Background: an optimization exercise with open tools, aiming at small area, a short achievable clock period and few clock cycles. Do not read the settings as production practice.
In this exercise RTL edits were held to simulation tests only and were not proved equivalent to the original.
Not every run is shown, and edits may drop behaviour that the tests do not exercise.

**flow/config.mk**
```make
export PLATFORM = sky130hd
export DESIGN_NAME = MyDesign
export DESIGN_NICKNAME = MyDesign
export VERILOG_FILES = /design/flow/design.v
export SDC_FILE = /design/flow/constraint.sdc
export NUM_CORES = 8
export LEC_CHECK = 0
export CAP_MARGIN = 20
export CORE_MARGIN = 2
export CORE_UTILIZATION = 20
export PLACE_DENSITY = 0.28
export SLEW_MARGIN = 20
```
**flow/constraint.sdc**
```tcl
create_clock -name core_clock -period 30.0 [get_ports {clock}]
set_input_delay 6.0000 -clock core_clock [delete_from_list [all_inputs] [get_ports {clock}]]
set_output_delay 6.0000 -clock core_clock [all_outputs]
set_load 0.01 [all_outputs]
```
**flow/design.v**
```verilog
module fp_mult (a, b, z);
input  [31:0] a;
input  [31:0] b;
output reg [31:0] z;
wire        sa = a[31], sb = b[31];
wire [7:0]  ea = a[30:23], eb = b[30:23];
wire        za = (ea == 8'd0), zb = (eb == 8'd0);
wire        ia = (ea == 8'hff), ib = (eb == 8'hff);
wire        na = ia & (a[22:0] != 23'd0), nb = ib & (b[22:0] != 23'd0);
wire        sz = sa ^ sb;
wire [47:0] p = {1'b1, a[22:0]} * {1'b1, b[22:0]};
wire [23:0] m0 = p[47] ? p[47:24] : p[46:23];
wire        g  = p[47] ? p[23] : p[22];
wire        st = p[47] ? (p[22:0] != 23'd0) : (p[21:0] != 22'd0);
wire        up = g & (st | m0[0]);
wire [24:0] mr = {1'b0, m0} + {24'd0, up};
wire [9:0]  e0 = {2'b0, ea} + {2'b0, eb} - 10'd127 + {9'd0, p[47]} + {9'd0, mr[24]};
wire [22:0] mf = mr[24] ? mr[23:1] : mr[22:0];
always @(*) begin
	if (na | nb | (ia & zb) | (ib & za))
		z = 32'h7fc00000;
	else if (ia | ib)
		z = {sz, 8'hff, 23'd0};
	else if (za | zb)
		z = {sz, 31'd0};
	else if (e0[9])
		z = {sz, 31'd0};
	else if (e0[8] | (e0[7:0] == 8'hff))
		z = {sz, 8'hff, 23'd0};
	else if (e0[7:0] == 8'd0)
		z = {sz, 31'd0};
	else
		z = {sz, e0[7:0], mf};
end
endmodule
module fp_addsub (a, b, op, z);
input  [31:0] a;
input  [31:0] b;
input         op;
output reg [31:0] z;
wire        sa = a[31], sb = b[31] ^ op;
wire [7:0]  ea = a[30:23], eb = b[30:23];
wire        za = (ea == 8'd0), zb = (eb == 8'd0);
wire        ia = (ea == 8'hff), ib = (eb == 8'hff);
wire        na = ia & (a[22:0] != 23'd0), nb = ib & (b[22:0] != 23'd0);
wire        swap = {eb, b[22:0]} > {ea, a[22:0]};
wire        sl = swap ? sb : sa;
wire [7:0]  el = swap ? eb : ea;
wire [7:0]  es = swap ? ea : eb;
wire [23:0] ml = swap ? {1'b1, b[22:0]} : {1'b1, a[22:0]};
wire [23:0] ms = swap ? {1'b1, a[22:0]} : {1'b1, b[22:0]};
wire        sub = sa ^ sb;
wire [7:0]  d  = el - es;
wire [4:0]  dc = (d > 8'd27) ? 5'd27 : d[4:0];
wire [53:0] sh = {ms, 3'b000, 27'd0} >> dc;
wire [26:0] ax = {sh[53:28], sh[27] | (sh[26:0] != 27'd0)};
wire [26:0] lx = {ml, 3'b000};
wire [27:0] sum = sub ? ({1'b0, lx} - {1'b0, ax}) : ({1'b0, lx} + {1'b0, ax});
reg  [4:0]  lz;
integer     i;
always @(*) begin
	lz = 5'd27;
	for (i = 0; i <= 26; i = i + 1)
		if (sum[i]) lz = 26 - i;
end
wire [26:0] nl = sum[26:0] << lz;
wire [26:0] nr = {sum[27:2], sum[1] | sum[0]};
wire [26:0] nm = sum[27] ? nr : nl;
wire [9:0]  e1 = sum[27] ? ({2'b0, el} + 10'd1) : ({2'b0, el} - {5'd0, lz});
wire        up = nm[2] & (nm[1] | nm[0] | nm[3]);
wire [24:0] mr = {1'b0, nm[26:3]} + {24'd0, up};
wire [9:0]  e2 = e1 + {9'd0, mr[24]};
wire [22:0] mf = mr[24] ? mr[23:1] : mr[22:0];
always @(*) begin
	if (na | nb | (ia & ib & (sa ^ sb)))
		z = 32'h7fc00000;
	else if (ia)
		z = {sa, 8'hff, 23'd0};
	else if (ib)
		z = {sb, 8'hff, 23'd0};
	else if (za & zb)
		z = {sa & sb, 31'd0};
	else if (za)
		z = {sb, b[30:0]};
	else if (zb)
		z = a;
	else if (sum == 28'd0)
		z = 32'd0;
	else if (e2[9] | (e2[8:0] == 9'd0))
		z = {sl, 31'd0};
	else if (e2[8] | (e2[7:0] == 8'hff))
		z = {sl, 8'hff, 23'd0};
	else
		z = {sl, e2[7:0], mf};
end
endmodule
module div_step (r_in, d, r_out, q);
input  [25:0] r_in;
input  [23:0] d;
output [25:0] r_out;
output        q;
wire   [26:0] t = {1'b0, r_in} - {3'b000, d};
assign q = ~t[26];
assign r_out = q ? t[25:0] : r_in;
endmodule
module div_pipe (inst_a, inst_b, div_go, z6, overflow, clock);
input  [31:0] inst_a;
input  [31:0] inst_b;
input         div_go;
input         clock;
output [31:0] z6;
output reg    overflow;
reg [25:0] r1, r2, r3, r4, r5;
reg [23:0] d1, d2, d3, d4, d5;
reg [24:0] q1, q2, q3, q4, q5;
reg [9:0]  x1, x2, x3, x4, x5;
reg        s1, s2, s3, s4, s5;
reg [1:0]  c1, c2, c3, c4, c5;
reg [31:0] z6;
wire        sa = inst_a[31], sb = inst_b[31];
wire [7:0]  ea = inst_a[30:23], eb = inst_b[30:23];
wire        za = (ea == 8'd0), zb = (eb == 8'd0);
wire        ia = (ea == 8'hff), ib = (eb == 8'hff);
wire        na = ia & (inst_a[22:0] != 23'd0), nb = ib & (inst_b[22:0] != 23'd0);
wire [23:0] ma = {1'b1, inst_a[22:0]};
wire [23:0] mb = {1'b1, inst_b[22:0]};
wire        lt = ma < mb;
wire [25:0] r0 = lt ? {1'b0, ma, 1'b0} : {2'b00, ma};
wire [9:0]  x0 = {2'b0, ea} - {2'b0, eb} + 10'd127 - {9'd0, lt};
wire [1:0]  c0 = (na | nb | (za & zb) | (ia & ib)) ? 2'd3 :
                 (ia | zb) ? 2'd2 :
                 (za | ib) ? 2'd1 : 2'd0;
wire [25:0] ra0, ra1, ra2;
wire        qa0, qa1, qa2;
div_step sa_0 (r0, mb, ra0, qa0);
div_step sa_1 ({ra0[24:0], 1'b0}, mb, ra1, qa1);
div_step sa_2 ({ra1[24:0], 1'b0}, mb, ra2, qa2);
always @(posedge clock) begin
	r1 <= ra2; d1 <= mb; q1 <= {22'd0, qa0, qa1, qa2};
	x1 <= x0; s1 <= sa ^ sb; c1 <= c0;
	overflow <= div_go & zb;
end
wire [25:0] rb0, rb1, rb2, rb3, rb4;
wire        qb0, qb1, qb2, qb3, qb4;
div_step sb_0 ({r1[24:0], 1'b0}, d1, rb0, qb0);
div_step sb_1 ({rb0[24:0], 1'b0}, d1, rb1, qb1);
div_step sb_2 ({rb1[24:0], 1'b0}, d1, rb2, qb2);
div_step sb_3 ({rb2[24:0], 1'b0}, d1, rb3, qb3);
div_step sb_4 ({rb3[24:0], 1'b0}, d1, rb4, qb4);
always @(posedge clock) begin
	r2 <= rb4; d2 <= d1; q2 <= {q1[19:0], qb0, qb1, qb2, qb3, qb4};
	x2 <= x1; s2 <= s1; c2 <= c1;
end
wire [25:0] rc0, rc1, rc2, rc3, rc4;
wire        qc0, qc1, qc2, qc3, qc4;
div_step sc_0 ({r2[24:0], 1'b0}, d2, rc0, qc0);
div_step sc_1 ({rc0[24:0], 1'b0}, d2, rc1, qc1);
div_step sc_2 ({rc1[24:0], 1'b0}, d2, rc2, qc2);
div_step sc_3 ({rc2[24:0], 1'b0}, d2, rc3, qc3);
div_step sc_4 ({rc3[24:0], 1'b0}, d2, rc4, qc4);
always @(posedge clock) begin
	r3 <= rc4; d3 <= d2; q3 <= {q2[19:0], qc0, qc1, qc2, qc3, qc4};
	x3 <= x2; s3 <= s2; c3 <= c2;
end
wire [25:0] rd0, rd1, rd2, rd3, rd4;
wire        qd0, qd1, qd2, qd3, qd4;
div_step sd_0 ({r3[24:0], 1'b0}, d3, rd0, qd0);
div_step sd_1 ({rd0[24:0], 1'b0}, d3, rd1, qd1);
div_step sd_2 ({rd1[24:0], 1'b0}, d3, rd2, qd2);
div_step sd_3 ({rd2[24:0], 1'b0}, d3, rd3, qd3);
div_step sd_4 ({rd3[24:0], 1'b0}, d3, rd4, qd4);
always @(posedge clock) begin
	r4 <= rd4; d4 <= d3; q4 <= {q3[19:0], qd0, qd1, qd2, qd3, qd4};
	x4 <= x3; s4 <= s3; c4 <= c3;
end
wire [25:0] re0, re1, re2, re3, re4;
wire        qe0, qe1, qe2, qe3, qe4;
div_step se_0 ({r4[24:0], 1'b0}, d4, re0, qe0);
div_step se_1 ({re0[24:0], 1'b0}, d4, re1, qe1);
div_step se_2 ({re1[24:0], 1'b0}, d4, re2, qe2);
div_step se_3 ({re2[24:0], 1'b0}, d4, re3, qe3);
div_step se_4 ({re3[24:0], 1'b0}, d4, re4, qe4);
always @(posedge clock) begin
	r5 <= re4; d5 <= d4; q5 <= {q4[19:0], qe0, qe1, qe2, qe3, qe4};
	x5 <= x4; s5 <= s4; c5 <= c4;
end
wire [25:0] rf0, rf1;
wire        qf0, qf1;
div_step sf_0 ({r5[24:0], 1'b0}, d5, rf0, qf0);
div_step sf_1 ({rf0[24:0], 1'b0}, d5, rf1, qf1);
wire [24:0] q  = {q5[22:0], qf0, qf1};
wire        st = (rf1 != 26'd0);
wire        up = q[0] & (st | q[1]);
wire [24:0] mr = {1'b0, q[24:1]} + {24'd0, up};
wire [9:0]  xr = x5 + {9'd0, mr[24]};
wire [22:0] mf = mr[24] ? mr[23:1] : mr[22:0];
always @(posedge clock) begin
	if (c5 == 2'd3)
		z6 <= 32'h7fc00000;
	else if (c5 == 2'd2)
		z6 <= {s5, 8'hff, 23'd0};
	else if (c5 == 2'd1)
		z6 <= {s5, 31'd0};
	else if (xr[9] | (xr[8:0] == 9'd0))
		z6 <= {s5, 31'd0};
	else if (xr[8] | (xr[7:0] == 8'hff))
		z6 <= {s5, 8'hff, 23'd0};
	else
		z6 <= {s5, xr[7:0], mf};
end
endmodule
module MyDesign (clock, reset,go,rdAddress, wrAddress,WE,readbus,writebus,overflow,finished);
	input 		        clock;
	input				reset; 
    input               go;
	input 	 [31:0] 	readbus;   
  	output 	 [31:0]		writebus;   
	output   [6:0] 		rdAddress;  
	output   [6:0]		wrAddress;  
    output              overflow;
    output				finished;
    output              WE;
	reg [6:0]      	rdAddress;
	reg [6:0]		wrAddress;
	reg [31:0] 		a [9:0];  
	reg [31:0] 		b [8:0];  
	reg [31:0] 		c [8:0];  
	reg [5:0]  		Counter;  
	reg [8:0]		cycle;
	reg 			Enable;
	reg    			finished;
	reg				WE;
	reg [31:0]			mul_1_in1;
	reg [31:0]			mul_1_in2;
	wire [31:0]			mul_1_out;
	reg [31:0]			mul_2_in1;
	reg [31:0]			mul_2_in2;
	wire [31:0]			mul_2_out;
	reg [31:0]			div_in1;
	reg [31:0]			div_in2;
	wire [31:0]			div_out;
	reg [31:0]			sub_in_1;
	reg [31:0]			sub_in_2;
	wire [31:0]			sub_out;
	reg [31:0]			R1_mul1;
	reg [31:0]			R2_mul1;
	reg [31:0]			R1_mul2;
	reg [31:0]			R2_mul2;
	reg [31:0]			BC [6:2];
	reg [31:0]			theta[10:2];
	reg [31:0]			phi[9:2];
	reg [31:0]			T_out;
	reg [31:0]			theta_1_10;
	reg [31:0]			theta_0_10;
	wire 				go;	
    wire    		    overflow;
    wire [31:0] 		readbus;
    wire [31:0] 		writebus;
	reg 				div_go;
	wire	inst_op = 1;
always @(posedge clock) begin
	if(!reset) begin
		Counter <= 7'b001_1100;
		finished <= 1'b0;
		Enable <= 1'b0;
	end
	else begin
		if(go) begin
			Enable <= 1'b1;
			Counter <= 7'b001_1100;
			finished <= 1'b0;
		end
		else begin
			if(Counter == 4'b0000) 
			begin
				if(Counter == 4'b0000) 
				begin
				Enable <= 1'b0;
				Counter <= Counter;
				end
			end
			else 
			begin
				Enable <= Enable;
				Counter <= Counter - 1;
			end
			if(cycle==108)
				finished <= 1;
		end
	end	
end
always@(*) 
begin
	if (!reset)
	begin
    	rdAddress = 7'b0;
	end
	else
	begin
		if(Enable == 1)
		begin
			if(Counter == 28)
			begin	
				rdAddress = 7'd0;
			end
			else if(Counter == 27)
			begin	
				rdAddress = 7'd1;
			end
			else if(Counter == 26)
			begin	
				rdAddress = 7'd2;
			end
			else if(Counter == 25)
				begin
				rdAddress = 7'd3;
				end
			else if(Counter == 24)
				begin
					rdAddress = 7'd4;
				end
			else if(Counter == 23)
				begin		
					rdAddress = 7'd5;
				end
			else if(Counter == 22)
				begin		
					rdAddress = 7'd6;
				end
			else if(Counter == 21)
				begin		
					rdAddress = 7'd7;
				end
			else if(Counter == 20)
				begin		
					rdAddress = 7'd8;
				end
			else if(Counter == 19)
				begin		
					rdAddress = 7'd9;
				end
			else if(Counter == 18)
				begin		
					rdAddress = 7'd10;
				end
			else if(Counter == 17)
				begin		
					rdAddress = 7'd11;
				end
			else if(Counter == 16)
				begin		
					rdAddress = 7'd12;
				end
			else if(Counter == 15)
				begin		
					rdAddress = 7'd13;
				end
			else if(Counter == 14)
				begin		
					rdAddress = 7'd14;
				end
			else if(Counter == 13)
				begin		
					rdAddress = 7'd15;
				end
			else if(Counter == 12)
				begin		
					rdAddress = 7'd16;
				end
			else if(Counter == 11)
				begin		
					rdAddress = 7'd17;
				end
			else if(Counter == 10)
				begin		
					rdAddress = 7'd18;
				end
			else if(Counter == 9)
				begin		
					rdAddress = 7'd19;
				end
			else if(Counter == 8)
				begin		
					rdAddress = 7'd20;
				end
			else if(Counter == 7)
				begin		
					rdAddress = 7'd21;
				end
			else if(Counter == 6)
				begin		
					rdAddress = 7'd22;
				end
			else if(Counter == 5)
				begin		
					rdAddress = 7'd23;
				end
			else if(Counter == 4)
				begin		
					rdAddress = 7'd24;
				end
			else if(Counter == 3)
				begin		
					rdAddress = 7'd25;
				end
			else if(Counter == 2)
				begin		
					rdAddress = 7'd26;
				end
			else if(Counter == 1)
				begin		
					rdAddress = 7'd27;
				end
			else if(Counter == 0)
				begin		
					rdAddress = 7'd28;
				end
			else rdAddress = 7'b0;
		end
		else
		begin
			if(cycle == 1)
			begin
				rdAddress = 7'd27;
			end
			else if(cycle == 2)
			begin
				rdAddress = 7'd21;
			end
			else if(cycle == 4)
			begin
				rdAddress = 7'd18;
			end
			else if(cycle == 9)
			begin
				rdAddress = 7'd27;
			end
			else if(cycle == 13)
			begin
				rdAddress = 7'd27;
			end
			else if(cycle == 15)
			begin
				rdAddress = 7'd27;
			end
			else if(cycle == 18)
			begin
				rdAddress = 7'd27;
			end
			else if(cycle == 22)
			begin
				rdAddress = 7'd27;
			end
			else if(cycle == 23)
			begin
				rdAddress = 7'd15;
			end
			else if(cycle == 24)
			begin
				rdAddress = 7'd17;
			end
			else if(cycle == 27)
			begin
				rdAddress = 7'd27;
			end
			else if(cycle == 31)
			begin
				rdAddress = 7'd27;
			end
			else if(cycle == 32)
			begin
				rdAddress = 7'd12;
			end
			else if(cycle == 33)
			begin
				rdAddress = 7'd14;
			end
			else if(cycle == 34)
			begin
				rdAddress = 7'd17;
			end
			else if(cycle == 37)
			begin
				rdAddress = 7'd27;
			end
			else if(cycle == 42)
			begin
				rdAddress = 7'd27;
			end
			else if(cycle == 43)
			begin
				rdAddress = 7'd9;
			end
			else if(cycle == 44)
			begin
				rdAddress = 7'd11;
			end
			else if(cycle == 45)
			begin
				rdAddress = 7'd14;
			end
			else if(cycle == 46)
			begin
				rdAddress = 7'd17;
			end
			else if(cycle == 49)
			begin
				rdAddress = 7'd27;
			end
			else if(cycle == 55)
			begin
				rdAddress = 7'd27;
			end
			else if(cycle == 56)
			begin
				rdAddress = 7'd6;
			end
			else if(cycle == 57)
			begin
				rdAddress = 7'd8;
			end
			else if(cycle == 58)
			begin
				rdAddress = 7'd11;
			end
			else if(cycle == 59)
			begin
				rdAddress = 7'd14;
			end
			else if(cycle == 60)
			begin
				rdAddress = 7'd17;
			end
			else if(cycle == 63)
			begin
				rdAddress = 7'd27;
			end
			else if(cycle == 70)
			begin
				rdAddress = 7'd27;
			end
			else if(cycle == 71)
			begin
				rdAddress = 7'd3;
			end
			else if(cycle == 72)
			begin
				rdAddress = 7'd5;
			end
			else if(cycle == 73)
			begin
				rdAddress = 7'd8;
			end
			else if(cycle == 74)
			begin
				rdAddress = 7'd11;
			end
			else if(cycle == 75)
			begin
				rdAddress = 7'd14;
			end
			else if(cycle == 76)
			begin
				rdAddress = 7'd17;
			end
			else if(cycle == 79)
			begin
				rdAddress = 7'd27;
			end
			else if(cycle == 87)
			begin
				rdAddress = 7'd27;
			end
			else if(cycle == 89)
			begin
				rdAddress = 7'd2;
			end
			else if(cycle == 90)
			begin
				rdAddress = 7'd5;
			end
			else if(cycle == 91)
			begin
				rdAddress = 7'd8;
			end
			else if(cycle == 92)
			begin
				rdAddress = 7'd11;
			end
			else if(cycle == 93)
			begin
				rdAddress = 7'd14;
			end
			else if(cycle == 94)
			begin
				rdAddress = 7'd17;
			end
			else if(cycle == 97)
			begin
				rdAddress = 7'd27;
			end
			else if(cycle == 106)
			begin
				rdAddress = 7'd27;
			end
			else rdAddress = 7'b0;
		end
	end
end
always@(posedge clock) 
begin
	if (!reset)
	begin
		a[0] <= 32'b0;
	end
	else
	begin
		if(Enable == 1 && Counter == 28)
		begin
			a[0]   <= readbus[31:0];
		end
		else
		begin
			a[0] <= a[0];
		end
	end
end
always@(posedge clock) 
begin
	if (!reset)
	begin
		b[0] <= 32'b0;
	end
	else
	begin
		if(Enable == 1 && Counter == 27)
		begin
			b[0]   <= readbus[31:0];
		end
		else
		begin
			b[0] <= b[0];
		end
	end
end
always@(*)
begin
		sub_in_1 = 32'b0;
		sub_in_2 = 32'b0;
		mul_1_in1 = 32'b0;
		mul_1_in2 = 32'b0;
		mul_2_in1 = 32'b0;
		mul_2_in2 = 32'b0;
		div_in1 = 32'b0;
		div_in2 = 32'b0;
		div_go = 1'b0;
	case ({Enable, Counter, cycle})
	{1'b1, 6'd26, 9'd0}:
		begin	
			mul_1_in1 = readbus[31:0];
			mul_1_in2 = b[0];
		end
	{1'b1, 6'd25, 9'd0}:
		begin
			mul_1_in1 = readbus[31:0];
			mul_1_in2 = a[0];
		end
	{1'b1, 6'd24, 9'd0}:
		begin
			sub_in_1 = R1_mul1;
			sub_in_2 = R2_mul1;
			mul_1_in1 = readbus[31:0];
			mul_1_in2 = a[0];
		end
	{1'b1, 6'd23, 9'd0}:
		begin		
			mul_1_in1 = readbus[31:0];
			mul_1_in2 = R1_mul1;
			mul_2_in1 = readbus[31:0];
			mul_2_in2 = b[1];
		end
	{1'b1, 6'd22, 9'd0}:
		begin		
			mul_1_in1 = readbus[31:0];
			mul_1_in2 = theta[2];
		end
	{1'b1, 6'd21, 9'd0}:
		begin		
			sub_in_1 = R1_mul1;
			sub_in_2 = R2_mul1;
			mul_1_in1 = readbus[31:0];
			mul_1_in2 = theta[2];
		end
	{1'b1, 6'd20, 9'd0}:
		begin		
			mul_1_in1 = readbus[31:0];
			mul_1_in2 = R1_mul1;
			mul_2_in1 = readbus[31:0];
			mul_2_in2 = b[2];
		end
	{1'b1, 6'd19, 9'd0}:
		begin		
			mul_1_in1 = readbus[31:0];
			mul_1_in2 = theta[3];
		end
	{1'b1, 6'd18, 9'd0}:
		begin		
			sub_in_1 = R1_mul1;
			sub_in_2 = R2_mul1;
			mul_1_in1 = readbus[31:0];
			mul_1_in2 = theta[3];
		end
	{1'b1, 6'd17, 9'd0}:
		begin		
			mul_1_in1 = readbus[31:0];
			mul_1_in2 = R1_mul1;
			mul_2_in1 = readbus[31:0];
			mul_2_in2 = b[3];
		end
	{1'b1, 6'd16, 9'd0}:
		begin		
			mul_1_in1 = readbus[31:0];
			mul_1_in2 = theta[4];
		end
	{1'b1, 6'd15, 9'd0}:
		begin		
			sub_in_1 = R1_mul1;
			sub_in_2 = R2_mul1;
			mul_1_in1 = readbus[31:0];
			mul_1_in2 = theta[4];
		end
	{1'b1, 6'd14, 9'd0}:
		begin		
			mul_1_in1 = readbus[31:0];
			mul_1_in2 = R1_mul1;
			mul_2_in1 = readbus[31:0];
			mul_2_in2 = b[4];
		end
	{1'b1, 6'd13, 9'd0}:
		begin		
			mul_1_in1 = readbus[31:0];
			mul_1_in2 = theta[5];
		end
	{1'b1, 6'd12, 9'd0}:
		begin		
			sub_in_1 = R1_mul1;
			sub_in_2 = R2_mul1;
			mul_1_in1 = readbus[31:0];
			mul_1_in2 = theta[5];
		end
	{1'b1, 6'd11, 9'd0}:
		begin		
			mul_1_in1 = readbus[31:0];
			mul_1_in2 = R1_mul1;
			mul_2_in1 = readbus[31:0];
			mul_2_in2 = b[5];
		end
	{1'b1, 6'd10, 9'd0}:
		begin		
			mul_1_in1 = readbus[31:0];
			mul_1_in2 = theta[6];
		end
	{1'b1, 6'd9, 9'd0}:
		begin		
			sub_in_1 = R1_mul1;
			sub_in_2 = R2_mul1;
			mul_1_in1 = readbus[31:0];
			mul_1_in2 = theta[6];
		end
	{1'b1, 6'd8, 9'd0}:
		begin		
			mul_1_in1 = readbus[31:0];
			mul_1_in2 = R1_mul1;
		end
	{1'b1, 6'd7, 9'd0}:
		begin		
			mul_1_in1 = readbus[31:0];
			mul_1_in2 = theta[7];
		end
	{1'b1, 6'd6, 9'd0}:
		begin		
			sub_in_1 = R1_mul1;
			sub_in_2 = R2_mul1;
			mul_1_in1 = readbus[31:0];
			mul_1_in2 = theta[7];
		end
	{1'b1, 6'd5, 9'd0}:
		begin		
			mul_1_in1 = readbus[31:0];
			mul_1_in2 = R1_mul1;
		end
	{1'b1, 6'd4, 9'd0}:
		begin		
			mul_1_in1 = readbus[31:0];
			mul_1_in2 = theta[8];
		end
	{1'b1, 6'd3, 9'd0}:
		begin		
			sub_in_1 = R1_mul1;
			sub_in_2 = R2_mul1;
			mul_1_in1 = readbus[31:0];
			mul_1_in2 = theta[8];
		end
	{1'b1, 6'd2, 9'd0}:
		begin		
			mul_1_in1 = readbus[31:0];
			mul_1_in2 = R1_mul1;
		end
	{1'b1, 6'd1, 9'd0}:
		begin		
			mul_1_in1 = readbus[31:0];
			mul_1_in2 = theta[9];
			mul_2_in1 = a[8];
			mul_2_in2 = readbus[31:0];
		end
	{1'b1, 6'd0, 9'd0}:
		begin		
			sub_in_1 = R1_mul1;
			sub_in_2 = R2_mul1;
			mul_1_in1 = b[8];
			mul_1_in2 = c[8];
			mul_2_in1 = b[7];
			mul_2_in2 = c[7];
		end	
	{1'b0, 6'd0, 9'd1}:
	begin
		div_in1 = theta[9];
		div_in2 = theta[10];
		div_go = 1'b1;
		sub_in_1 = R2_mul2;
		sub_in_2 = R1_mul1;
		mul_1_in1 = b[6];
		mul_1_in2 = c[6];
		mul_2_in1 = R1_mul2;
		mul_2_in2 = readbus[31:0];	
	end
	{1'b0, 6'd0, 9'd2}:
	begin
		div_in1 = theta[8];
		div_in2 = theta[10];
		div_go = 1'b1;
		mul_1_in1 = readbus[31:0];
		mul_1_in2 = phi[9];
	end
	{1'b0, 6'd0, 9'd3}:
	begin
		div_in1 = theta[7];
		div_in2 = theta[10];
		div_go = 1'b1;
		sub_in_1 = R1_mul1;
		sub_in_2 = R2_mul2;
		mul_2_in1 = R2_mul1;
		mul_2_in2 = phi[9];		
	end
	{1'b0, 6'd0, 9'd4}:
	begin
		div_in1 = theta[6];
		div_in2 = theta[10];
		div_go = 1'b1;
		mul_2_in1 = readbus[31:0];
		mul_2_in2 = phi[8];		
	end
	{1'b0, 6'd0, 9'd5}:
	begin
		div_in1 = theta[5];
		div_in2 = theta[10];
		div_go = 1'b1;
		sub_in_1 = R1_mul2;
		sub_in_2 = R2_mul2;
	end
	{1'b0, 6'd0, 9'd6}:
	begin
		div_in1 = theta[4];
		div_in2 = theta[10];
		div_go = 1'b1;
	end
	{1'b0, 6'd0, 9'd7}:
	begin
		div_in1 = theta[3];
		div_in2 = theta[10];
		div_go = 1'b1;
	end
	{1'b0, 6'd0, 9'd8}:
	begin
		div_in1 = theta[2];
		div_in2 = theta[10];
		div_go = 1'b1;
	end
	{1'b0, 6'd0, 9'd9}:
	begin
		div_in1 = a[0];
		div_in2 = theta[10];
		div_go = 1'b1;
		mul_1_in1 = readbus[31:0];
		mul_1_in2 = theta[8];
	end
	{1'b0, 6'd0, 9'd10}:
	begin	
		div_in1 = 32'b0011_1111_1000_0000_0000_0000_0000_0000;
		div_in2 = theta[10];
		div_go = 1'b1;
		mul_1_in1 = c[8];
		mul_1_in2 = theta[8];	
	end
	{1'b0, 6'd0, 9'd11}:
	begin
		mul_1_in1 = b[8];
		mul_1_in2 = theta[8];
	end
	{1'b0, 6'd0, 9'd12}:
	begin
		mul_1_in1 = phi[9];
		mul_1_in2 = theta[7];
		mul_2_in1 = theta[7];
		mul_2_in2 = c[7];
	end
	{1'b0, 6'd0, 9'd13}:
	begin
		mul_1_in1 = readbus[31:0];
		mul_1_in2 = R1_mul2;
	end
	{1'b0, 6'd0, 9'd14}:
	begin
		mul_1_in1 = c[8];
		mul_1_in2 = R2_mul2;
		mul_2_in1 = theta[7];
		mul_2_in2 = b[7];
	end
	{1'b0, 6'd0, 9'd15}:
	begin
		mul_1_in1 = readbus[31:0];
		mul_1_in2 = R1_mul2;
	end
	{1'b0, 6'd0, 9'd16}:
	begin
		mul_1_in1 = b[8];
		mul_1_in2 = R2_mul2;
		mul_2_in1 = phi[9];
		mul_2_in2 = c[6];
	end
	{1'b0, 6'd0, 9'd17}:
	begin
		mul_1_in1 = phi[8];
		mul_1_in2 = theta[6];
		mul_2_in1 = c[7];
		mul_2_in2 = c[6];
	end
	{1'b0, 6'd0, 9'd18}:
	begin
		mul_1_in1 = R2_mul2;
		mul_1_in2 = theta[6];
		mul_2_in1 = readbus[31:0];
		mul_2_in2 = R1_mul2;
	end
	{1'b0, 6'd0, 9'd19}:
	begin
		mul_1_in1 = R1_mul2;
		mul_1_in2 = theta[6];
		mul_2_in1 = R2_mul2;
		mul_2_in2 = c[8];
	end
	{1'b0, 6'd0, 9'd20}:
	begin
		mul_1_in1 = R1_mul2;
		mul_1_in2 = theta[6];
		mul_2_in1 = theta[6];
		mul_2_in2 = b[6];
	end
	{1'b0, 6'd0, 9'd21}:
	begin
		mul_1_in1 = R1_mul2;
		mul_1_in2 = phi[9];
		mul_2_in1 = b[7];
		mul_2_in2 = R1_mul2;
	end
	{1'b0, 6'd0, 9'd22}:
	begin
		mul_1_in1 = R1_mul2;
		mul_1_in2 = readbus[31:0];
		mul_2_in1 = BC[6];
		mul_2_in2 = phi[8];
	end
	{1'b0, 6'd0, 9'd23}:
	begin
		mul_1_in1 = R2_mul2;
		mul_1_in2 = b[8];
		mul_2_in1 = phi[7];
		mul_2_in2 = readbus[31:0];
	end
	{1'b0, 6'd0, 9'd24}:
	begin
		sub_in_1 = R1_mul2;
		sub_in_2 = R2_mul2;
		mul_1_in1 = theta[5];
		mul_1_in2 = phi[7];
		mul_2_in1 = theta[5];
		mul_2_in2 = readbus[31:0];
	end
	{1'b0, 6'd0, 9'd25}:
	begin
		mul_1_in1 = R1_mul2;
		mul_1_in2 = phi[8];
		mul_2_in1 = R1_mul2;
		mul_2_in2 = c[6];
	end
	{1'b0, 6'd0, 9'd26}:
	begin
		mul_1_in1 = R1_mul2;
		mul_1_in2 = phi[9];
		mul_2_in1 = R1_mul2;
		mul_2_in2 = c[7];
	end
	{1'b0, 6'd0, 9'd27}:
	begin
		mul_1_in1 = R1_mul2;
		mul_1_in2 = readbus[31:0];
	end
	{1'b0, 6'd0, 9'd28}:
	begin
		mul_1_in1 = R2_mul2;
		mul_1_in2 = c[8];
		mul_2_in1 = theta[5];
		mul_2_in2 = b[5];
	end
	{1'b0, 6'd0, 9'd29}:
	begin
		mul_1_in1 = R1_mul2;
		mul_1_in2 = phi[8];
		mul_2_in1 = R1_mul2;
		mul_2_in2 = b[6];
	end
	{1'b0, 6'd0, 9'd30}:
	begin
		mul_1_in1 = R1_mul2;
		mul_1_in2 = phi[9];
		mul_2_in1 = R1_mul2;
		mul_2_in2 = b[7];
	end
	{1'b0, 6'd0, 9'd31}:
	begin
		mul_1_in1 = R1_mul2;
		mul_1_in2 = readbus[31:0];
		mul_2_in1 = BC[5];
		mul_2_in2 = phi[7];
	end
	{1'b0, 6'd0, 9'd32}:
	begin
		mul_1_in1 = R2_mul2;
		mul_1_in2 = b[8];
		mul_2_in1 = readbus[31:0];
		mul_2_in2 = theta[6];
	end
	{1'b0, 6'd0, 9'd33}:
	begin
		sub_in_1 = R1_mul2;
		sub_in_2 = R2_mul2;
		mul_1_in1 = theta[4];
		mul_1_in2 = theta[6];
		mul_2_in1 = theta[4];
		mul_2_in2 = readbus[31:0];
	end
	{1'b0, 6'd0, 9'd34}:
	begin
		mul_1_in1 = R1_mul2;
		mul_1_in2 = phi[7];
		mul_2_in1 = R1_mul2;
		mul_2_in2 = readbus[31:0];
	end
	{1'b0, 6'd0, 9'd35}:
	begin
		mul_1_in1 = R1_mul2;
		mul_1_in2 = phi[8];
		mul_2_in1 = R1_mul2;
		mul_2_in2 = c[6];
	end
	{1'b0, 6'd0, 9'd36}:
	begin
		mul_1_in1 = R1_mul2;
		mul_1_in2 = phi[9];
		mul_2_in1 = R1_mul2;
		mul_2_in2 = c[7];
	end
	{1'b0, 6'd0, 9'd37}:
	begin
		mul_1_in1 = R1_mul2;
		mul_1_in2 = readbus[31:0];
	end
	{1'b0, 6'd0, 9'd38}:
	begin
		mul_1_in1 = R2_mul2;
		mul_1_in2 = c[8];
		mul_2_in1 = theta[4];
		mul_2_in2 = b[4];
	end
	{1'b0, 6'd0, 9'd39}:
	begin
		mul_1_in1 = R1_mul2;
		mul_1_in2 = phi[7];
		mul_2_in1 = R1_mul2;
		mul_2_in2 = b[5];
	end
	{1'b0, 6'd0, 9'd40}:
	begin
		mul_1_in1 = R1_mul2;
		mul_1_in2 = phi[8];
		mul_2_in1 = R1_mul2;
		mul_2_in2 = b[6];
	end
	{1'b0, 6'd0, 9'd41}:
	begin
		mul_1_in1 = R1_mul2;
		mul_1_in2 = phi[9];
		mul_2_in1 = R1_mul2;
		mul_2_in2 = b[7];
	end
	{1'b0, 6'd0, 9'd42}:
	begin
		mul_1_in1 = R1_mul2;
		mul_1_in2 = readbus[31:0];
		mul_2_in1 = theta[6];
		mul_2_in2 = BC[4];
	end
	{1'b0, 6'd0, 9'd43}:
	begin
		mul_1_in1 = R2_mul2;
		mul_1_in2 = b[8];
		mul_2_in1 = theta[5];
		mul_2_in2 = readbus[31:0];
	end
	{1'b0, 6'd0, 9'd44}:
	begin
		sub_in_1 = R1_mul2;
		sub_in_2 = R2_mul2;
		mul_1_in1 = theta[3];
		mul_1_in2 = theta[5];
		mul_2_in1 = theta[3];
		mul_2_in2 = readbus[31:0];
	end
	{1'b0, 6'd0, 9'd45}:
	begin
		mul_1_in1 = R1_mul2;
		mul_1_in2 = theta[6];
		mul_2_in1 = R1_mul2;
		mul_2_in2 = readbus[31:0];
	end
	{1'b0, 6'd0, 9'd46}:
	begin
		mul_1_in1 = R1_mul2;
		mul_1_in2 = phi[7];
		mul_2_in1 = R1_mul2;
		mul_2_in2 = readbus[31:0];
	end
	{1'b0, 6'd0, 9'd47}:
	begin
		mul_1_in1 = R1_mul2;
		mul_1_in2 = phi[8];
		mul_2_in1 = R1_mul2;
		mul_2_in2 = c[6];
	end
	{1'b0, 6'd0, 9'd48}:
	begin
		mul_1_in1 = R1_mul2;
		mul_1_in2 = phi[9];
		mul_2_in1 = R1_mul2;
		mul_2_in2 = c[7];
	end
	{1'b0, 6'd0, 9'd49}:
	begin
		mul_1_in1 = R1_mul2;
		mul_1_in2 = readbus[31:0];
	end
	{1'b0, 6'd0, 9'd50}:
	begin
		mul_1_in1 = R2_mul2;
		mul_1_in2 = c[8];
		mul_2_in1 = theta[3];
		mul_2_in2 = b[3];
	end
	{1'b0, 6'd0, 9'd51}:
	begin
		mul_1_in1 = R1_mul2;
		mul_1_in2 = theta[6];
		mul_2_in1 = R1_mul2;
		mul_2_in2 = b[4];
	end
	{1'b0, 6'd0, 9'd52}:
	begin
		mul_1_in1 = R1_mul2;
		mul_1_in2 = phi[7];
		mul_2_in1 = R1_mul2;
		mul_2_in2 = b[5];
	end
	{1'b0, 6'd0, 9'd53}:
	begin
		mul_1_in1 = R1_mul2;
		mul_1_in2 = phi[8];
		mul_2_in1 = R1_mul2;
		mul_2_in2 = b[6];
	end
	{1'b0, 6'd0, 9'd54}:
	begin
		mul_1_in1 = R1_mul2;
		mul_1_in2 = phi[9];
		mul_2_in1 = R1_mul2;
		mul_2_in2 = b[7];
	end
	{1'b0, 6'd0, 9'd55}:
	begin
		mul_1_in1 = R1_mul2;
		mul_1_in2 = readbus[31:0];
		mul_2_in1 = BC[3];
		mul_2_in2 = theta[5];
	end
	{1'b0, 6'd0, 9'd56}:
	begin
		mul_1_in1 = R2_mul2;
		mul_1_in2 = b[8];
		mul_2_in1 = readbus[31:0];
		mul_2_in2 = theta[4];
	end
	{1'b0, 6'd0, 9'd57}:
	begin
		sub_in_1 = R1_mul2;
		sub_in_2 = R2_mul2;
		mul_1_in1 = theta[2];
		mul_1_in2 = theta[4];
		mul_2_in1 = theta[2];
		mul_2_in2 = readbus[31:0];
	end
	{1'b0, 6'd0, 9'd58}:
	begin
		mul_1_in1 = R1_mul2;
		mul_1_in2 = theta[5];
		mul_2_in1 = R1_mul2;
		mul_2_in2 = readbus[31:0];
	end
	{1'b0, 6'd0, 9'd59}:
	begin
		mul_1_in1 = R1_mul2;
		mul_1_in2 = theta[6];
		mul_2_in1 = R1_mul2;
		mul_2_in2 = readbus[31:0];
	end
	{1'b0, 6'd0, 9'd60}:
	begin
		mul_1_in1 = R1_mul2;
		mul_1_in2 = phi[7];
		mul_2_in1 = R1_mul2;
		mul_2_in2 = readbus[31:0];
	end
	{1'b0, 6'd0, 9'd61}:
	begin
		mul_1_in1 = R1_mul2;
		mul_1_in2 = phi[8];
		mul_2_in1 = R1_mul2;
		mul_2_in2 = c[6];
	end
	{1'b0, 6'd0, 9'd62}:
	begin
		mul_1_in1 = R1_mul2;
		mul_1_in2 = phi[9];
		mul_2_in1 = R1_mul2;
		mul_2_in2 = c[7];
	end
	{1'b0, 6'd0, 9'd63}:
	begin
		mul_1_in1 = R1_mul2;
		mul_1_in2 = readbus[31:0];
	end
	{1'b0, 6'd0, 9'd64}:
	begin
		mul_1_in1 = R2_mul2;
		mul_1_in2 = c[8];
		mul_2_in1 = theta[2];
		mul_2_in2 = b[2];
	end
	{1'b0, 6'd0, 9'd65}:
	begin
		mul_1_in1 = R1_mul2;
		mul_1_in2 = theta[5];
		mul_2_in1 = R1_mul2;
		mul_2_in2 = b[3];
	end
	{1'b0, 6'd0, 9'd66}:
	begin
		mul_1_in1 = R1_mul2;
		mul_1_in2 = theta[6];
		mul_2_in1 = R1_mul2;
		mul_2_in2 = b[4];
	end
	{1'b0, 6'd0, 9'd67}:
	begin
		mul_1_in1 = R1_mul2;
		mul_1_in2 = phi[7];
		mul_2_in1 = R1_mul2;
		mul_2_in2 = b[5];
	end
	{1'b0, 6'd0, 9'd68}:
	begin
		mul_1_in1 = R1_mul2;
		mul_1_in2 = phi[8];
		mul_2_in1 = R1_mul2;
		mul_2_in2 = b[6];
	end
	{1'b0, 6'd0, 9'd69}:
	begin
		mul_1_in1 = R1_mul2;
		mul_1_in2 = phi[9];
		mul_2_in1 = R1_mul2;
		mul_2_in2 = b[7];
	end
	{1'b0, 6'd0, 9'd70}:
	begin
		mul_1_in1 = R1_mul2;
		mul_1_in2 = readbus[31:0];
		mul_2_in1 = BC[2];
		mul_2_in2 = theta[4];
	end
	{1'b0, 6'd0, 9'd71}:
	begin
		mul_1_in1 = R2_mul2;
		mul_1_in2 = b[8];
		mul_2_in1 = readbus[31:0];
		mul_2_in2 = theta[3];
	end
	{1'b0, 6'd0, 9'd72}:
	begin
		sub_in_1 = R1_mul2;
		sub_in_2 = R2_mul2;
		mul_1_in1 = theta_1_10;
		mul_1_in2 = theta[3];
		mul_2_in1 = theta_1_10;
		mul_2_in2 = readbus[31:0];
	end
	{1'b0, 6'd0, 9'd73}:
	begin
		mul_1_in1 = R1_mul2;
		mul_1_in2 = theta[4];
		mul_2_in1 = R1_mul2;
		mul_2_in2 = readbus[31:0];
	end
	{1'b0, 6'd0, 9'd74}:
	begin
		mul_1_in1 = R1_mul2;
		mul_1_in2 = theta[5];
		mul_2_in1 = R1_mul2;
		mul_2_in2 = readbus[31:0];
	end
	{1'b0, 6'd0, 9'd75}:
	begin
		mul_1_in1 = R1_mul2;
		mul_1_in2 = theta[6];
		mul_2_in1 = R1_mul2;
		mul_2_in2 = readbus[31:0];
	end
	{1'b0, 6'd0, 9'd76}:
	begin
		mul_1_in1 = R1_mul2;
		mul_1_in2 = phi[7];
		mul_2_in1 = R1_mul2;
		mul_2_in2 = readbus[31:0];
	end
	{1'b0, 6'd0, 9'd77}:
	begin
		mul_1_in1 = R1_mul2;
		mul_1_in2 = phi[8];
		mul_2_in1 = R1_mul2;
		mul_2_in2 = c[6];
	end
	{1'b0, 6'd0, 9'd78}:
	begin
		mul_1_in1 = R1_mul2;
		mul_1_in2 = phi[9];
		mul_2_in1 = R1_mul2;
		mul_2_in2 = c[7];
	end
	{1'b0, 6'd0, 9'd79}:
	begin
		mul_1_in1 = R1_mul2;
		mul_1_in2 = readbus[31:0];
	end
	{1'b0, 6'd0, 9'd80}:
	begin
		mul_1_in1 = R2_mul2;
		mul_1_in2 = c[8];
		mul_2_in1 = theta_1_10;
		mul_2_in2 = b[1];
	end
	{1'b0, 6'd0, 9'd81}:
	begin
		mul_1_in1 = R1_mul2;
		mul_1_in2 = theta[4];
		mul_2_in1 = R1_mul2;
		mul_2_in2 = b[2];
	end
	{1'b0, 6'd0, 9'd82}:
	begin
		mul_1_in1 = R1_mul2;
		mul_1_in2 = theta[5];
		mul_2_in1 = R1_mul2;
		mul_2_in2 = b[3];
	end
	{1'b0, 6'd0, 9'd83}:
	begin
		mul_1_in1 = R1_mul2;
		mul_1_in2 = theta[6];
		mul_2_in1 = R1_mul2;
		mul_2_in2 = b[4];
	end
	{1'b0, 6'd0, 9'd84}:
	begin
		mul_1_in1 = R1_mul2;
		mul_1_in2 = phi[7];
		mul_2_in1 = R1_mul2;
		mul_2_in2 = b[5];
	end
	{1'b0, 6'd0, 9'd85}:
	begin
		mul_1_in1 = R1_mul2;
		mul_1_in2 = phi[8];
		mul_2_in1 = R1_mul2;
		mul_2_in2 = b[6];
	end
	{1'b0, 6'd0, 9'd86}:
	begin
		mul_1_in1 = R1_mul2;
		mul_1_in2 = phi[9];
		mul_2_in1 = R1_mul2;
		mul_2_in2 = b[7];
	end
	{1'b0, 6'd0, 9'd87}:
	begin
		mul_1_in1 = R1_mul2;
		mul_1_in2 = readbus[31:0];
	end
	{1'b0, 6'd0, 9'd88}:
	begin
		mul_1_in1 = R2_mul2;
		mul_1_in2 = b[8];
	end
	{1'b0, 6'd0, 9'd89}:
	begin
		mul_1_in1 = theta_0_10;
		mul_1_in2 = theta[2];
		mul_2_in1 = theta_0_10;
		mul_2_in2 = readbus[31:0];
	end
	{1'b0, 6'd0, 9'd90}:
	begin
		mul_1_in1 = R1_mul2;
		mul_1_in2 = theta[3];
		mul_2_in1 = R1_mul2;
		mul_2_in2 = readbus[31:0];
	end
	{1'b0, 6'd0, 9'd91}:
	begin
		mul_1_in1 = R1_mul2;
		mul_1_in2 = theta[4];
		mul_2_in1 = R1_mul2;
		mul_2_in2 = readbus[31:0];
	end
	{1'b0, 6'd0, 9'd92}:
	begin
		mul_1_in1 = R1_mul2;
		mul_1_in2 = theta[5];
		mul_2_in1 = R1_mul2;
		mul_2_in2 = readbus[31:0];
	end
	{1'b0, 6'd0, 9'd93}:
	begin
		mul_1_in1 = R1_mul2;
		mul_1_in2 = theta[6];
		mul_2_in1 = R1_mul2;
		mul_2_in2 = readbus[31:0];
	end
	{1'b0, 6'd0, 9'd94}:
	begin
		mul_1_in1 = R1_mul2;
		mul_1_in2 = phi[7];
		mul_2_in1 = R1_mul2;
		mul_2_in2 = readbus[31:0];
	end
	{1'b0, 6'd0, 9'd95}:
	begin
		mul_1_in1 = R1_mul2;
		mul_1_in2 = phi[8];
		mul_2_in1 = R1_mul2;
		mul_2_in2 = c[6];
	end
	{1'b0, 6'd0, 9'd96}:
	begin
		mul_1_in1 = R1_mul2;
		mul_1_in2 = phi[9];
		mul_2_in1 = R1_mul2;
		mul_2_in2 = c[7];
	end
	{1'b0, 6'd0, 9'd97}:
	begin
		mul_1_in1 = R1_mul2;
		mul_1_in2 = readbus[31:0];
	end
	{1'b0, 6'd0, 9'd98}:
	begin
		mul_1_in1 = R2_mul2;
		mul_1_in2 = c[8];
		mul_2_in1 = theta_0_10;
		mul_2_in2 = b[0];
	end
	{1'b0, 6'd0, 9'd99}:
	begin
		mul_1_in1 = R1_mul2;
		mul_1_in2 = theta[3];
		mul_2_in1 = R1_mul2;
		mul_2_in2 = b[1];
	end
	{1'b0, 6'd0, 9'd100}:
	begin
		mul_1_in1 = R1_mul2;
		mul_1_in2 = theta[4];
		mul_2_in1 = R1_mul2;
		mul_2_in2 = b[2];
	end
	{1'b0, 6'd0, 9'd101}:
	begin
		mul_1_in1 = R1_mul2;
		mul_1_in2 = theta[5];
		mul_2_in1 = R1_mul2;
		mul_2_in2 = b[3];
	end
	{1'b0, 6'd0, 9'd102}:
	begin
		mul_1_in1 = R1_mul2;
		mul_1_in2 = theta[6];
		mul_2_in1 = R1_mul2;
		mul_2_in2 = b[4];
	end
	{1'b0, 6'd0, 9'd103}:
	begin
		mul_1_in1 = R1_mul2;
		mul_1_in2 = phi[7];
		mul_2_in1 = R1_mul2;
		mul_2_in2 = b[5];
	end
	{1'b0, 6'd0, 9'd104}:
	begin
		mul_1_in1 = R1_mul2;
		mul_1_in2 = phi[8];
		mul_2_in1 = R1_mul2;
		mul_2_in2 = b[6];
	end
	{1'b0, 6'd0, 9'd105}:
	begin
		mul_1_in1 = R1_mul2;
		mul_1_in2 = phi[9];
		mul_2_in1 = R1_mul2;
		mul_2_in2 = b[7];
	end
	{1'b0, 6'd0, 9'd106}:
	begin
		mul_1_in1 = R1_mul2;
		mul_1_in2 = readbus[31:0];
	end
	{1'b0, 6'd0, 9'd107}:
	begin
		mul_1_in1 = R2_mul2;
		mul_1_in2 = b[8];
	end
	default: ;
	endcase
end
always@(posedge clock) 
begin
	case ({Enable, Counter, cycle})
	{1'b1, 6'd26, 9'd0}:
		begin
			R1_mul1 <= mul_1_out;
		end
	{1'b1, 6'd25, 9'd0}:
		begin
			R2_mul1 <= R1_mul1;
			R1_mul1 <= mul_1_out;
		end
	{1'b1, 6'd24, 9'd0}:
		begin		
			theta[2] <= sub_out;
			R2_mul1 <= R1_mul1;
			R1_mul1 <= mul_1_out;
		end
	{1'b1, 6'd23, 9'd0}:
		begin		
			R2_mul1 <= R1_mul1;
			R1_mul1 <= mul_1_out;
			BC[2] <= mul_2_out;
		end
	{1'b1, 6'd22, 9'd0}:
		begin	
			R2_mul1 <= R1_mul1;
			R1_mul1 <= mul_1_out;
		end
	{1'b1, 6'd21, 9'd0}:
		begin	
			theta[3] <= sub_out;
			R2_mul1 <= R1_mul1;
			R1_mul1 <= mul_1_out;
		end
	{1'b1, 6'd20, 9'd0}:
		begin		
			R2_mul1 <= R1_mul1;
			R1_mul1 <= mul_1_out;
			BC[3] <= mul_2_out;
		end
	{1'b1, 6'd19, 9'd0}:
		begin	
			R2_mul1 <= R1_mul1;
			R1_mul1 <= mul_1_out;
		end
	{1'b1, 6'd18, 9'd0}:
		begin	
			theta[4] <= sub_out;
			R2_mul1 <= R1_mul1;
			R1_mul1 <= mul_1_out;
		end
	{1'b1, 6'd17, 9'd0}:
		begin		
			R2_mul1 <= R1_mul1;
			R1_mul1 <= mul_1_out;
			BC[4] <= mul_2_out;
		end
	{1'b1, 6'd16, 9'd0}:
		begin	
			R2_mul1 <= R1_mul1;
			R1_mul1 <= mul_1_out;
		end
	{1'b1, 6'd15, 9'd0}:
		begin	
			theta[5] <= sub_out;
			R2_mul1 <= R1_mul1;
			R1_mul1 <= mul_1_out;
		end
	{1'b1, 6'd14, 9'd0}:
		begin		
			R2_mul1 <= R1_mul1;
			R1_mul1 <= mul_1_out;
			BC[5] <= mul_2_out;
		end
	{1'b1, 6'd13, 9'd0}:
		begin	
			R2_mul1 <= R1_mul1;
			R1_mul1 <= mul_1_out;
		end
	{1'b1, 6'd12, 9'd0}:
		begin	
			theta[6] <= sub_out;
			R2_mul1 <= R1_mul1;
			R1_mul1 <= mul_1_out;
		end
	{1'b1, 6'd11, 9'd0}:
		begin		
			R2_mul1 <= R1_mul1;
			R1_mul1 <= mul_1_out;
			BC[6] <= mul_2_out;
		end
	{1'b1, 6'd10, 9'd0}:
		begin	
			R2_mul1 <= R1_mul1;
			R1_mul1 <= mul_1_out;
		end
	{1'b1, 6'd9, 9'd0}:
		begin	
			theta[7] <= sub_out;
			R2_mul1 <= R1_mul1;
			R1_mul1 <= mul_1_out;
		end
	{1'b1, 6'd8, 9'd0}:
		begin		
			R2_mul1 <= R1_mul1;
			R1_mul1 <= mul_1_out;
		end
	{1'b1, 6'd7, 9'd0}:
		begin	
			R2_mul1 <= R1_mul1;
			R1_mul1 <= mul_1_out;
		end
	{1'b1, 6'd6, 9'd0}:
		begin	
			theta[8] <= sub_out;
			R2_mul1 <= R1_mul1;
			R1_mul1 <= mul_1_out;
		end
	{1'b1, 6'd5, 9'd0}:
		begin		
			R2_mul1 <= R1_mul1;
			R1_mul1 <= mul_1_out;
		end
	{1'b1, 6'd4, 9'd0}:
		begin	
			R2_mul1 <= R1_mul1;
			R1_mul1 <= mul_1_out;
		end
	{1'b1, 6'd3, 9'd0}:
		begin	
			theta[9] <= sub_out;
			R2_mul1 <= R1_mul1;
			R1_mul1 <= mul_1_out;
		end
	{1'b1, 6'd2, 9'd0}:
		begin		
			R2_mul1 <= R1_mul1;
			R1_mul1 <= mul_1_out;
		end
	{1'b1, 6'd1, 9'd0}:
		begin	
			R2_mul1 <= R1_mul1;
			R1_mul1 <= mul_1_out;
			R2_mul2 <= R1_mul2;
			R1_mul2 <= mul_2_out;
		end
	{1'b1, 6'd0, 9'd0}:
		begin	
			theta[10] <= sub_out;
			R2_mul1 <= R1_mul1;
			R1_mul1 <= mul_1_out;
			R2_mul2 <= R1_mul2;
			R1_mul2 <= mul_2_out;
			cycle <= 1;
		end
	{1'b0, 6'd0, 9'd1}:
		begin
			phi[9] <= sub_out;
			R2_mul1 <= R1_mul1;
			R1_mul1 <= mul_1_out;
			R2_mul2 <= R1_mul2;
			R1_mul2 <= mul_2_out;
			cycle <= cycle + 1;
		end
	{1'b0, 6'd0, 9'd2}:
		begin		
			R2_mul1 <= R1_mul1;
			R1_mul1 <= mul_1_out;
			R2_mul2 <= R1_mul2;
			cycle <= cycle + 1;			
		end
	{1'b0, 6'd0, 9'd3}:
		begin
			phi[8] <= sub_out;
			R2_mul1 <= R1_mul1;
			R2_mul2 <= R1_mul2;
			R1_mul2 <= mul_2_out;
			cycle <= cycle + 1;
		end
	{1'b0, 6'd0, 9'd4}:
		begin
			R2_mul1 <= R1_mul1;
			R2_mul2 <= R1_mul2;
			R1_mul2 <= mul_2_out;
			cycle <= cycle + 1;
		end
	{1'b0, 6'd0, 9'd5}:
		begin
			phi[7] <= sub_out;
			cycle <= cycle + 1;
		end
	{1'b0, 6'd0, 9'd6}:
		begin
			cycle <= cycle + 1;
		end
	{1'b0, 6'd0, 9'd7}:
		begin
		theta[9] <= div_out;
		cycle <= cycle + 1;
	end
	{1'b0, 6'd0, 9'd8}:
		begin		
			theta[8] <= div_out;
			cycle <= cycle + 1;
		end
	{1'b0, 6'd0, 9'd9}:
		begin
			WE <= 1;			
			wrAddress <= 127;  
			T_out <= theta[9];
			theta[7] <= div_out;
			R2_mul1 <= R1_mul1;
			R1_mul1 <= mul_1_out;
			cycle <= cycle + 1;
		end
	{1'b0, 6'd0, 9'd10}:
		begin
			WE <= 1;			
			wrAddress <= 116;  
			T_out <= R1_mul1;
			theta[6] <= div_out;
			R2_mul1 <= R1_mul1;
			R1_mul1 <= mul_1_out;
			cycle <= cycle + 1;
		end
	{1'b0, 6'd0, 9'd11}:
		begin
			WE <= 1;			
			wrAddress <= 126;  
			T_out <= {~R1_mul1[31],R1_mul1[30:0]};
			theta[5] <= div_out;
			R2_mul1 <= R1_mul1;
			R1_mul1 <= mul_1_out;
			cycle <= cycle + 1;
		end
	{1'b0, 6'd0, 9'd12}:
		begin
			WE <= 1;			
			wrAddress <= 117;  
			T_out <= {~R1_mul1[31],R1_mul1[30:0]};
			theta[4] <= div_out;
			R2_mul1 <= R1_mul1;
			R1_mul1 <= mul_1_out;
			R1_mul2 <= mul_2_out;
			cycle <= cycle + 1;
		end
	{1'b0, 6'd0, 9'd13}:
		begin
			WE <= 1;			
			wrAddress <= 105;  
			T_out <= R1_mul1;
			theta[3] <= div_out;
			R2_mul1 <= R1_mul1;
			R1_mul1 <= mul_1_out;
			R2_mul2 <= R1_mul2;
			cycle <= cycle + 1;
		end
	{1'b0, 6'd0, 9'd14}:
		begin
			WE <= 1;			
			wrAddress <= 115;  
			T_out <= {~R1_mul1[31],R1_mul1[30:0]};
			theta[2] <= div_out;
			R2_mul1 <= R1_mul1;
			R1_mul1 <= mul_1_out;
			R2_mul2 <= R1_mul2;
			R1_mul2 <= mul_2_out;
			cycle <= cycle + 1;
		end
	{1'b0, 6'd0, 9'd15}:
		begin
			WE <= 1;			
			wrAddress <= 125;  
			theta_1_10 <= div_out;
			T_out <= R1_mul1;
			R2_mul1 <= R1_mul1;
			R1_mul1 <= mul_1_out;
			R2_mul2 <= R1_mul2;
			cycle <= cycle + 1;
		end
	{1'b0, 6'd0, 9'd16}:
		begin
			WE <= 1;			
			wrAddress <= 106;  
			theta_0_10 <= div_out;
			T_out <= {~R1_mul1[31],R1_mul1[30:0]};
			R2_mul1 <= R1_mul1;
			R1_mul1 <= mul_1_out;
			R2_mul2 <= R1_mul2;
			R1_mul2 <= mul_2_out;
			cycle <= cycle + 1;
		end
	{1'b0, 6'd0, 9'd17}:
		begin
			WE <= 1;			
			wrAddress <= 107;  
			T_out <= R1_mul1;
			R2_mul1 <= R1_mul1;
			R1_mul1 <= mul_1_out;
			R2_mul2 <= R1_mul2;
			R1_mul2 <= mul_2_out;
			cycle <= cycle + 1;
		end
	{1'b0, 6'd0, 9'd18}:
		begin
			WE <= 1;			
			wrAddress <= 94;  
			T_out <= R1_mul1;
			R2_mul1 <= R1_mul1;
			R1_mul1 <= mul_1_out;
			R2_mul2 <= R1_mul2;
			R1_mul2 <= mul_2_out;
			cycle <= cycle + 1;
		end
	{1'b0, 6'd0, 9'd19}:
		begin
			WE <= 1;			
			wrAddress <= 104;  
			T_out <= {~R1_mul1[31],R1_mul1[30:0]};			
			R2_mul1 <= R1_mul1;
			R1_mul1 <= mul_1_out;
			R2_mul2 <= R1_mul2;
			R1_mul2 <= mul_2_out;
			cycle <= cycle + 1;
		end
	{1'b0, 6'd0, 9'd20}:
		begin
			WE <= 1;			
			wrAddress <= 114;  
			T_out <= R1_mul1;
			R2_mul1 <= R1_mul1;
			R1_mul1 <= mul_1_out;
			R2_mul2 <= R1_mul2;
			R1_mul2 <= mul_2_out;
			cycle <= cycle + 1;
		end
	{1'b0, 6'd0, 9'd21}:
		begin
			WE <= 1;			
			wrAddress <= 124;  
			T_out <= {~R1_mul1[31],R1_mul1[30:0]};
			R2_mul1 <= R1_mul1;
			R1_mul1 <= mul_1_out;
			R2_mul2 <= R1_mul2;
			R1_mul2 <= mul_2_out;
			cycle <= cycle + 1;
		end
	{1'b0, 6'd0, 9'd22}:
		begin
			WE <= 1;			
			wrAddress <= 95;  
			T_out <= {~R1_mul1[31],R1_mul1[30:0]};
			R2_mul1 <= R1_mul1;
			R1_mul1 <= mul_1_out;
			R2_mul2 <= R1_mul2;
			R1_mul2 <= mul_2_out;
			cycle <= cycle + 1;
		end
	{1'b0, 6'd0, 9'd23}:
		begin
			WE <= 1;			
			wrAddress <= 96;  
			T_out <= R1_mul1;
			R2_mul1 <= R1_mul1;
			R1_mul1 <= mul_1_out;
			R2_mul2 <= R1_mul2;
			R1_mul2 <= mul_2_out;
			cycle <= cycle + 1;
		end
	{1'b0, 6'd0, 9'd24}:
		begin
			WE <= 1;			
			wrAddress <= 97;  
			T_out <= {~R1_mul1[31],R1_mul1[30:0]};
			theta[6] <= sub_out;
			R2_mul1 <= R1_mul1;
			R1_mul1 <= mul_1_out;
			R2_mul2 <= R1_mul2;
			R1_mul2 <= mul_2_out;
			cycle <= cycle + 1;
		end
	{1'b0, 6'd0, 9'd25}:
		begin
			WE <= 1;			
			wrAddress <= 83;  
			T_out <= R1_mul1;
			R2_mul1 <= R1_mul1;
			R1_mul1 <= mul_1_out;
			R2_mul2 <= R1_mul2;
			R1_mul2 <= mul_2_out;
			cycle <= cycle + 1;
		end
	{1'b0, 6'd0, 9'd26}:
		begin
			WE <= 1;			
			wrAddress <= 93;  
			T_out <= {~R1_mul1[31],R1_mul1[30:0]};
			R2_mul1 <= R1_mul1;
			R1_mul1 <= mul_1_out;
			R2_mul2 <= R1_mul2;
			R1_mul2 <= mul_2_out;
			cycle <= cycle + 1;
		end
	{1'b0, 6'd0, 9'd27}:
		begin
			WE <= 1;			
			wrAddress <= 103;  
			T_out <= R1_mul1;
			R2_mul1 <= R1_mul1;
			R1_mul1 <= mul_1_out;
			R2_mul2 <= R1_mul2;
			cycle <= cycle + 1;
		end
	{1'b0, 6'd0, 9'd28}:
		begin
			WE <= 1;			
			wrAddress <= 113;  
			T_out <= {~R1_mul1[31],R1_mul1[30:0]};
			R2_mul1 <= R1_mul1;
			R1_mul1 <= mul_1_out;
			R2_mul2 <= R1_mul2;
			R1_mul2 <= mul_2_out;
			cycle <= cycle + 1;
		end
	{1'b0, 6'd0, 9'd29}:
		begin
			WE <= 1;			
			wrAddress <= 123;  
			T_out <= R1_mul1;
			R2_mul1 <= R1_mul1;
			R1_mul1 <= mul_1_out;
			R2_mul2 <= R1_mul2;
			R1_mul2 <= mul_2_out;
			cycle <= cycle + 1;
		end
	{1'b0, 6'd0, 9'd30}:
		begin
			WE <= 1;			
			wrAddress <= 84;  
			T_out <= {~R1_mul1[31],R1_mul1[30:0]};
			R2_mul1 <= R1_mul1;
			R1_mul1 <= mul_1_out;
			R2_mul2 <= R1_mul2;
			R1_mul2 <= mul_2_out;
			cycle <= cycle + 1;
		end
	{1'b0, 6'd0, 9'd31}:
		begin
			WE <= 1;			
			wrAddress <= 85;  
			T_out <= R1_mul1;
			R2_mul1 <= R1_mul1;
			R1_mul1 <= mul_1_out;
			R2_mul2 <= R1_mul2;
			R1_mul2 <= mul_2_out;
			cycle <= cycle + 1;
		end
	{1'b0, 6'd0, 9'd32}:
		begin
			WE <= 1;			
			wrAddress <= 86;  
			T_out <= {~R1_mul1[31],R1_mul1[30:0]};
			R2_mul1 <= R1_mul1;
			R1_mul1 <= mul_1_out;
			R2_mul2 <= R1_mul2;
			R1_mul2 <= mul_2_out;
			cycle <= cycle + 1;
		end
	{1'b0, 6'd0, 9'd33}:
		begin
			WE <= 1;			
			wrAddress <= 87;  
			T_out <= R1_mul1;
			theta[5] <= sub_out;
			R2_mul1 <= R1_mul1;
			R1_mul1 <= mul_1_out;
			R2_mul2 <= R1_mul2;
			R1_mul2 <= mul_2_out;
			cycle <= cycle + 1;
		end
	{1'b0, 6'd0, 9'd34}:
		begin
			WE <= 1;			
			wrAddress <= 72;  
			T_out <= R1_mul1;
			R2_mul1 <= R1_mul1;
			R1_mul1 <= mul_1_out;
			R2_mul2 <= R1_mul2;
			R1_mul2 <= mul_2_out;
			cycle <= cycle + 1;
		end
	{1'b0, 6'd0, 9'd35}:
		begin
			WE <= 1;			
			wrAddress <= 82;  
			T_out <= {~R1_mul1[31],R1_mul1[30:0]};
			R2_mul1 <= R1_mul1;
			R1_mul1 <= mul_1_out;
			R2_mul2 <= R1_mul2;
			R1_mul2 <= mul_2_out;
			cycle <= cycle + 1;
		end
	{1'b0, 6'd0, 9'd36}:
		begin
			WE <= 1;			
			wrAddress <= 92;  
			T_out <= R1_mul1;
			R2_mul1 <= R1_mul1;
			R1_mul1 <= mul_1_out;
			R2_mul2 <= R1_mul2;
			R1_mul2 <= mul_2_out;
			cycle <= cycle + 1;
		end
	{1'b0, 6'd0, 9'd37}:
		begin
			WE <= 1;			
			wrAddress <= 102;  
			T_out <= {~R1_mul1[31],R1_mul1[30:0]};
			R2_mul1 <= R1_mul1;
			R1_mul1 <= mul_1_out;
			R2_mul2 <= R1_mul2;
			cycle <= cycle + 1;
		end
	{1'b0, 6'd0, 9'd38}:
		begin
			WE <= 1;			
			wrAddress <= 112;  
			T_out <= R1_mul1;
			R2_mul1 <= R1_mul1;
			R1_mul1 <= mul_1_out;
			R2_mul2 <= R1_mul2;
			R1_mul2 <= mul_2_out;
			cycle <= cycle + 1;
		end
	{1'b0, 6'd0, 9'd39}:
		begin
			WE <= 1;			
			wrAddress <= 122;  
			T_out <= {~R1_mul1[31],R1_mul1[30:0]};
			R2_mul1 <= R1_mul1;
			R1_mul1 <= mul_1_out;
			R2_mul2 <= R1_mul2;
			R1_mul2 <= mul_2_out;
			cycle <= cycle + 1;
		end
	{1'b0, 6'd0, 9'd40}:
		begin
			WE <= 1;			
			wrAddress <= 73;  
			T_out <= {~R1_mul1[31],R1_mul1[30:0]};
			R2_mul1 <= R1_mul1;
			R1_mul1 <= mul_1_out;
			R2_mul2 <= R1_mul2;
			R1_mul2 <= mul_2_out;
			cycle <= cycle + 1;
		end
	{1'b0, 6'd0, 9'd41}:
		begin
			WE <= 1;			
			wrAddress <= 74;  
			T_out <= R1_mul1;
			R2_mul1 <= R1_mul1;
			R1_mul1 <= mul_1_out;
			R2_mul2 <= R1_mul2;
			R1_mul2 <= mul_2_out;
			cycle <= cycle + 1;
		end
	{1'b0, 6'd0, 9'd42}:
		begin
			WE <= 1;			
			wrAddress <= 75;  
			T_out <= {~R1_mul1[31],R1_mul1[30:0]};
			R2_mul1 <= R1_mul1;
			R1_mul1 <= mul_1_out;
			R2_mul2 <= R1_mul2;
			R1_mul2 <= mul_2_out;
			cycle <= cycle + 1;
		end
	{1'b0, 6'd0, 9'd43}:
		begin
			WE <= 1;			
			wrAddress <= 76;  
			T_out <= R1_mul1;
			R2_mul1 <= R1_mul1;
			R1_mul1 <= mul_1_out;
			R2_mul2 <= R1_mul2;
			R1_mul2 <= mul_2_out;
			cycle <= cycle + 1;
		end
	{1'b0, 6'd0, 9'd44}:
		begin
			WE <= 1;			
			wrAddress <= 77;  
			T_out <= {~R1_mul1[31],R1_mul1[30:0]};
			theta[4] <= sub_out;
			R2_mul1 <= R1_mul1;
			R1_mul1 <= mul_1_out;
			R2_mul2 <= R1_mul2;
			R1_mul2 <= mul_2_out;
			cycle <= cycle + 1;
		end
	{1'b0, 6'd0, 9'd45}:
		begin
			WE <= 1;			
			wrAddress <= 61;  
			T_out <= R1_mul1;
			R2_mul1 <= R1_mul1;
			R1_mul1 <= mul_1_out;
			R2_mul2 <= R1_mul2;
			R1_mul2 <= mul_2_out;
			cycle <= cycle + 1;
		end
	{1'b0, 6'd0, 9'd46}:
		begin
			WE <= 1;			
			wrAddress <= 71;  
			T_out <= {~R1_mul1[31],R1_mul1[30:0]};
			R2_mul1 <= R1_mul1;
			R1_mul1 <= mul_1_out;
			R2_mul2 <= R1_mul2;
			R1_mul2 <= mul_2_out;
			cycle <= cycle + 1;
		end
	{1'b0, 6'd0, 9'd47}:
		begin
			WE <= 1;			
			wrAddress <= 81;  
			T_out <= R1_mul1;
			R2_mul1 <= R1_mul1;
			R1_mul1 <= mul_1_out;
			R2_mul2 <= R1_mul2;
			R1_mul2 <= mul_2_out;
			cycle <= cycle + 1;
		end
	{1'b0, 6'd0, 9'd48}:
		begin
			WE <= 1;			
			wrAddress <= 91;  
			T_out <= {~R1_mul1[31],R1_mul1[30:0]};
			R2_mul1 <= R1_mul1;
			R1_mul1 <= mul_1_out;
			R2_mul2 <= R1_mul2;
			R1_mul2 <= mul_2_out;
			cycle <= cycle + 1;
		end
	{1'b0, 6'd0, 9'd49}:
		begin
			WE <= 1;			
			wrAddress <= 101;  
			T_out <= R1_mul1;
			R2_mul1 <= R1_mul1;
			R1_mul1 <= mul_1_out;
			R2_mul2 <= R1_mul2;
			cycle <= cycle + 1;
		end
	{1'b0, 6'd0, 9'd50}:
		begin
			WE <= 1;			
			wrAddress <= 111;  
			T_out <= {~R1_mul1[31],R1_mul1[30:0]};
			R2_mul1 <= R1_mul1;
			R1_mul1 <= mul_1_out;
			R2_mul2 <= R1_mul2;
			R1_mul2 <= mul_2_out;
			cycle <= cycle + 1;
		end
	{1'b0, 6'd0, 9'd51}:
		begin
			WE <= 1;			
			wrAddress <= 121;  
			T_out <= R1_mul1;
			R2_mul1 <= R1_mul1;
			R1_mul1 <= mul_1_out;
			R2_mul2 <= R1_mul2;
			R1_mul2 <= mul_2_out;
			cycle <= cycle + 1;
		end
	{1'b0, 6'd0, 9'd52}:
		begin
			WE <= 1;			
			wrAddress <= 62;  
			T_out <= {~R1_mul1[31],R1_mul1[30:0]};
			R2_mul1 <= R1_mul1;
			R1_mul1 <= mul_1_out;
			R2_mul2 <= R1_mul2;
			R1_mul2 <= mul_2_out;
			cycle <= cycle + 1;
		end
	{1'b0, 6'd0, 9'd53}:
		begin
			WE <= 1;			
			wrAddress <= 63;  
			T_out <= R1_mul1;
			R2_mul1 <= R1_mul1;
			R1_mul1 <= mul_1_out;
			R2_mul2 <= R1_mul2;
			R1_mul2 <= mul_2_out;
			cycle <= cycle + 1;
		end
	{1'b0, 6'd0, 9'd54}:
		begin
			WE <= 1;			
			wrAddress <= 64;  
			T_out <= {~R1_mul1[31],R1_mul1[30:0]};
			R2_mul1 <= R1_mul1;
			R1_mul1 <= mul_1_out;
			R2_mul2 <= R1_mul2;
			R1_mul2 <= mul_2_out;
			cycle <= cycle + 1;
		end
	{1'b0, 6'd0, 9'd55}:
		begin
			WE <= 1;			
			wrAddress <= 65;  
			T_out <= R1_mul1;
			R2_mul1 <= R1_mul1;
			R1_mul1 <= mul_1_out;
			R2_mul2 <= R1_mul2;
			R1_mul2 <= mul_2_out;
			cycle <= cycle + 1;
		end
	{1'b0, 6'd0, 9'd56}:
		begin
			WE <= 1;			
			wrAddress <= 66;  
			T_out <= {~R1_mul1[31],R1_mul1[30:0]};
			R2_mul1 <= R1_mul1;
			R1_mul1 <= mul_1_out;
			R2_mul2 <= R1_mul2;
			R1_mul2 <= mul_2_out;
			cycle <= cycle + 1;
		end
	{1'b0, 6'd0, 9'd57}:
		begin
			WE <= 1;			
			wrAddress <= 67;  
			T_out <= R1_mul1;
			theta[3] <= sub_out;
			R2_mul1 <= R1_mul1;
			R1_mul1 <= mul_1_out;
			R2_mul2 <= R1_mul2;
			R1_mul2 <= mul_2_out;
			cycle <= cycle + 1;
		end
	{1'b0, 6'd0, 9'd58}:
		begin
			WE <= 1;			
			wrAddress <= 50;  
			T_out <= R1_mul1;
			R2_mul1 <= R1_mul1;
			R1_mul1 <= mul_1_out;
			R2_mul2 <= R1_mul2;
			R1_mul2 <= mul_2_out;
			cycle <= cycle + 1;
		end
	{1'b0, 6'd0, 9'd59}:
		begin
			WE <= 1;			
			wrAddress <= 60;  
			T_out <= {~R1_mul1[31],R1_mul1[30:0]};
			R2_mul1 <= R1_mul1;
			R1_mul1 <= mul_1_out;
			R2_mul2 <= R1_mul2;
			R1_mul2 <= mul_2_out;
			cycle <= cycle + 1;
		end
	{1'b0, 6'd0, 9'd60}:
		begin
			WE <= 1;			
			wrAddress <= 70;  
			T_out <= R1_mul1;
			R2_mul1 <= R1_mul1;
			R1_mul1 <= mul_1_out;
			R2_mul2 <= R1_mul2;
			R1_mul2 <= mul_2_out;
			cycle <= cycle + 1;
		end
	{1'b0, 6'd0, 9'd61}:
		begin
			WE <= 1;			
			wrAddress <= 80;  
			T_out <= {~R1_mul1[31],R1_mul1[30:0]};
			R2_mul1 <= R1_mul1;
			R1_mul1 <= mul_1_out;
			R2_mul2 <= R1_mul2;
			R1_mul2 <= mul_2_out;
			cycle <= cycle + 1;
		end
	{1'b0, 6'd0, 9'd62}:
		begin
			WE <= 1;			
			wrAddress <= 90;  
			T_out <= R1_mul1;
			R2_mul1 <= R1_mul1;
			R1_mul1 <= mul_1_out;
			R2_mul2 <= R1_mul2;
			R1_mul2 <= mul_2_out;
			cycle <= cycle + 1;
		end
	{1'b0, 6'd0, 9'd63}:
		begin
			WE <= 1;			
			wrAddress <= 100;  
			T_out <= {~R1_mul1[31],R1_mul1[30:0]};
			R2_mul1 <= R1_mul1;
			R1_mul1 <= mul_1_out;
			R2_mul2 <= R1_mul2;
			cycle <= cycle + 1;
		end
	{1'b0, 6'd0, 9'd64}:
		begin
			WE <= 1;			
			wrAddress <= 110;  
			T_out <= R1_mul1;
			R2_mul1 <= R1_mul1;
			R1_mul1 <= mul_1_out;
			R2_mul2 <= R1_mul2;
			R1_mul2 <= mul_2_out;
			cycle <= cycle + 1;
		end
	{1'b0, 6'd0, 9'd65}:
		begin
			WE <= 1;			
			wrAddress <= 120;  
			T_out <= {~R1_mul1[31],R1_mul1[30:0]};
			R2_mul1 <= R1_mul1;
			R1_mul1 <= mul_1_out;
			R2_mul2 <= R1_mul2;
			R1_mul2 <= mul_2_out;
			cycle <= cycle + 1;
		end
	{1'b0, 6'd0, 9'd66}:
		begin
			WE <= 1;			
			wrAddress <= 51;  
			T_out <= {~R1_mul1[31],R1_mul1[30:0]};
			R2_mul1 <= R1_mul1;
			R1_mul1 <= mul_1_out;
			R2_mul2 <= R1_mul2;
			R1_mul2 <= mul_2_out;
			cycle <= cycle + 1;
		end
	{1'b0, 6'd0, 9'd67}:
		begin
			WE <= 1;			
			wrAddress <= 52;  
			T_out <= R1_mul1;
			R2_mul1 <= R1_mul1;
			R1_mul1 <= mul_1_out;
			R2_mul2 <= R1_mul2;
			R1_mul2 <= mul_2_out;
			cycle <= cycle + 1;
		end
	{1'b0, 6'd0, 9'd68}:
		begin
			WE <= 1;			
			wrAddress <= 53;  
			T_out <= {~R1_mul1[31],R1_mul1[30:0]};
			R2_mul1 <= R1_mul1;
			R1_mul1 <= mul_1_out;
			R2_mul2 <= R1_mul2;
			R1_mul2 <= mul_2_out;
			cycle <= cycle + 1;
		end
	{1'b0, 6'd0, 9'd69}:
		begin
			WE <= 1;			
			wrAddress <= 54;  
			T_out <= R1_mul1;
			R2_mul1 <= R1_mul1;
			R1_mul1 <= mul_1_out;
			R2_mul2 <= R1_mul2;
			R1_mul2 <= mul_2_out;
			cycle <= cycle + 1;
		end
	{1'b0, 6'd0, 9'd70}:
		begin
			WE <= 1;			
			wrAddress <= 55;  
			T_out <= {~R1_mul1[31],R1_mul1[30:0]};
			R2_mul1 <= R1_mul1;
			R1_mul1 <= mul_1_out;
			R2_mul2 <= R1_mul2;
			R1_mul2 <= mul_2_out;
			cycle <= cycle + 1;
		end
	{1'b0, 6'd0, 9'd71}:
		begin
			WE <= 1;			
			wrAddress <= 56;  
			T_out <= R1_mul1;
			R2_mul1 <= R1_mul1;
			R1_mul1 <= mul_1_out;
			R2_mul2 <= R1_mul2;
			R1_mul2 <= mul_2_out;
			cycle <= cycle + 1;
		end
	{1'b0, 6'd0, 9'd72}:
		begin
			WE <= 1;			
			wrAddress <= 57;  
			T_out <= {~R1_mul1[31],R1_mul1[30:0]};
			theta[2] <= sub_out;
			R2_mul1 <= R1_mul1;
			R1_mul1 <= mul_1_out;
			R2_mul2 <= R1_mul2;
			R1_mul2 <= mul_2_out;
			cycle <= cycle + 1;
		end
	{1'b0, 6'd0, 9'd73}:
		begin
			WE <= 1;			
			wrAddress <= 39;  
			T_out <= R1_mul1;
			R2_mul1 <= R1_mul1;
			R1_mul1 <= mul_1_out;
			R2_mul2 <= R1_mul2;
			R1_mul2 <= mul_2_out;
			cycle <= cycle + 1;
		end
	{1'b0, 6'd0, 9'd74}:
		begin
			WE <= 1;			
			wrAddress <= 49;  
			T_out <= {~R1_mul1[31],R1_mul1[30:0]};
			R2_mul1 <= R1_mul1;
			R1_mul1 <= mul_1_out;
			R2_mul2 <= R1_mul2;
			R1_mul2 <= mul_2_out;
			cycle <= cycle + 1;
		end
	{1'b0, 6'd0, 9'd75}:
		begin
			WE <= 1;			
			wrAddress <= 59;  
			T_out <= R1_mul1;
			R2_mul1 <= R1_mul1;
			R1_mul1 <= mul_1_out;
			R2_mul2 <= R1_mul2;
			R1_mul2 <= mul_2_out;
			cycle <= cycle + 1;
		end
	{1'b0, 6'd0, 9'd76}:
		begin
			WE <= 1;			
			wrAddress <=  69;  
			T_out <= {~R1_mul1[31],R1_mul1[30:0]};
			R2_mul1 <= R1_mul1;
			R1_mul1 <= mul_1_out;
			R2_mul2 <= R1_mul2;
			R1_mul2 <= mul_2_out;
			cycle <= cycle + 1;
		end
	{1'b0, 6'd0, 9'd77}:
		begin
			WE <= 1;			
			wrAddress <= 79;  
			T_out <= R1_mul1;
			R2_mul1 <= R1_mul1;
			R1_mul1 <= mul_1_out;
			R2_mul2 <= R1_mul2;
			R1_mul2 <= mul_2_out;
			cycle <= cycle + 1;
		end
	{1'b0, 6'd0, 9'd78}:
		begin
			WE <= 1;			
			wrAddress <= 89;  
			T_out <= {~R1_mul1[31],R1_mul1[30:0]};
			R2_mul1 <= R1_mul1;
			R1_mul1 <= mul_1_out;
			R2_mul2 <= R1_mul2;
			R1_mul2 <= mul_2_out;
			cycle <= cycle + 1;
		end
	{1'b0, 6'd0, 9'd79}:
		begin
			WE <= 1;			
			wrAddress <= 99;  
			T_out <= R1_mul1;
			R2_mul1 <= R1_mul1;
			R1_mul1 <= mul_1_out;
			R2_mul2 <= R1_mul2;
			cycle <= cycle + 1;
		end
	{1'b0, 6'd0, 9'd80}:
		begin
			WE <= 1;			
			wrAddress <= 109;  
			T_out <= {~R1_mul1[31],R1_mul1[30:0]};
			R2_mul1 <= R1_mul1;
			R1_mul1 <= mul_1_out;
			R2_mul2 <= R1_mul2;
			R1_mul2 <= mul_2_out;
			cycle <= cycle + 1;
		end
	{1'b0, 6'd0, 9'd81}:
		begin
			WE <= 1;			
			wrAddress <= 119;  
			T_out <= R1_mul1;
			R2_mul1 <= R1_mul1;
			R1_mul1 <= mul_1_out;
			R2_mul2 <= R1_mul2;
			R1_mul2 <= mul_2_out;
			cycle <= cycle + 1;
		end
	{1'b0, 6'd0, 9'd82}:
		begin
			WE <= 1;			
			wrAddress <= 40;  
			T_out <= {~R1_mul1[31],R1_mul1[30:0]};
			R2_mul1 <= R1_mul1;
			R1_mul1 <= mul_1_out;
			R2_mul2 <= R1_mul2;
			R1_mul2 <= mul_2_out;
			cycle <= cycle + 1;
		end
	{1'b0, 6'd0, 9'd83}:
		begin
			WE <= 1;			
			wrAddress <= 41;  
			T_out <= R1_mul1;
			R2_mul1 <= R1_mul1;
			R1_mul1 <= mul_1_out;
			R2_mul2 <= R1_mul2;
			R1_mul2 <= mul_2_out;
			cycle <= cycle + 1;
		end
	{1'b0, 6'd0, 9'd84}:
		begin
			WE <= 1;			
			wrAddress <= 42;  
			T_out <= {~R1_mul1[31],R1_mul1[30:0]};
			R2_mul1 <= R1_mul1;
			R1_mul1 <= mul_1_out;
			R2_mul2 <= R1_mul2;
			R1_mul2 <= mul_2_out;
			cycle <= cycle + 1;
		end
	{1'b0, 6'd0, 9'd85}:
		begin
			WE <= 1;			
			wrAddress <= 43;  
			T_out <= R1_mul1;
			R2_mul1 <= R1_mul1;
			R1_mul1 <= mul_1_out;
			R2_mul2 <= R1_mul2;
			R1_mul2 <= mul_2_out;
			cycle <= cycle + 1;
		end
	{1'b0, 6'd0, 9'd86}:
		begin
			WE <= 1;			
			wrAddress <= 44;  
			T_out <= {~R1_mul1[31],R1_mul1[30:0]};
			R2_mul1 <= R1_mul1;
			R1_mul1 <= mul_1_out;
			R2_mul2 <= R1_mul2;
			R1_mul2 <= mul_2_out;
			cycle <= cycle + 1;
		end
	{1'b0, 6'd0, 9'd87}:
		begin
			WE <= 1;			
			wrAddress <= 45;  
			T_out <= R1_mul1;
			R2_mul1 <= R1_mul1;
			R1_mul1 <= mul_1_out;
			R2_mul2 <= R1_mul2;
			cycle <= cycle + 1;
		end
	{1'b0, 6'd0, 9'd88}:
		begin
			WE <= 1;			
			wrAddress <= 46;  
			T_out <= {~R1_mul1[31],R1_mul1[30:0]};
			R2_mul1 <= R1_mul1;
			R1_mul1 <= mul_1_out;
			R2_mul2 <= R2_mul2;
			cycle <= cycle + 1;
		end
	{1'b0, 6'd0, 9'd89}:
		begin
			WE <= 1;			
			wrAddress <= 47;  
			T_out <= R1_mul1;
			R2_mul1 <= R1_mul1;
			R1_mul1 <= mul_1_out;
			R2_mul2 <= R1_mul2;
			R1_mul2 <= mul_2_out;
			cycle <= cycle + 1;
		end
	{1'b0, 6'd0, 9'd90}:
		begin
			WE <= 1;			
			wrAddress <= 7'b001_1100;  
			T_out <= R1_mul1;
			R2_mul1 <= R1_mul1;
			R1_mul1 <= mul_1_out;
			R2_mul2 <= R1_mul2;
			R1_mul2 <= mul_2_out;
			cycle <= cycle + 1;
		end
	{1'b0, 6'd0, 9'd91}:
		begin
			WE <= 1;			
			wrAddress <= 38;  
			T_out <= {~R1_mul1[31],R1_mul1[30:0]};
			R2_mul1 <= R1_mul1;
			R1_mul1 <= mul_1_out;
			R2_mul2 <= R1_mul2;
			R1_mul2 <= mul_2_out;
			cycle <= cycle + 1;
		end
	{1'b0, 6'd0, 9'd92}:
		begin
			WE <= 1;			
			wrAddress <= 48;  
			T_out <= R1_mul1;
			R2_mul1 <= R1_mul1;
			R1_mul1 <= mul_1_out;
			R2_mul2 <= R1_mul2;
			R1_mul2 <= mul_2_out;
			cycle <= cycle + 1;
		end
	{1'b0, 6'd0, 9'd93}:
		begin
			WE <= 1;			
			wrAddress <= 58;  
			T_out <= {~R1_mul1[31],R1_mul1[30:0]};
			R2_mul1 <= R1_mul1;
			R1_mul1 <= mul_1_out;
			R2_mul2 <= R1_mul2;
			R1_mul2 <= mul_2_out;
			cycle <= cycle + 1;
		end
	{1'b0, 6'd0, 9'd94}:
		begin
			WE <= 1;			
			wrAddress <= 68;  
			T_out <= R1_mul1;
			R2_mul1 <= R1_mul1;
			R1_mul1 <= mul_1_out;
			R2_mul2 <= R1_mul2;
			R1_mul2 <= mul_2_out;
			cycle <= cycle + 1;
		end
	{1'b0, 6'd0, 9'd95}:
		begin
			WE <= 1;			
			wrAddress <= 78;  
			T_out <= {~R1_mul1[31],R1_mul1[30:0]};
			R2_mul1 <= R1_mul1;
			R1_mul1 <= mul_1_out;
			R2_mul2 <= R1_mul2;
			R1_mul2 <= mul_2_out;
			cycle <= cycle + 1;
		end
	{1'b0, 6'd0, 9'd96}:
		begin
			WE <= 1;			
			wrAddress <= 88;  
			T_out <= R1_mul1;
			R2_mul1 <= R1_mul1;
			R1_mul1 <= mul_1_out;
			R2_mul2 <= R1_mul2;
			R1_mul2 <= mul_2_out;
			cycle <= cycle + 1;
		end
	{1'b0, 6'd0, 9'd97}:
		begin
			WE <= 1;			
			wrAddress <= 98;  
			T_out <= {~R1_mul1[31],R1_mul1[30:0]};
			R2_mul1 <= R1_mul1;
			R1_mul1 <= mul_1_out;
			R2_mul2 <= R1_mul2;
			cycle <= cycle + 1;
		end
	{1'b0, 6'd0, 9'd98}:
		begin
			WE <= 1;			
			wrAddress <= 108;  
			T_out <= R1_mul1;
			R2_mul1 <= R1_mul1;
			R1_mul1 <= mul_1_out;
			R2_mul2 <= R1_mul2;
			R1_mul2 <= mul_2_out;
			cycle <= cycle + 1;
		end
	{1'b0, 6'd0, 9'd99}:
		begin
			WE <= 1;			
			wrAddress <= 118;  
			T_out <= {~R1_mul1[31],R1_mul1[30:0]};
			R2_mul1 <= R1_mul1;
			R1_mul1 <= mul_1_out;
			R2_mul2 <= R1_mul2;
			R1_mul2 <= mul_2_out;
			cycle <= cycle + 1;
		end
	{1'b0, 6'd0, 9'd100}:
		begin
			WE <= 1;			
			wrAddress <= 29;  
			T_out <= {~R1_mul1[31],R1_mul1[30:0]};
			R2_mul1 <= R1_mul1;
			R1_mul1 <= mul_1_out;
			R2_mul2 <= R1_mul2;
			R1_mul2 <= mul_2_out;
			cycle <= cycle + 1;
		end
	{1'b0, 6'd0, 9'd101}:
		begin
			WE <= 1;			
			wrAddress <= 30;  
			T_out <= R1_mul1;
			R2_mul1 <= R1_mul1;
			R1_mul1 <= mul_1_out;
			R2_mul2 <= R1_mul2;
			R1_mul2 <= mul_2_out;
			cycle <= cycle + 1;
		end
	{1'b0, 6'd0, 9'd102}:
		begin
			WE <= 1;			
			wrAddress <= 31;  
			T_out <= {~R1_mul1[31],R1_mul1[30:0]};
			R2_mul1 <= R1_mul1;
			R1_mul1 <= mul_1_out;
			R2_mul2 <= R1_mul2;
			R1_mul2 <= mul_2_out;
			cycle <= cycle + 1;
		end
	{1'b0, 6'd0, 9'd103}:
		begin
			WE <= 1;			
			wrAddress <= 32;  
			T_out <= R1_mul1;
			R2_mul1 <= R1_mul1;
			R1_mul1 <= mul_1_out;
			R2_mul2 <= R1_mul2;
			R1_mul2 <= mul_2_out;
			cycle <= cycle + 1;
		end
	{1'b0, 6'd0, 9'd104}:
		begin
			WE <= 1;			
			wrAddress <= 33;  
			T_out <= {~R1_mul1[31],R1_mul1[30:0]};
			R2_mul1 <= R1_mul1;
			R1_mul1 <= mul_1_out;
			R2_mul2 <= R1_mul2;
			R1_mul2 <= mul_2_out;
			cycle <= cycle + 1;
		end
	{1'b0, 6'd0, 9'd105}:
		begin
			WE <= 1;			
			wrAddress <= 34;  
			T_out <= R1_mul1;
			R2_mul1 <= R1_mul1;
			R1_mul1 <= mul_1_out;
			R2_mul2 <= R1_mul2;
			R1_mul2 <= mul_2_out;
			cycle <= cycle + 1;
		end
	{1'b0, 6'd0, 9'd106}:
		begin
			WE <= 1;			
			wrAddress <= 35;  
			T_out <= {~R1_mul1[31],R1_mul1[30:0]};
			R2_mul1 <= R1_mul1;
			R1_mul1 <= mul_1_out;
			R2_mul2 <= R1_mul2;
			cycle <= cycle + 1;
		end
	{1'b0, 6'd0, 9'd107}:
		begin
			WE <= 1;			
			wrAddress <= 36;  
			T_out <= R1_mul1;
			R2_mul1 <= R1_mul1;
			R1_mul1 <= mul_1_out;
			R2_mul2 <= R2_mul2;
			cycle <= cycle + 1;
		end
	{1'b0, 6'd0, 9'd108}:
		begin
			WE <= 1;			
			wrAddress <= 37;  
			T_out <= {~R1_mul1[31],R1_mul1[30:0]};
			cycle <= cycle;
		end
	default: ;
	endcase
	if(!reset || (go == 1))
	begin
		cycle <= 0;
		WE <= 0;
	end
end
always@(posedge clock) 
begin
	if (!reset)
	begin
		b[1] <= 32'b0;
	end
	else
	begin
		if(Enable == 1 && Counter == 24)
		begin
			b[1]  <= readbus[31:0];
		end
		else
		begin
			b[1] <= b[1];
		end
	end
end
always@(posedge clock) 
begin
	if (!reset)
	begin
		b[2] <= 32'b0;
	end
	else
		if(Enable == 1 && Counter == 21)
		begin
			b[2]  <= readbus[31:0];
		end
		else
		begin
			b[2] <= b[2];
		end
end
always@(posedge clock) 
begin
	if (!reset)
	begin
		b[3] <= 32'b0;
	end
	else
		if(Enable == 1 && Counter == 18)
		begin
			b[3]  <= readbus[31:0];
		end
		else
		begin
			b[3] <= b[3];
		end
end
always@(posedge clock) 
begin
	if (!reset)
	begin
		b[4] <= 32'b0;
	end
	else
		if(Enable == 1 && Counter == 15)
		begin
			b[4]  <= readbus[31:0];
		end
		else
		begin
			b[4] <= b[4];
		end
end
always@(posedge clock) 
begin
	if (!reset)
	begin
		b[5] <= 32'b0;
	end
	else
		if(Enable == 1 && Counter == 12)
		begin
			b[5]  <= readbus[31:0];
		end
		else
		begin
			b[5] <= b[5];
		end
end
always@(posedge clock) 
begin
	if (!reset)
	begin
		b[6] <= 32'b0;
	end
	else
		if(Enable == 1 && Counter == 9)
		begin
			b[6]  <= readbus[31:0];
		end
		else
		begin
			b[6] <= b[6];
		end
end
always@(posedge clock) 
begin
	if (!reset)
	begin
		c[6] <= 32'b0;
	end
	else
		if(Enable == 1 && Counter == 8)
		begin
			c[6]   <= readbus[31:0];
		end
		else
		begin
			c[6] <= c[6];
		end
end
always@(posedge clock) 
begin
	if (!reset)
	begin
		b[7] <= 32'b0;
	end
	else
		if(Enable == 1 && Counter == 6)
		begin
			b[7]  <= readbus[31:0];
		end
		else
		begin
			b[7] <= b[7];
		end
end
always@(posedge clock) 
begin
	if (!reset)
	begin
		c[7] <= 32'b0;
	end
	else
		if(Enable == 1 && Counter == 5)
		begin
			c[7]   <= readbus[31:0];
		end
		else
		begin
			c[7] <= c[7];
		end
end
always@(posedge clock) 
begin
	if (!reset)
	begin
		a[8] <= 32'b0;
	end
	else
		if(Enable == 1 && Counter == 4)
		begin
			a[8]   <= readbus[31:0];
		end		
		else
		begin
			a[8] <= a[8];
		end
end
always@(posedge clock) 
begin
	if (!reset)
	begin
		b[8] <= 32'b0;
	end
	else
		if(Enable == 1 && Counter == 3)
		begin
			b[8]  <= readbus[31:0];
		end
		else
		begin
			b[8] <= b[8];
		end
end
always@(posedge clock) 
begin
	if (!reset)
	begin
		c[8] <= 32'b0;
	end
	else
		if(Enable == 1 && Counter == 2)
		begin
			c[8]   <= readbus[31:0];
		end
		else
		begin
			c[8] <= c[8];
		end
end
assign writebus = (WE) ? (T_out) : 32'b0;  
div_pipe U1 (.inst_a(div_in1), .inst_b(div_in2), .div_go(div_go), .z6(div_out) , .overflow(overflow), .clock(clock));
fp_addsub U2 ( .a(sub_in_1), .b(sub_in_2), .op(inst_op), .z(sub_out));
fp_mult U3 (.a(mul_1_in1), .b(mul_1_in2),.z(mul_1_out));
fp_mult U4 (.a(mul_2_in1), .b(mul_2_in2),.z(mul_2_out));
endmodule
```
**flow/run.sh**
```bash
#!/bin/bash
# synth_recipe.tcl (not shown) runs the flow's synth.tcl, then flattens the netlist and writes it again
# the make line also repeats each setting of config.mk as NAME=value (left out here)
make -C /OpenROAD-flow-scripts/flow DESIGN_CONFIG=/design/flow/config.mk WORK_HOME=/design/flow/orfs CLKGATE_MAP_FILE= SYNTH_SCRIPT=/design/flow/synth_recipe.tcl finish
```
### Clock distribution, run 1

Scale bar: 200 um.
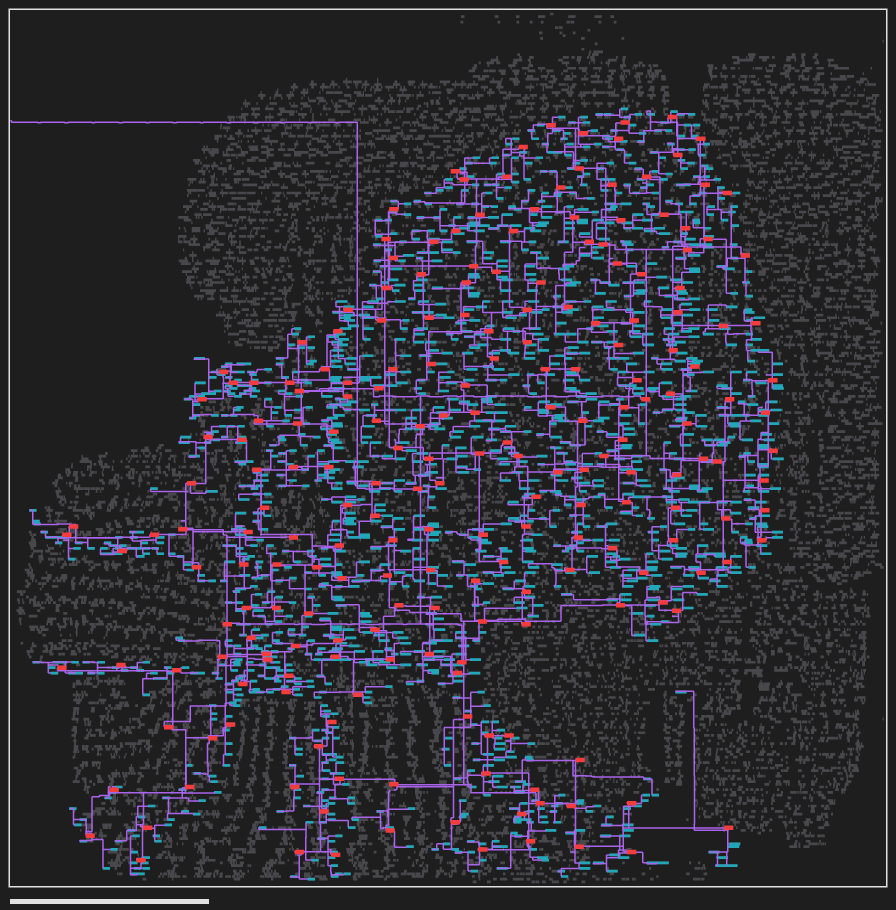
Key: red = cells driving clock nets [count 220]; cyan = flip-flops [count 1644]; purple = clock wires [length 32.7 mm]
There are 221 routed clock nets.

### Routed metal, one color a layer, run 1

Scale bar: 200 um.
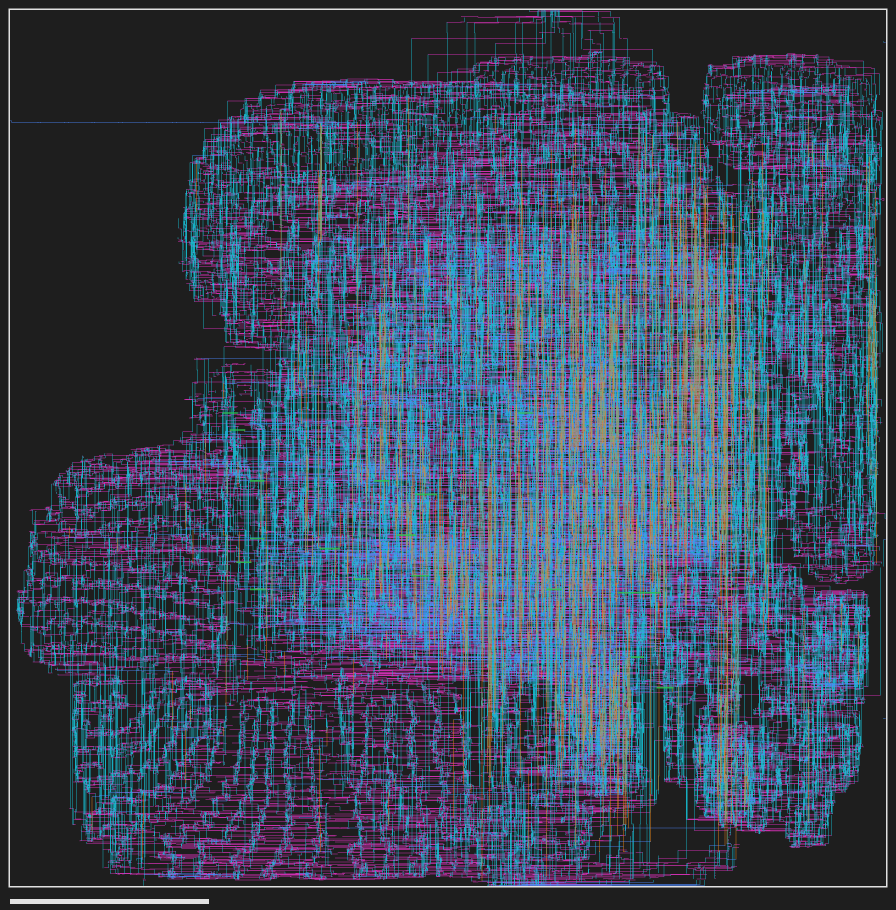
Key: blue = met3 [wire length 69.4 mm]; magenta = met1 [wire length 410 mm]; orange = met4 [wire length 60.8 mm]; green = met5 [wire length 277 um]; cyan = met2 [wire length 439 mm]

### Sequential cells grouped by signal name, run 1

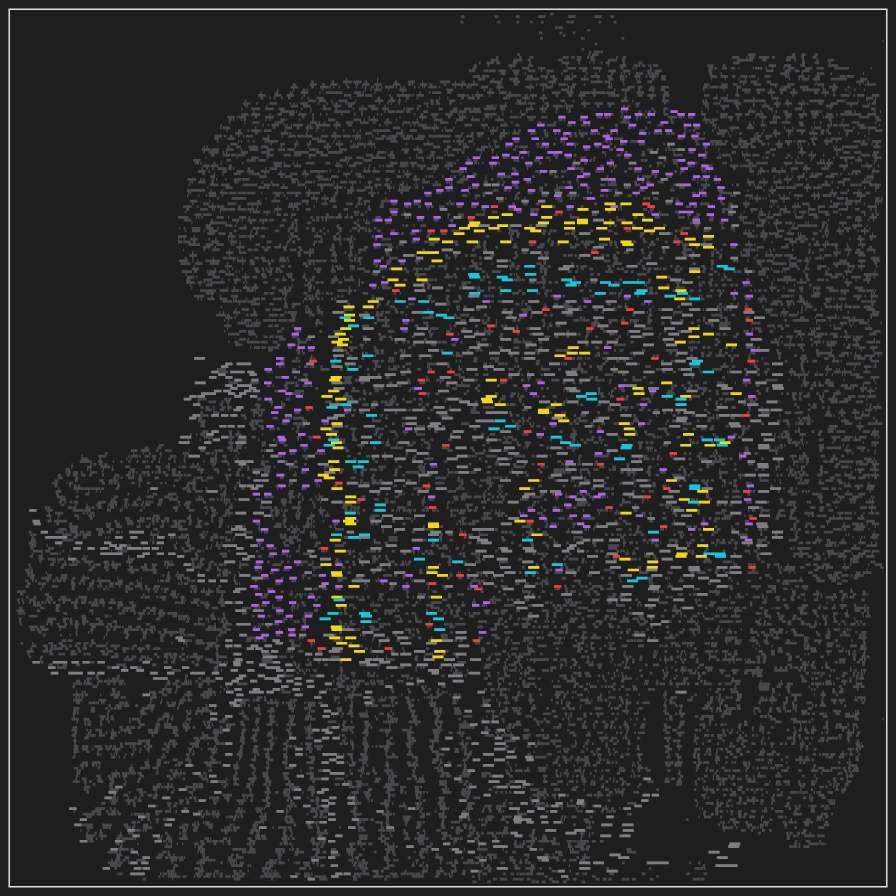
Key: purple = b [sequential cells 288]; yellow = BC [sequential cells 160]; cyan = phi [sequential cells 96]; red = a [sequential cells 64]

==> impl.org, run 1 <==
** Die
- Area of the core region :: 763000 um^2
- Die boundary width :: 878 um
- 84 I/O pins were placed.
- Die Area :: 772000 um^2
- Once the floorplan was initialized, standard cells occupied 20.0% of the core.
- The floorplan step set the die height to 878 um.
- Number of standard-cell rows in the floorplan :: 321

** Routing
- The routed design has 979000 um of wire.
- The count of nets left with antenna violations once routing finished came out at 0.
- The first detailed-routing pass ran for 14 iterations.
- Dividing the detail-routed wire length by the instance count gives 34.4 um.
- Initial drt markers :: 16600
- Detailed-route via count :: 147000
- Remaining DRCs :: 0
- Routed via count divided by cell count :: 5.16

** Layout
- Relative area change from synthesis to final layout :: 15.6%
- In the final design database the tool counted 20000 nets.
- Post-route standard cell area excluding fillers :: 177000 um^2
- The library cell used most frequently in the layout, excluding fill and tap cells, is nand2_1.
- The post-route netlist has 9.21% of its cells at a drive strength greater than 1.
- Final cell count without fillers :: 28400
- At the end of the flow the core is filled with cells to 23.2%.
- Leaving out fill and tap cells, the most frequent cells in the layout are nand2_1, inv_1, nor2_1.
- In the final layout, the registers with the most flip-flops are b x288, theta x288, BC x160.

** Clock tree
- Post-cts gate resize count :: 0
- The H-tree was split into 4 levels.
- Source-to-sink clock delay at the later pin of the worst-skew pair :: 1.05 ns
- Buffer count from post-CTS setup fixing :: 0
- Clock buffer count from CTS :: 220
- CTS max path bufs :: 4
- Hold repair after CTS inserted 0 buffers.
- CTS clock-pin slew for the worst setup and hold paths :: 0.06 ns
- The tree is rooted in a clkbuf_16.
- CTS saw 1644 sinks.
- TritonCTS built the clock tree.

** Logic synthesis
- Summed over all instances, the cell type with the most area after synthesis is edfxtp_1.
- Post-synth top area share :: 15.2%
- Sequential cell area fraction in the yosys report :: 26.6%
- Mean post-synth cell area :: 8.49 um^2
- The mapped netlist covers 153000 um^2.
- Leading post-synthesis cells by cell area :: edfxtp_1, fa_1, dfxtp_1, ha_1, nand2_1
- Flip-flop and latch count after synthesis :: 1644
- Number of enable flip-flop cells after synthesis :: 775
- Synthesis produced a netlist whose cell count is 18000.
- Synth unique cells :: 133
- In the synthesized netlist the dominant register cell turns out to be dfxtp_1.
- Async SR Flop Fraction :: 0%
- Yosys warning count :: 10

** Timing
- Across all setup checks in the final design, the least slack found is 2.39 ns.
- Clock skew on the completed layout was measured at 0.182 ns.
- Hold timing on the final database bottoms out at a slack of 0.270 ns.
- Worst max-slew margin expressed relative to the limit :: 13.0%
- Setup violations remaining at the end of the flow were counted as 0.
- For this run, the top clock speed supported by timing is 0.0362 GHz.
- Summed negative setup slack over all endpoints :: 0 ns
- RSZ-0062 raised after global routing :: no
- Worst Max-Slew Pin Slew :: 1.30 ns
- The number of endpoints with negative hold slack in the final report came to 0.
- Post-layout min period :: 27.61 ns
- Portion of the clock cycle consumed by the worst path in the final layout :: 92.0%
- Max-slew violations :: 0

** Setup path
- On the worst path, the slowest cell contributes a delay of 0.79 ns.
- On the critical path, the stage with the largest delay is an instance of o211a_1.
- For the worst setup path, the data arrival time is 28.42 ns.
- Critical Path Source Type :: register
- Required time of the worst setup path :: 30.81 ns
- Critical path type :: register to register
- The worst setup path is captured at a register.
- Crit path max fanout :: 45
- The cell that appears most often on the critical path is o21a_1.

** GRT
- Largest net degree at the start of global routing :: 177
- Wire length of the first global-routing pass :: 1310000 um
- Sum of overflow across all layers after global routing :: 0
- GRT Overall Usage :: 24.4%
- Initial antenna violation count :: 129
- The via count of the first global-routing pass is 144000.

** Place
- Port-buffer cells :: 81
- After detailed placement, the design holds a cell count of 27800.
- Prior to clock tree synthesis, the placed netlist has a worst setup slack of 2.21 ns.
- Summing all placed instances gives a cell area of 169000 um^2.
- Final Wtd Congestion :: 0.925
- After legalization and detailed placement, the total HPWL measured 726000 um.

** Flow run
- Across the run, the number of max-cap violations was 0.

** Worst hold path
- The path class of the tightest hold or removal check is register to register.

** Status
- Status :: finished clean
Testbench counts for the RTL of run 1, summed over its fixed seeds: cycles 8,840.
[run 1: layer usage]
layer	track usage (%)	routed length, um	up-vias
met5	0	276	-
met4	13.1	60800	34
met3	5.08	69400	1912
met2	38.7	439000	6550
met1	31.0	410000	74500
li1	-	-	63700
[run 1: layout make-up]
| class | count | area, um^2 |
|---|---|---|
| diodes | 174 | 435 |
| clock buffers | 306 | 6290 |
| clock inverters | 105 | 1000 |
| fillers | 83800 | 586000 |
| inverters | 1673 | 6290 |
| multi-input cells | 13600 | 103000 |
| flip-flops and latches | 1644 | 40700 |
| well taps | 10200 | 12700 |
| repair buffers | 756 | 6100 |
[run 1: cell usage after synthesis (160+ instances only)]
library cell  instances
buf_1               160
a21o_1              306
xnor2_1             320
nand2_1            2948
dfxtp_1             869
o31ai_1             233
and2_1              176
a222oi_1            247
inv_1              1660
edfxtp_1            775
ha_1               1067
nor3_1              315
nor2_1             1239
mux2_2              272
nand3_1             288
clkbuf_1            869
a22oi_1             521
nand4_1             242
a221oi_1            295
a21oi_1             773
fa_1                979
o21a_1              364
o21ai_0             586
a21boi_0            596
[run 1: cell families (layout without fill, tap and decap cells)]
kind of cell             count (synthesis)  after routing  share of synthesized area (%)
AND/OR/NAND/NOR                       5894           5894                           17.1
AO/OA/AOI/OAI                         4801           4801                           22.4
buffers and inverters                 2764           2840                           6.87
adder cells (fa/ha/maj)               2046           2046                           21.5
flip-flops                            1644           1644                           26.6
XOR/XNOR                               483            483                           2.80
multiplexers                           371            371                           2.67
other                                    1            176                        0.00245
[run 1: path summary, 6_finish.rpt]
kind / startpoint / endpoint / slack (ns) / cells after the start
worst min-delay path: U1.d4[2] / U1.d5[2] / 0.27 / 0
worst max register to register: U1.d2[0] / U1.r3[4] / 2.39 / 130
worst min register to register: U1.d4[2] / U1.d5[2] / 0.27 / 0
worst max-delay path: U1.d2[0] / U1.r3[4] / 2.39 / 130
[run 1: worst max-delay path, delay by kind of cell, from the launching register on]
family | cells | cell delay (ns)
fa+ha+maj | 5 | 1.83
simple gates | 7 | 1.35
mux | 2 | 0.72
flops | 1 | 0.66
compound gates | 112 | 21.70
buf+inv | 4 | 1.14
### Track usage over the die, run 1

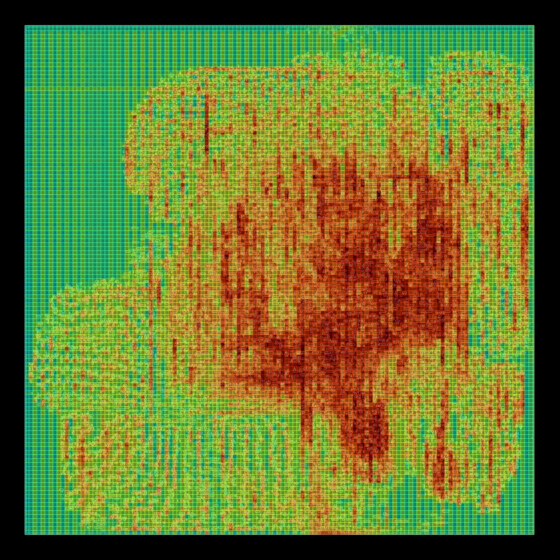

## Run 2: large edit since run 1, in outline
flow/design.v: 3074 -> 1764 lines; modules unchanged: 0
  fmul2: new, 43 lines
  fsub2: new, 67 lines
  mant_mul_and: new, 1110 lines
  dstep4: new, 14 lines
  fdiv_it: new, 56 lines
  MyDesign: edited, 2863 -> 474 lines
  removed: fp_mult, fp_addsub, div_step, div_pipe
==> module dstep4 as of run 2 <==
module dstep4 (r_in, d1, d2, d3, r_out, q);
input  [23:0] r_in;       
input  [23:0] d1;
input  [24:0] d2;
input  [25:0] d3;
output [23:0] r_out;
output [1:0]  q;
wire   [25:0] x = {r_in, 2'b00};
wire   [26:0] t1 = {1'b0, x} - {3'b000, d1};
wire   [26:0] t2 = {1'b0, x} - {2'b00, d2};
wire   [26:0] t3 = {1'b0, x} - {1'b0, d3};
assign q = ~t3[26] ? 2'd3 : ~t2[26] ? 2'd2 : ~t1[26] ? 2'd1 : 2'd0;
assign r_out = ~t3[26] ? t3[23:0] : ~t2[26] ? t2[23:0] : ~t1[26] ? t1[23:0] : x[23:0];
endmodule
==> module fmul2 as of run 2 <==
module fmul2 (clock, a, b, en2, z);
input         clock;
input  [31:0] a, b;
input         en2;
output reg [31:0] z;
wire [7:0]  ea = a[30:23], eb = b[30:23];
wire        za = (ea == 8'd0), zb = (eb == 8'd0);
wire        ia = (ea == 8'hff), ib = (eb == 8'hff);
wire        na = ia & (a[22:0] != 23'd0), nb = ib & (b[22:0] != 23'd0);
wire [1:0]  cls = (na | nb | (ia & zb) | (ib & za)) ? 2'd3 :
                  (ia | ib) ? 2'd2 : (za | zb) ? 2'd1 : 2'd0;
wire [47:0] ps, pc;
mant_mul_and mm (.a({1'b1, a[22:0]}), .b({1'b1, b[22:0]}), .s(ps), .c(pc));
reg [47:0] s1, c1;
reg [8:0]  e1;
reg        sz1;
reg [1:0]  cl1;
always @(posedge clock) begin
	s1 <= ps; c1 <= pc;
	e1 <= {1'b0, ea} + {1'b0, eb};
	sz1 <= a[31] ^ b[31];
	cl1 <= cls;
end
wire [47:0] p  = s1 + c1;
wire [23:0] m0 = p[47] ? p[47:24] : p[46:23];
wire        g  = p[47] ? p[23] : p[22];
wire        st = p[47] ? (p[22:0] != 23'd0) : (p[21:0] != 22'd0);
wire        up = g & (st | m0[0]);
wire [24:0] mr = {1'b0, m0} + {24'd0, up};
wire [9:0]  e0 = {1'b0, e1} - 10'd127 + {9'd0, p[47]} + {9'd0, mr[24]};
wire [22:0] mf = mr[24] ? mr[23:1] : mr[22:0];
reg  [31:0] zr;
always @(*) begin
	if (cl1 == 2'd3)                       zr = 32'h7fc00000;
	else if (cl1 == 2'd2)                  zr = {sz1, 8'hff, 23'd0};
	else if (cl1 == 2'd1)                  zr = {sz1, 31'd0};
	else if (e0[9])                        zr = {sz1, 31'd0};
	else if (e0[8] | (e0[7:0] == 8'hff))   zr = {sz1, 8'hff, 23'd0};
	else if (e0[7:0] == 8'd0)              zr = {sz1, 31'd0};
	else                                   zr = {sz1, e0[7:0], mf};
end
always @(posedge clock) if (en2) z <= zr;
endmodule
==> module fdiv_it as of run 2 <==
module fdiv_it (clock, go, a, b, z);
input         clock, go;
input  [31:0] a, b;
output reg [31:0] z;
wire        sa = a[31], sb = b[31];
wire [7:0]  ea = a[30:23], eb = b[30:23];
wire        za = (ea == 8'd0), zb = (eb == 8'd0);
wire        ia = (ea == 8'hff), ib = (eb == 8'hff);
wire        na = ia & (a[22:0] != 23'd0), nb = ib & (b[22:0] != 23'd0);
wire [23:0] ma = {1'b1, a[22:0]};
wire [23:0] mb = {1'b1, b[22:0]};
wire        lt = ma < mb;
wire [9:0]  x0 = {2'b0, ea} - {2'b0, eb} + 10'd127 - {9'd0, lt};
wire [1:0]  c0 = (na | nb | (za & zb) | (ia & ib)) ? 2'd3 :
                 (ia | zb) ? 2'd2 :
                 (za | ib) ? 2'd1 : 2'd0;
wire [24:0] r0 = lt ? {ma, 1'b0} : {1'b0, ma};
wire [24:0] r1 = r0 - {1'b0, mb};
reg [23:0] r, d1;
reg [25:0] d3;
reg [24:0] q;
reg [9:0]  x;
reg        s;
reg [1:0]  c;
reg [2:0]  n;
reg        rnd;
wire [23:0] ra, rb;
wire [1:0]  qa, qb;
dstep4 sa_ (r,  d1, {d1, 1'b0}, d3, ra, qa);
dstep4 sb_ (ra, d1, {d1, 1'b0}, d3, rb, qb);
always @(posedge clock) begin
	if (go) begin
		r <= r1[23:0]; d1 <= mb; d3 <= {1'b0, mb, 1'b0} + {2'b00, mb};
		q <= 25'd1;
		x <= x0; s <= sa ^ sb; c <= c0;
		n <= 3'd6;
	end else if (n != 3'd0) begin
		r <= rb; q <= {q[20:0], qa, qb};
		n <= n - 3'd1;
	end
	rnd <= (n == 3'd1) & ~go;
end
wire        stk = (r != 24'd0);
wire        up = q[0] & (stk | q[1]);
wire [24:0] mr = {1'b0, q[24:1]} + {24'd0, up};
wire [9:0]  xr = x + {9'd0, mr[24]};
wire [22:0] mf = mr[24] ? mr[23:1] : mr[22:0];
always @(posedge clock) if (rnd) begin
	if (c == 2'd3)                        z <= 32'h7fc00000;
	else if (c == 2'd2)                   z <= {s, 8'hff, 23'd0};
	else if (c == 2'd1)                   z <= {s, 31'd0};
	else if (xr[9] | (xr[8:0] == 9'd0))   z <= {s, 31'd0};
	else if (xr[8] | (xr[7:0] == 8'hff))  z <= {s, 8'hff, 23'd0};
	else                                  z <= {s, xr[7:0], mf};
end
endmodule
==> module fsub2 as of run 2 <==
module fsub2 (clock, a, b, en2, z);
input         clock;
input  [31:0] a, b;
input         en2;
output reg [31:0] z;
wire        sa = a[31], sb = ~b[31];
wire [7:0]  ea = a[30:23], eb = b[30:23];
wire        za = (ea == 8'd0), zb = (eb == 8'd0);
wire        ia = (ea == 8'hff), ib = (eb == 8'hff);
wire        na = ia & (a[22:0] != 23'd0), nb = ib & (b[22:0] != 23'd0);
wire        swap = {eb, b[22:0]} > {ea, a[22:0]};
wire        sl = swap ? sb : sa;
wire [7:0]  el = swap ? eb : ea;
wire [7:0]  d  = swap ? (eb - ea) : (ea - eb);
wire [23:0] ml = swap ? {1'b1, b[22:0]} : {1'b1, a[22:0]};
wire [23:0] ms = swap ? {1'b1, a[22:0]} : {1'b1, b[22:0]};
wire        sub = sa ^ sb;
wire        big = (d > 8'd26);
wire [4:0]  dc = d[4:0];
wire [49:0] shx = {ms, 26'd0} >> dc;
wire [26:0] ax = big ? 27'd1 : {shx[49:24], shx[23:0] != 24'd0};
wire [26:0] lx = {ml, 3'b000};
wire [27:0] sum = sub ? ({1'b0, lx} - {1'b0, ax}) : ({1'b0, lx} + {1'b0, ax});
reg  [31:0] spv;
reg         spf;
always @(*) begin
	spf = 1'b1;
	if (na | nb | (ia & ib & (sa ^ sb))) spv = 32'h7fc00000;
	else if (ia)        spv = {sa, 8'hff, 23'd0};
	else if (ib)        spv = {sb, 8'hff, 23'd0};
	else if (za & zb)   spv = {sa & sb, 31'd0};
	else if (za)        spv = {sb, b[30:0]};
	else if (zb)        spv = a;
	else begin          spv = 32'd0; spf = 1'b0; end
end
reg [27:0] sum1;
reg [7:0]  el1;
reg        sl1, spf1;
reg [31:0] spv1;
always @(posedge clock) begin
	sum1 <= sum; el1 <= el; sl1 <= sl; spf1 <= spf; spv1 <= spv;
end
reg  [4:0]  lz;
integer     i;
always @(*) begin
	lz = 5'd27;
	for (i = 0; i <= 26; i = i + 1)
		if (sum1[i]) lz = 26 - i;
end
wire [26:0] nl = sum1[26:0] << lz;
wire [26:0] nr = {sum1[27:2], sum1[1] | sum1[0]};
wire [26:0] nm = sum1[27] ? nr : nl;
wire [9:0]  e1 = sum1[27] ? ({2'b0, el1} + 10'd1) : ({2'b0, el1} - {5'd0, lz});
wire        up = nm[2] & (nm[1] | nm[0] | nm[3]);
wire [24:0] mr = {1'b0, nm[26:3]} + {24'd0, up};
wire [9:0]  e2 = e1 + {9'd0, mr[24]};
wire [22:0] mf = mr[24] ? mr[23:1] : mr[22:0];
reg  [31:0] zr;
always @(*) begin
	if (spf1)                              zr = spv1;
	else if (sum1 == 28'd0)                zr = 32'd0;
	else if (e2[9] | (e2[8:0] == 9'd0))    zr = {sl1, 31'd0};
	else if (e2[8] | (e2[7:0] == 8'hff))   zr = {sl1, 8'hff, 23'd0};
	else                                   zr = {sl1, e2[7:0], mf};
end
always @(posedge clock) if (en2) z <= zr;
endmodule
### Track usage over the die, run 2

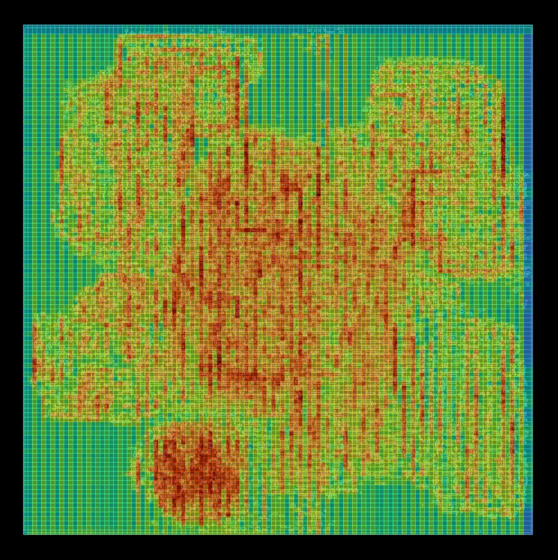
GRT Overall Usage: 21.3%
met1 Use GR: 30.2%
GR Layer Usage met2: 34.7%

### Clock distribution, run 2

Scale bar: 200 um.
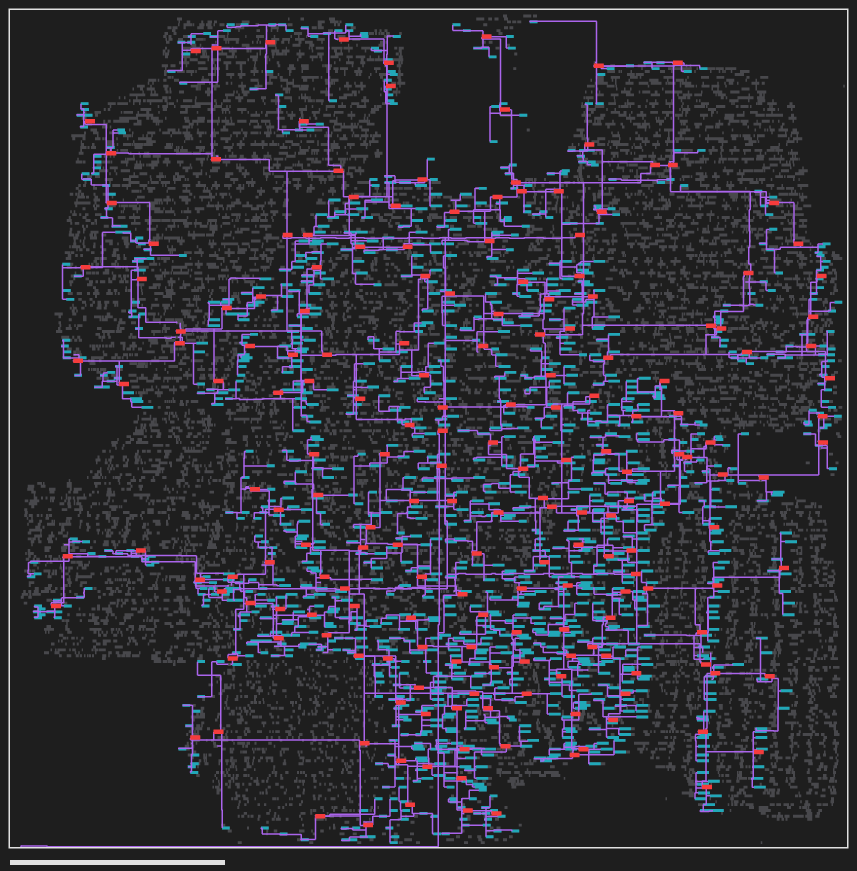

==> impl.org, run 2 <==
** Routing
- Remaining DRCs :: 0 (unchanged)
- Routed via count divided by cell count :: 4.83 (-6.4%)
- Initial drt markers :: 8786 (-47%)
- The total iterations of the first detailed-routing run is 6 (-8).
- Number of antenna-violating nets in the routed design :: 0 (unchanged)
- Total Routed Length :: 661000 um (-32%)

** Layout
- Registers with the highest flip-flop counts :: u_m1.s1 x47, u_m2.s1 x47
- Finished Core Util :: 23.3% (+0.12 points)
- Leading cell types in the layout, fill and taps excluded :: inv_1, nor2_1, fa_1
- Compared with the post-synthesis result, the final layout area differs by 15.9%.
- The area taken by multi-input logic gates was 76700 um^2 (-26%).
- The number of cells in the finished layout apart from fillers was 21300 (-25%).
- The number of fillers in the final layout was 65400 (-22%).
- The final non-filler cell area is 139000 um^2 (-21%).
- Final layout net count :: 14600 (-27%)
- The fraction of layout instances using a drive strength above 1 is 12.3% (+3.1 points).
- The library cell used most frequently in the layout, excluding fill and tap cells, is inv_1.
- The register area is 35700 um^2 (-12%).

** GRT
- Wire length of the first global-routing pass :: 913000 um (-30%)
- Initial antenna violation count :: 62 (-52%)
- Sum of overflow across all layers after global routing :: 0 (unchanged)
- Via count of the first global-routing pass :: 106000 (-27%)
- The pin count of the biggest net entering global routing is 71 (-60%).

** Worst hold path
- The path with the worst hold slack has its endpoint at wrAddress[1].
- Hold Path Cell Cnt :: 0 (unchanged)
- The worst hold path belongs to the class register to register.
- Worst min-delay path startpoint :: c_wa[1]

** Logic synthesis
- By area the synthesized netlist is led by edfxtp_1, fa_1, dfxtp_1, ha_1, inv_1.
- The async set-reset flop share out of synthesis was 0% (unchanged).
- Cell type with the largest total area after synthesis :: edfxtp_1
- Post-synth top area share :: 21.3% (+6.1 points)
- The sequential-to-total area share from yosys stat was 29.6% (+3.0 points).
- Among all flip-flop cells after synthesis, the most frequent one is edfxtp_1.
- The number of library cell types mapped by synthesis is 131 (-1.5%).
- The number of enable-type register cells in the synthesized netlist came to 853 (+10%).
- Area of the mapped netlist :: 120000 um^2 (-21%)
- Synth cell count leaders :: inv_1, nor2_1, fa_1
- The gate count of the mapped netlist was 13100 (-27%).
- Flip-flop and latch count after synthesis :: 1349 (-18%)
- The mean instance size in the synthesized netlist is 9.19 um^2 (+8.2%).
- In the post-synthesis netlist, the cell with the most instances is inv_1.
- Yosys warning count :: 4 (-6)

** Setup path
- STA classifies the critical path startpoint as a register.
- Worst r2r dst :: u_s.sum1[25]
- FF-to-FF setup slack :: 18.40 ns (+16.01 ns)
- Crit path DAT :: 12.45 ns (-15.97 ns)
- Worst path most repeated cell :: a21oi_1
- Critical Path Sink Type :: register
- The largest fanout of any net on the critical path is 41 (-8.9%).
- The number of cells traversed by the worst register-to-register path is 42 (-68%).
- Cell with the largest stage delay on the worst path :: nand2b_1
- The delay contributed by the slowest stage of the critical path is 0.76 ns (-0.03 ns).
- Required time of the worst setup path :: 30.86 ns (+0.05 ns)
- In this run the critical register-to-register path is launched from c_sel_S_b[3].
- Critical path type :: register to register

** Die
- Die boundary width :: 779 um (-11%)
- Number of standard-cell rows in the floorplan :: 284 (-12%)
- The placeable core region was 599000 um^2 (-22%).
- The overall die area is 608000 um^2 (-21%).
- Number of I/O pins :: 84 (unchanged)
- The y dimension of the die was 779 um (-11%).
- Effective utilization at floorplan :: 20.1% (+0.043 points)

** Timing
- The clock period minus final worst setup slack came to 11.60 ns (-16.01 ns).
- The summed negative setup slack over all endpoints was 0 ns (unchanged).
- The setup violation total in the final timing report was 0 (unchanged).
- The actual transition at the worst max-transition pin is 1.22 ns (-0.0896 ns).
- The relative slew slack is 18.7% (+5.7 points).
- The max-slew violation total from the final report came to 0 (unchanged).
- Setup repair after global routing left no endpoint under its margin.
- Tightest hold margin :: 0.326 ns (+0.0557 ns)
- The final worst slack is 18.40 ns (+16.01 ns).
- Portion of the clock cycle consumed by the worst path in the final layout :: 38.7% (-53 points)
- Final-report hold violation count :: 0 (unchanged)
- Clk_skew :: 0.110 ns (-0.0722 ns)
- The peak clock frequency supported by timing is 0.0862 GHz (+140%).

** Place
- Port-buffer cells :: 81 (unchanged)
- Final Wtd Congestion :: 0.908 (-1.8%)
- Half-perimeter wire length after placement :: 485000 um (-33%)
- Cell Count Post-Placement :: 20900 (-25%)
- Post-placement setup slack :: 18.62 ns (+16.40 ns)
- The cell area after placement came to 133000 um^2 (-21%).

** Clock tree
- The number of clock sinks was 1349 (-18%).
- The count of hold-fix buffers inserted at cts is 0 (unchanged).
- The number of H-tree branching levels is 4 (unchanged).
- CTS clock-pin slew for the worst setup and hold paths :: 0.06 ns (about the same)
- Source-to-sink clock delay at the later pin of the worst-skew pair :: 1.00 ns (-0.05 ns)
- The worst-case clock buffer depth is 4 (unchanged).
- Clk root buf :: clkbuf_16
- CTS tree :: yes
- Clock buffer count from CTS :: 196 (-11%)
- The number of cells upsized or downsized after cts was 0 (unchanged).
- The post-CTS setup repair buffer count was 0 (unchanged).

** Status
- The flow ran to the end and the layout has no timing, DRC or antenna violations.

** Flow run
- Number of max-cap violations :: 0 (unchanged)
Testbench counts for the RTL of run 2, summed over its fixed seeds: cycles 9,672.
### Routed metal, one color a layer, run 2

Scale bar: 200 um.
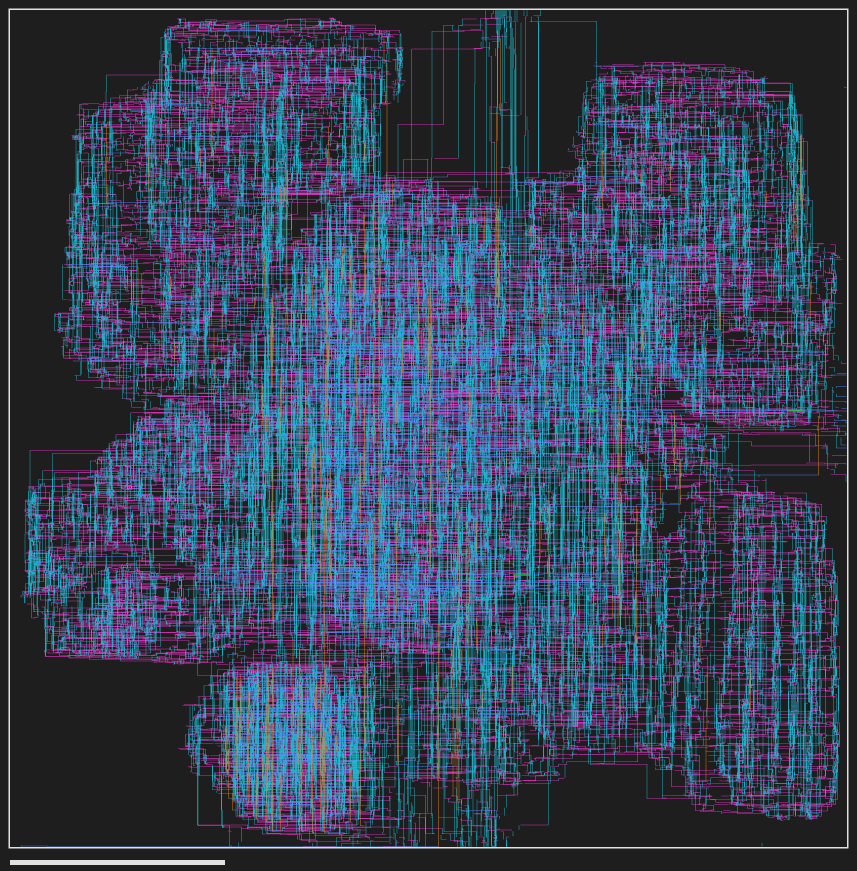
detailed-route via count: 103000
post-detailed-route wirelength per cell: 31.1 um

[run 2: cells by family after synthesis]
logic type	count (synthesis)	synth area share [%]
AND/OR/NAND/NOR	3819	14.8
buffers and inverters	2392	7.62
flip-flops	1349	29.6
adder cells (fa/ha/maj)	1488	21.6
AO/OA/AOI/OAI	2838	15.6
other	1	0.00312
XOR/XNOR	384	2.81
multiplexers	817	7.95
[run 2: layout make-up]
cell class | instances | share of cell area [%]
multi-input cells | 9348 | 55.0
flip-flops and latches | 1349 | 25.6
well taps | 8008 | 7.19
inverters | 1594 | 4.29
clock buffers | 260 | 3.90
repair buffers | 567 | 3.22
clock inverters | 106 | 0.771
diodes | 35 | 0.0628
[run 2: how the worst max path moves through the flow]
stage / cells past startpoint / from / endpoint / slack (ns)
2_1_floorplan: 14 / go / c_en_M1 / 21.24
3_3_place_gp: 43 / c_sel_S_b[3] / u_s.sum1[25] / 18.58
3_5_place_dp: 42 / c_sel_S_b[3] / u_s.sum1[25] / 18.62
4_1_cts: 42 / c_sel_S_b[3] / u_s.sum1[25] / 18.55
5_1_grt: 43 / c_sel_S_b[3] / u_s.sum1[25] / 17.77
6_report: 42 / c_sel_S_b[3] / u_s.sum1[25] / 18.40
[run 2: metal layers]
metal | routed length (um) | global-route usage, % | vias to the layer above
li1 | - | - | 45400
met1 | 309000 | 30.2 | 53800
met2 | 304000 | 34.7 | 2990
met3 | 32500 | 2.58 | 601
met4 | 15100 | 4.38 | 6
met5 | 36 | 0 | -
[run 2: worst max-delay path, delay by kind of cell, from the launching register on]
kind | cells | cell delay (ns)
compound gates | 20 | 4.14
simple gates | 9 | 2.63
buf+inv | 6 | 2.16
fa+ha+maj | 3 | 0.99
flops | 1 | 0.66
mux | 3 | 0.66
xor+xnor | 1 | 0.15

re-timing with driven ports:
The results above use ideal ports. As a check the final layouts listed here were re-extracted and re-timed, cells and wires unchanged.
Step 1 assumes that a clkbuf_16 drives the clock port and a buf_2 every other input.
Step 2 also shifts input and output timing later by t, the mid clock arrival at the registers, as if the neighbouring blocks saw the same clock.
Slacks: ideal / step 1 / step 2; pairs: ideal / step 1.
run | shift t [ns] | setup slack, ns | worst slew at a driven data input, ns
run 1 | 1.107 | 2.390 / 2.390 / 2.390 | 0.13
run 2 | 1.072 | 18.402 / 18.402 / 18.402 | 0.08
After both steps setup and hold are still met in every run listed.
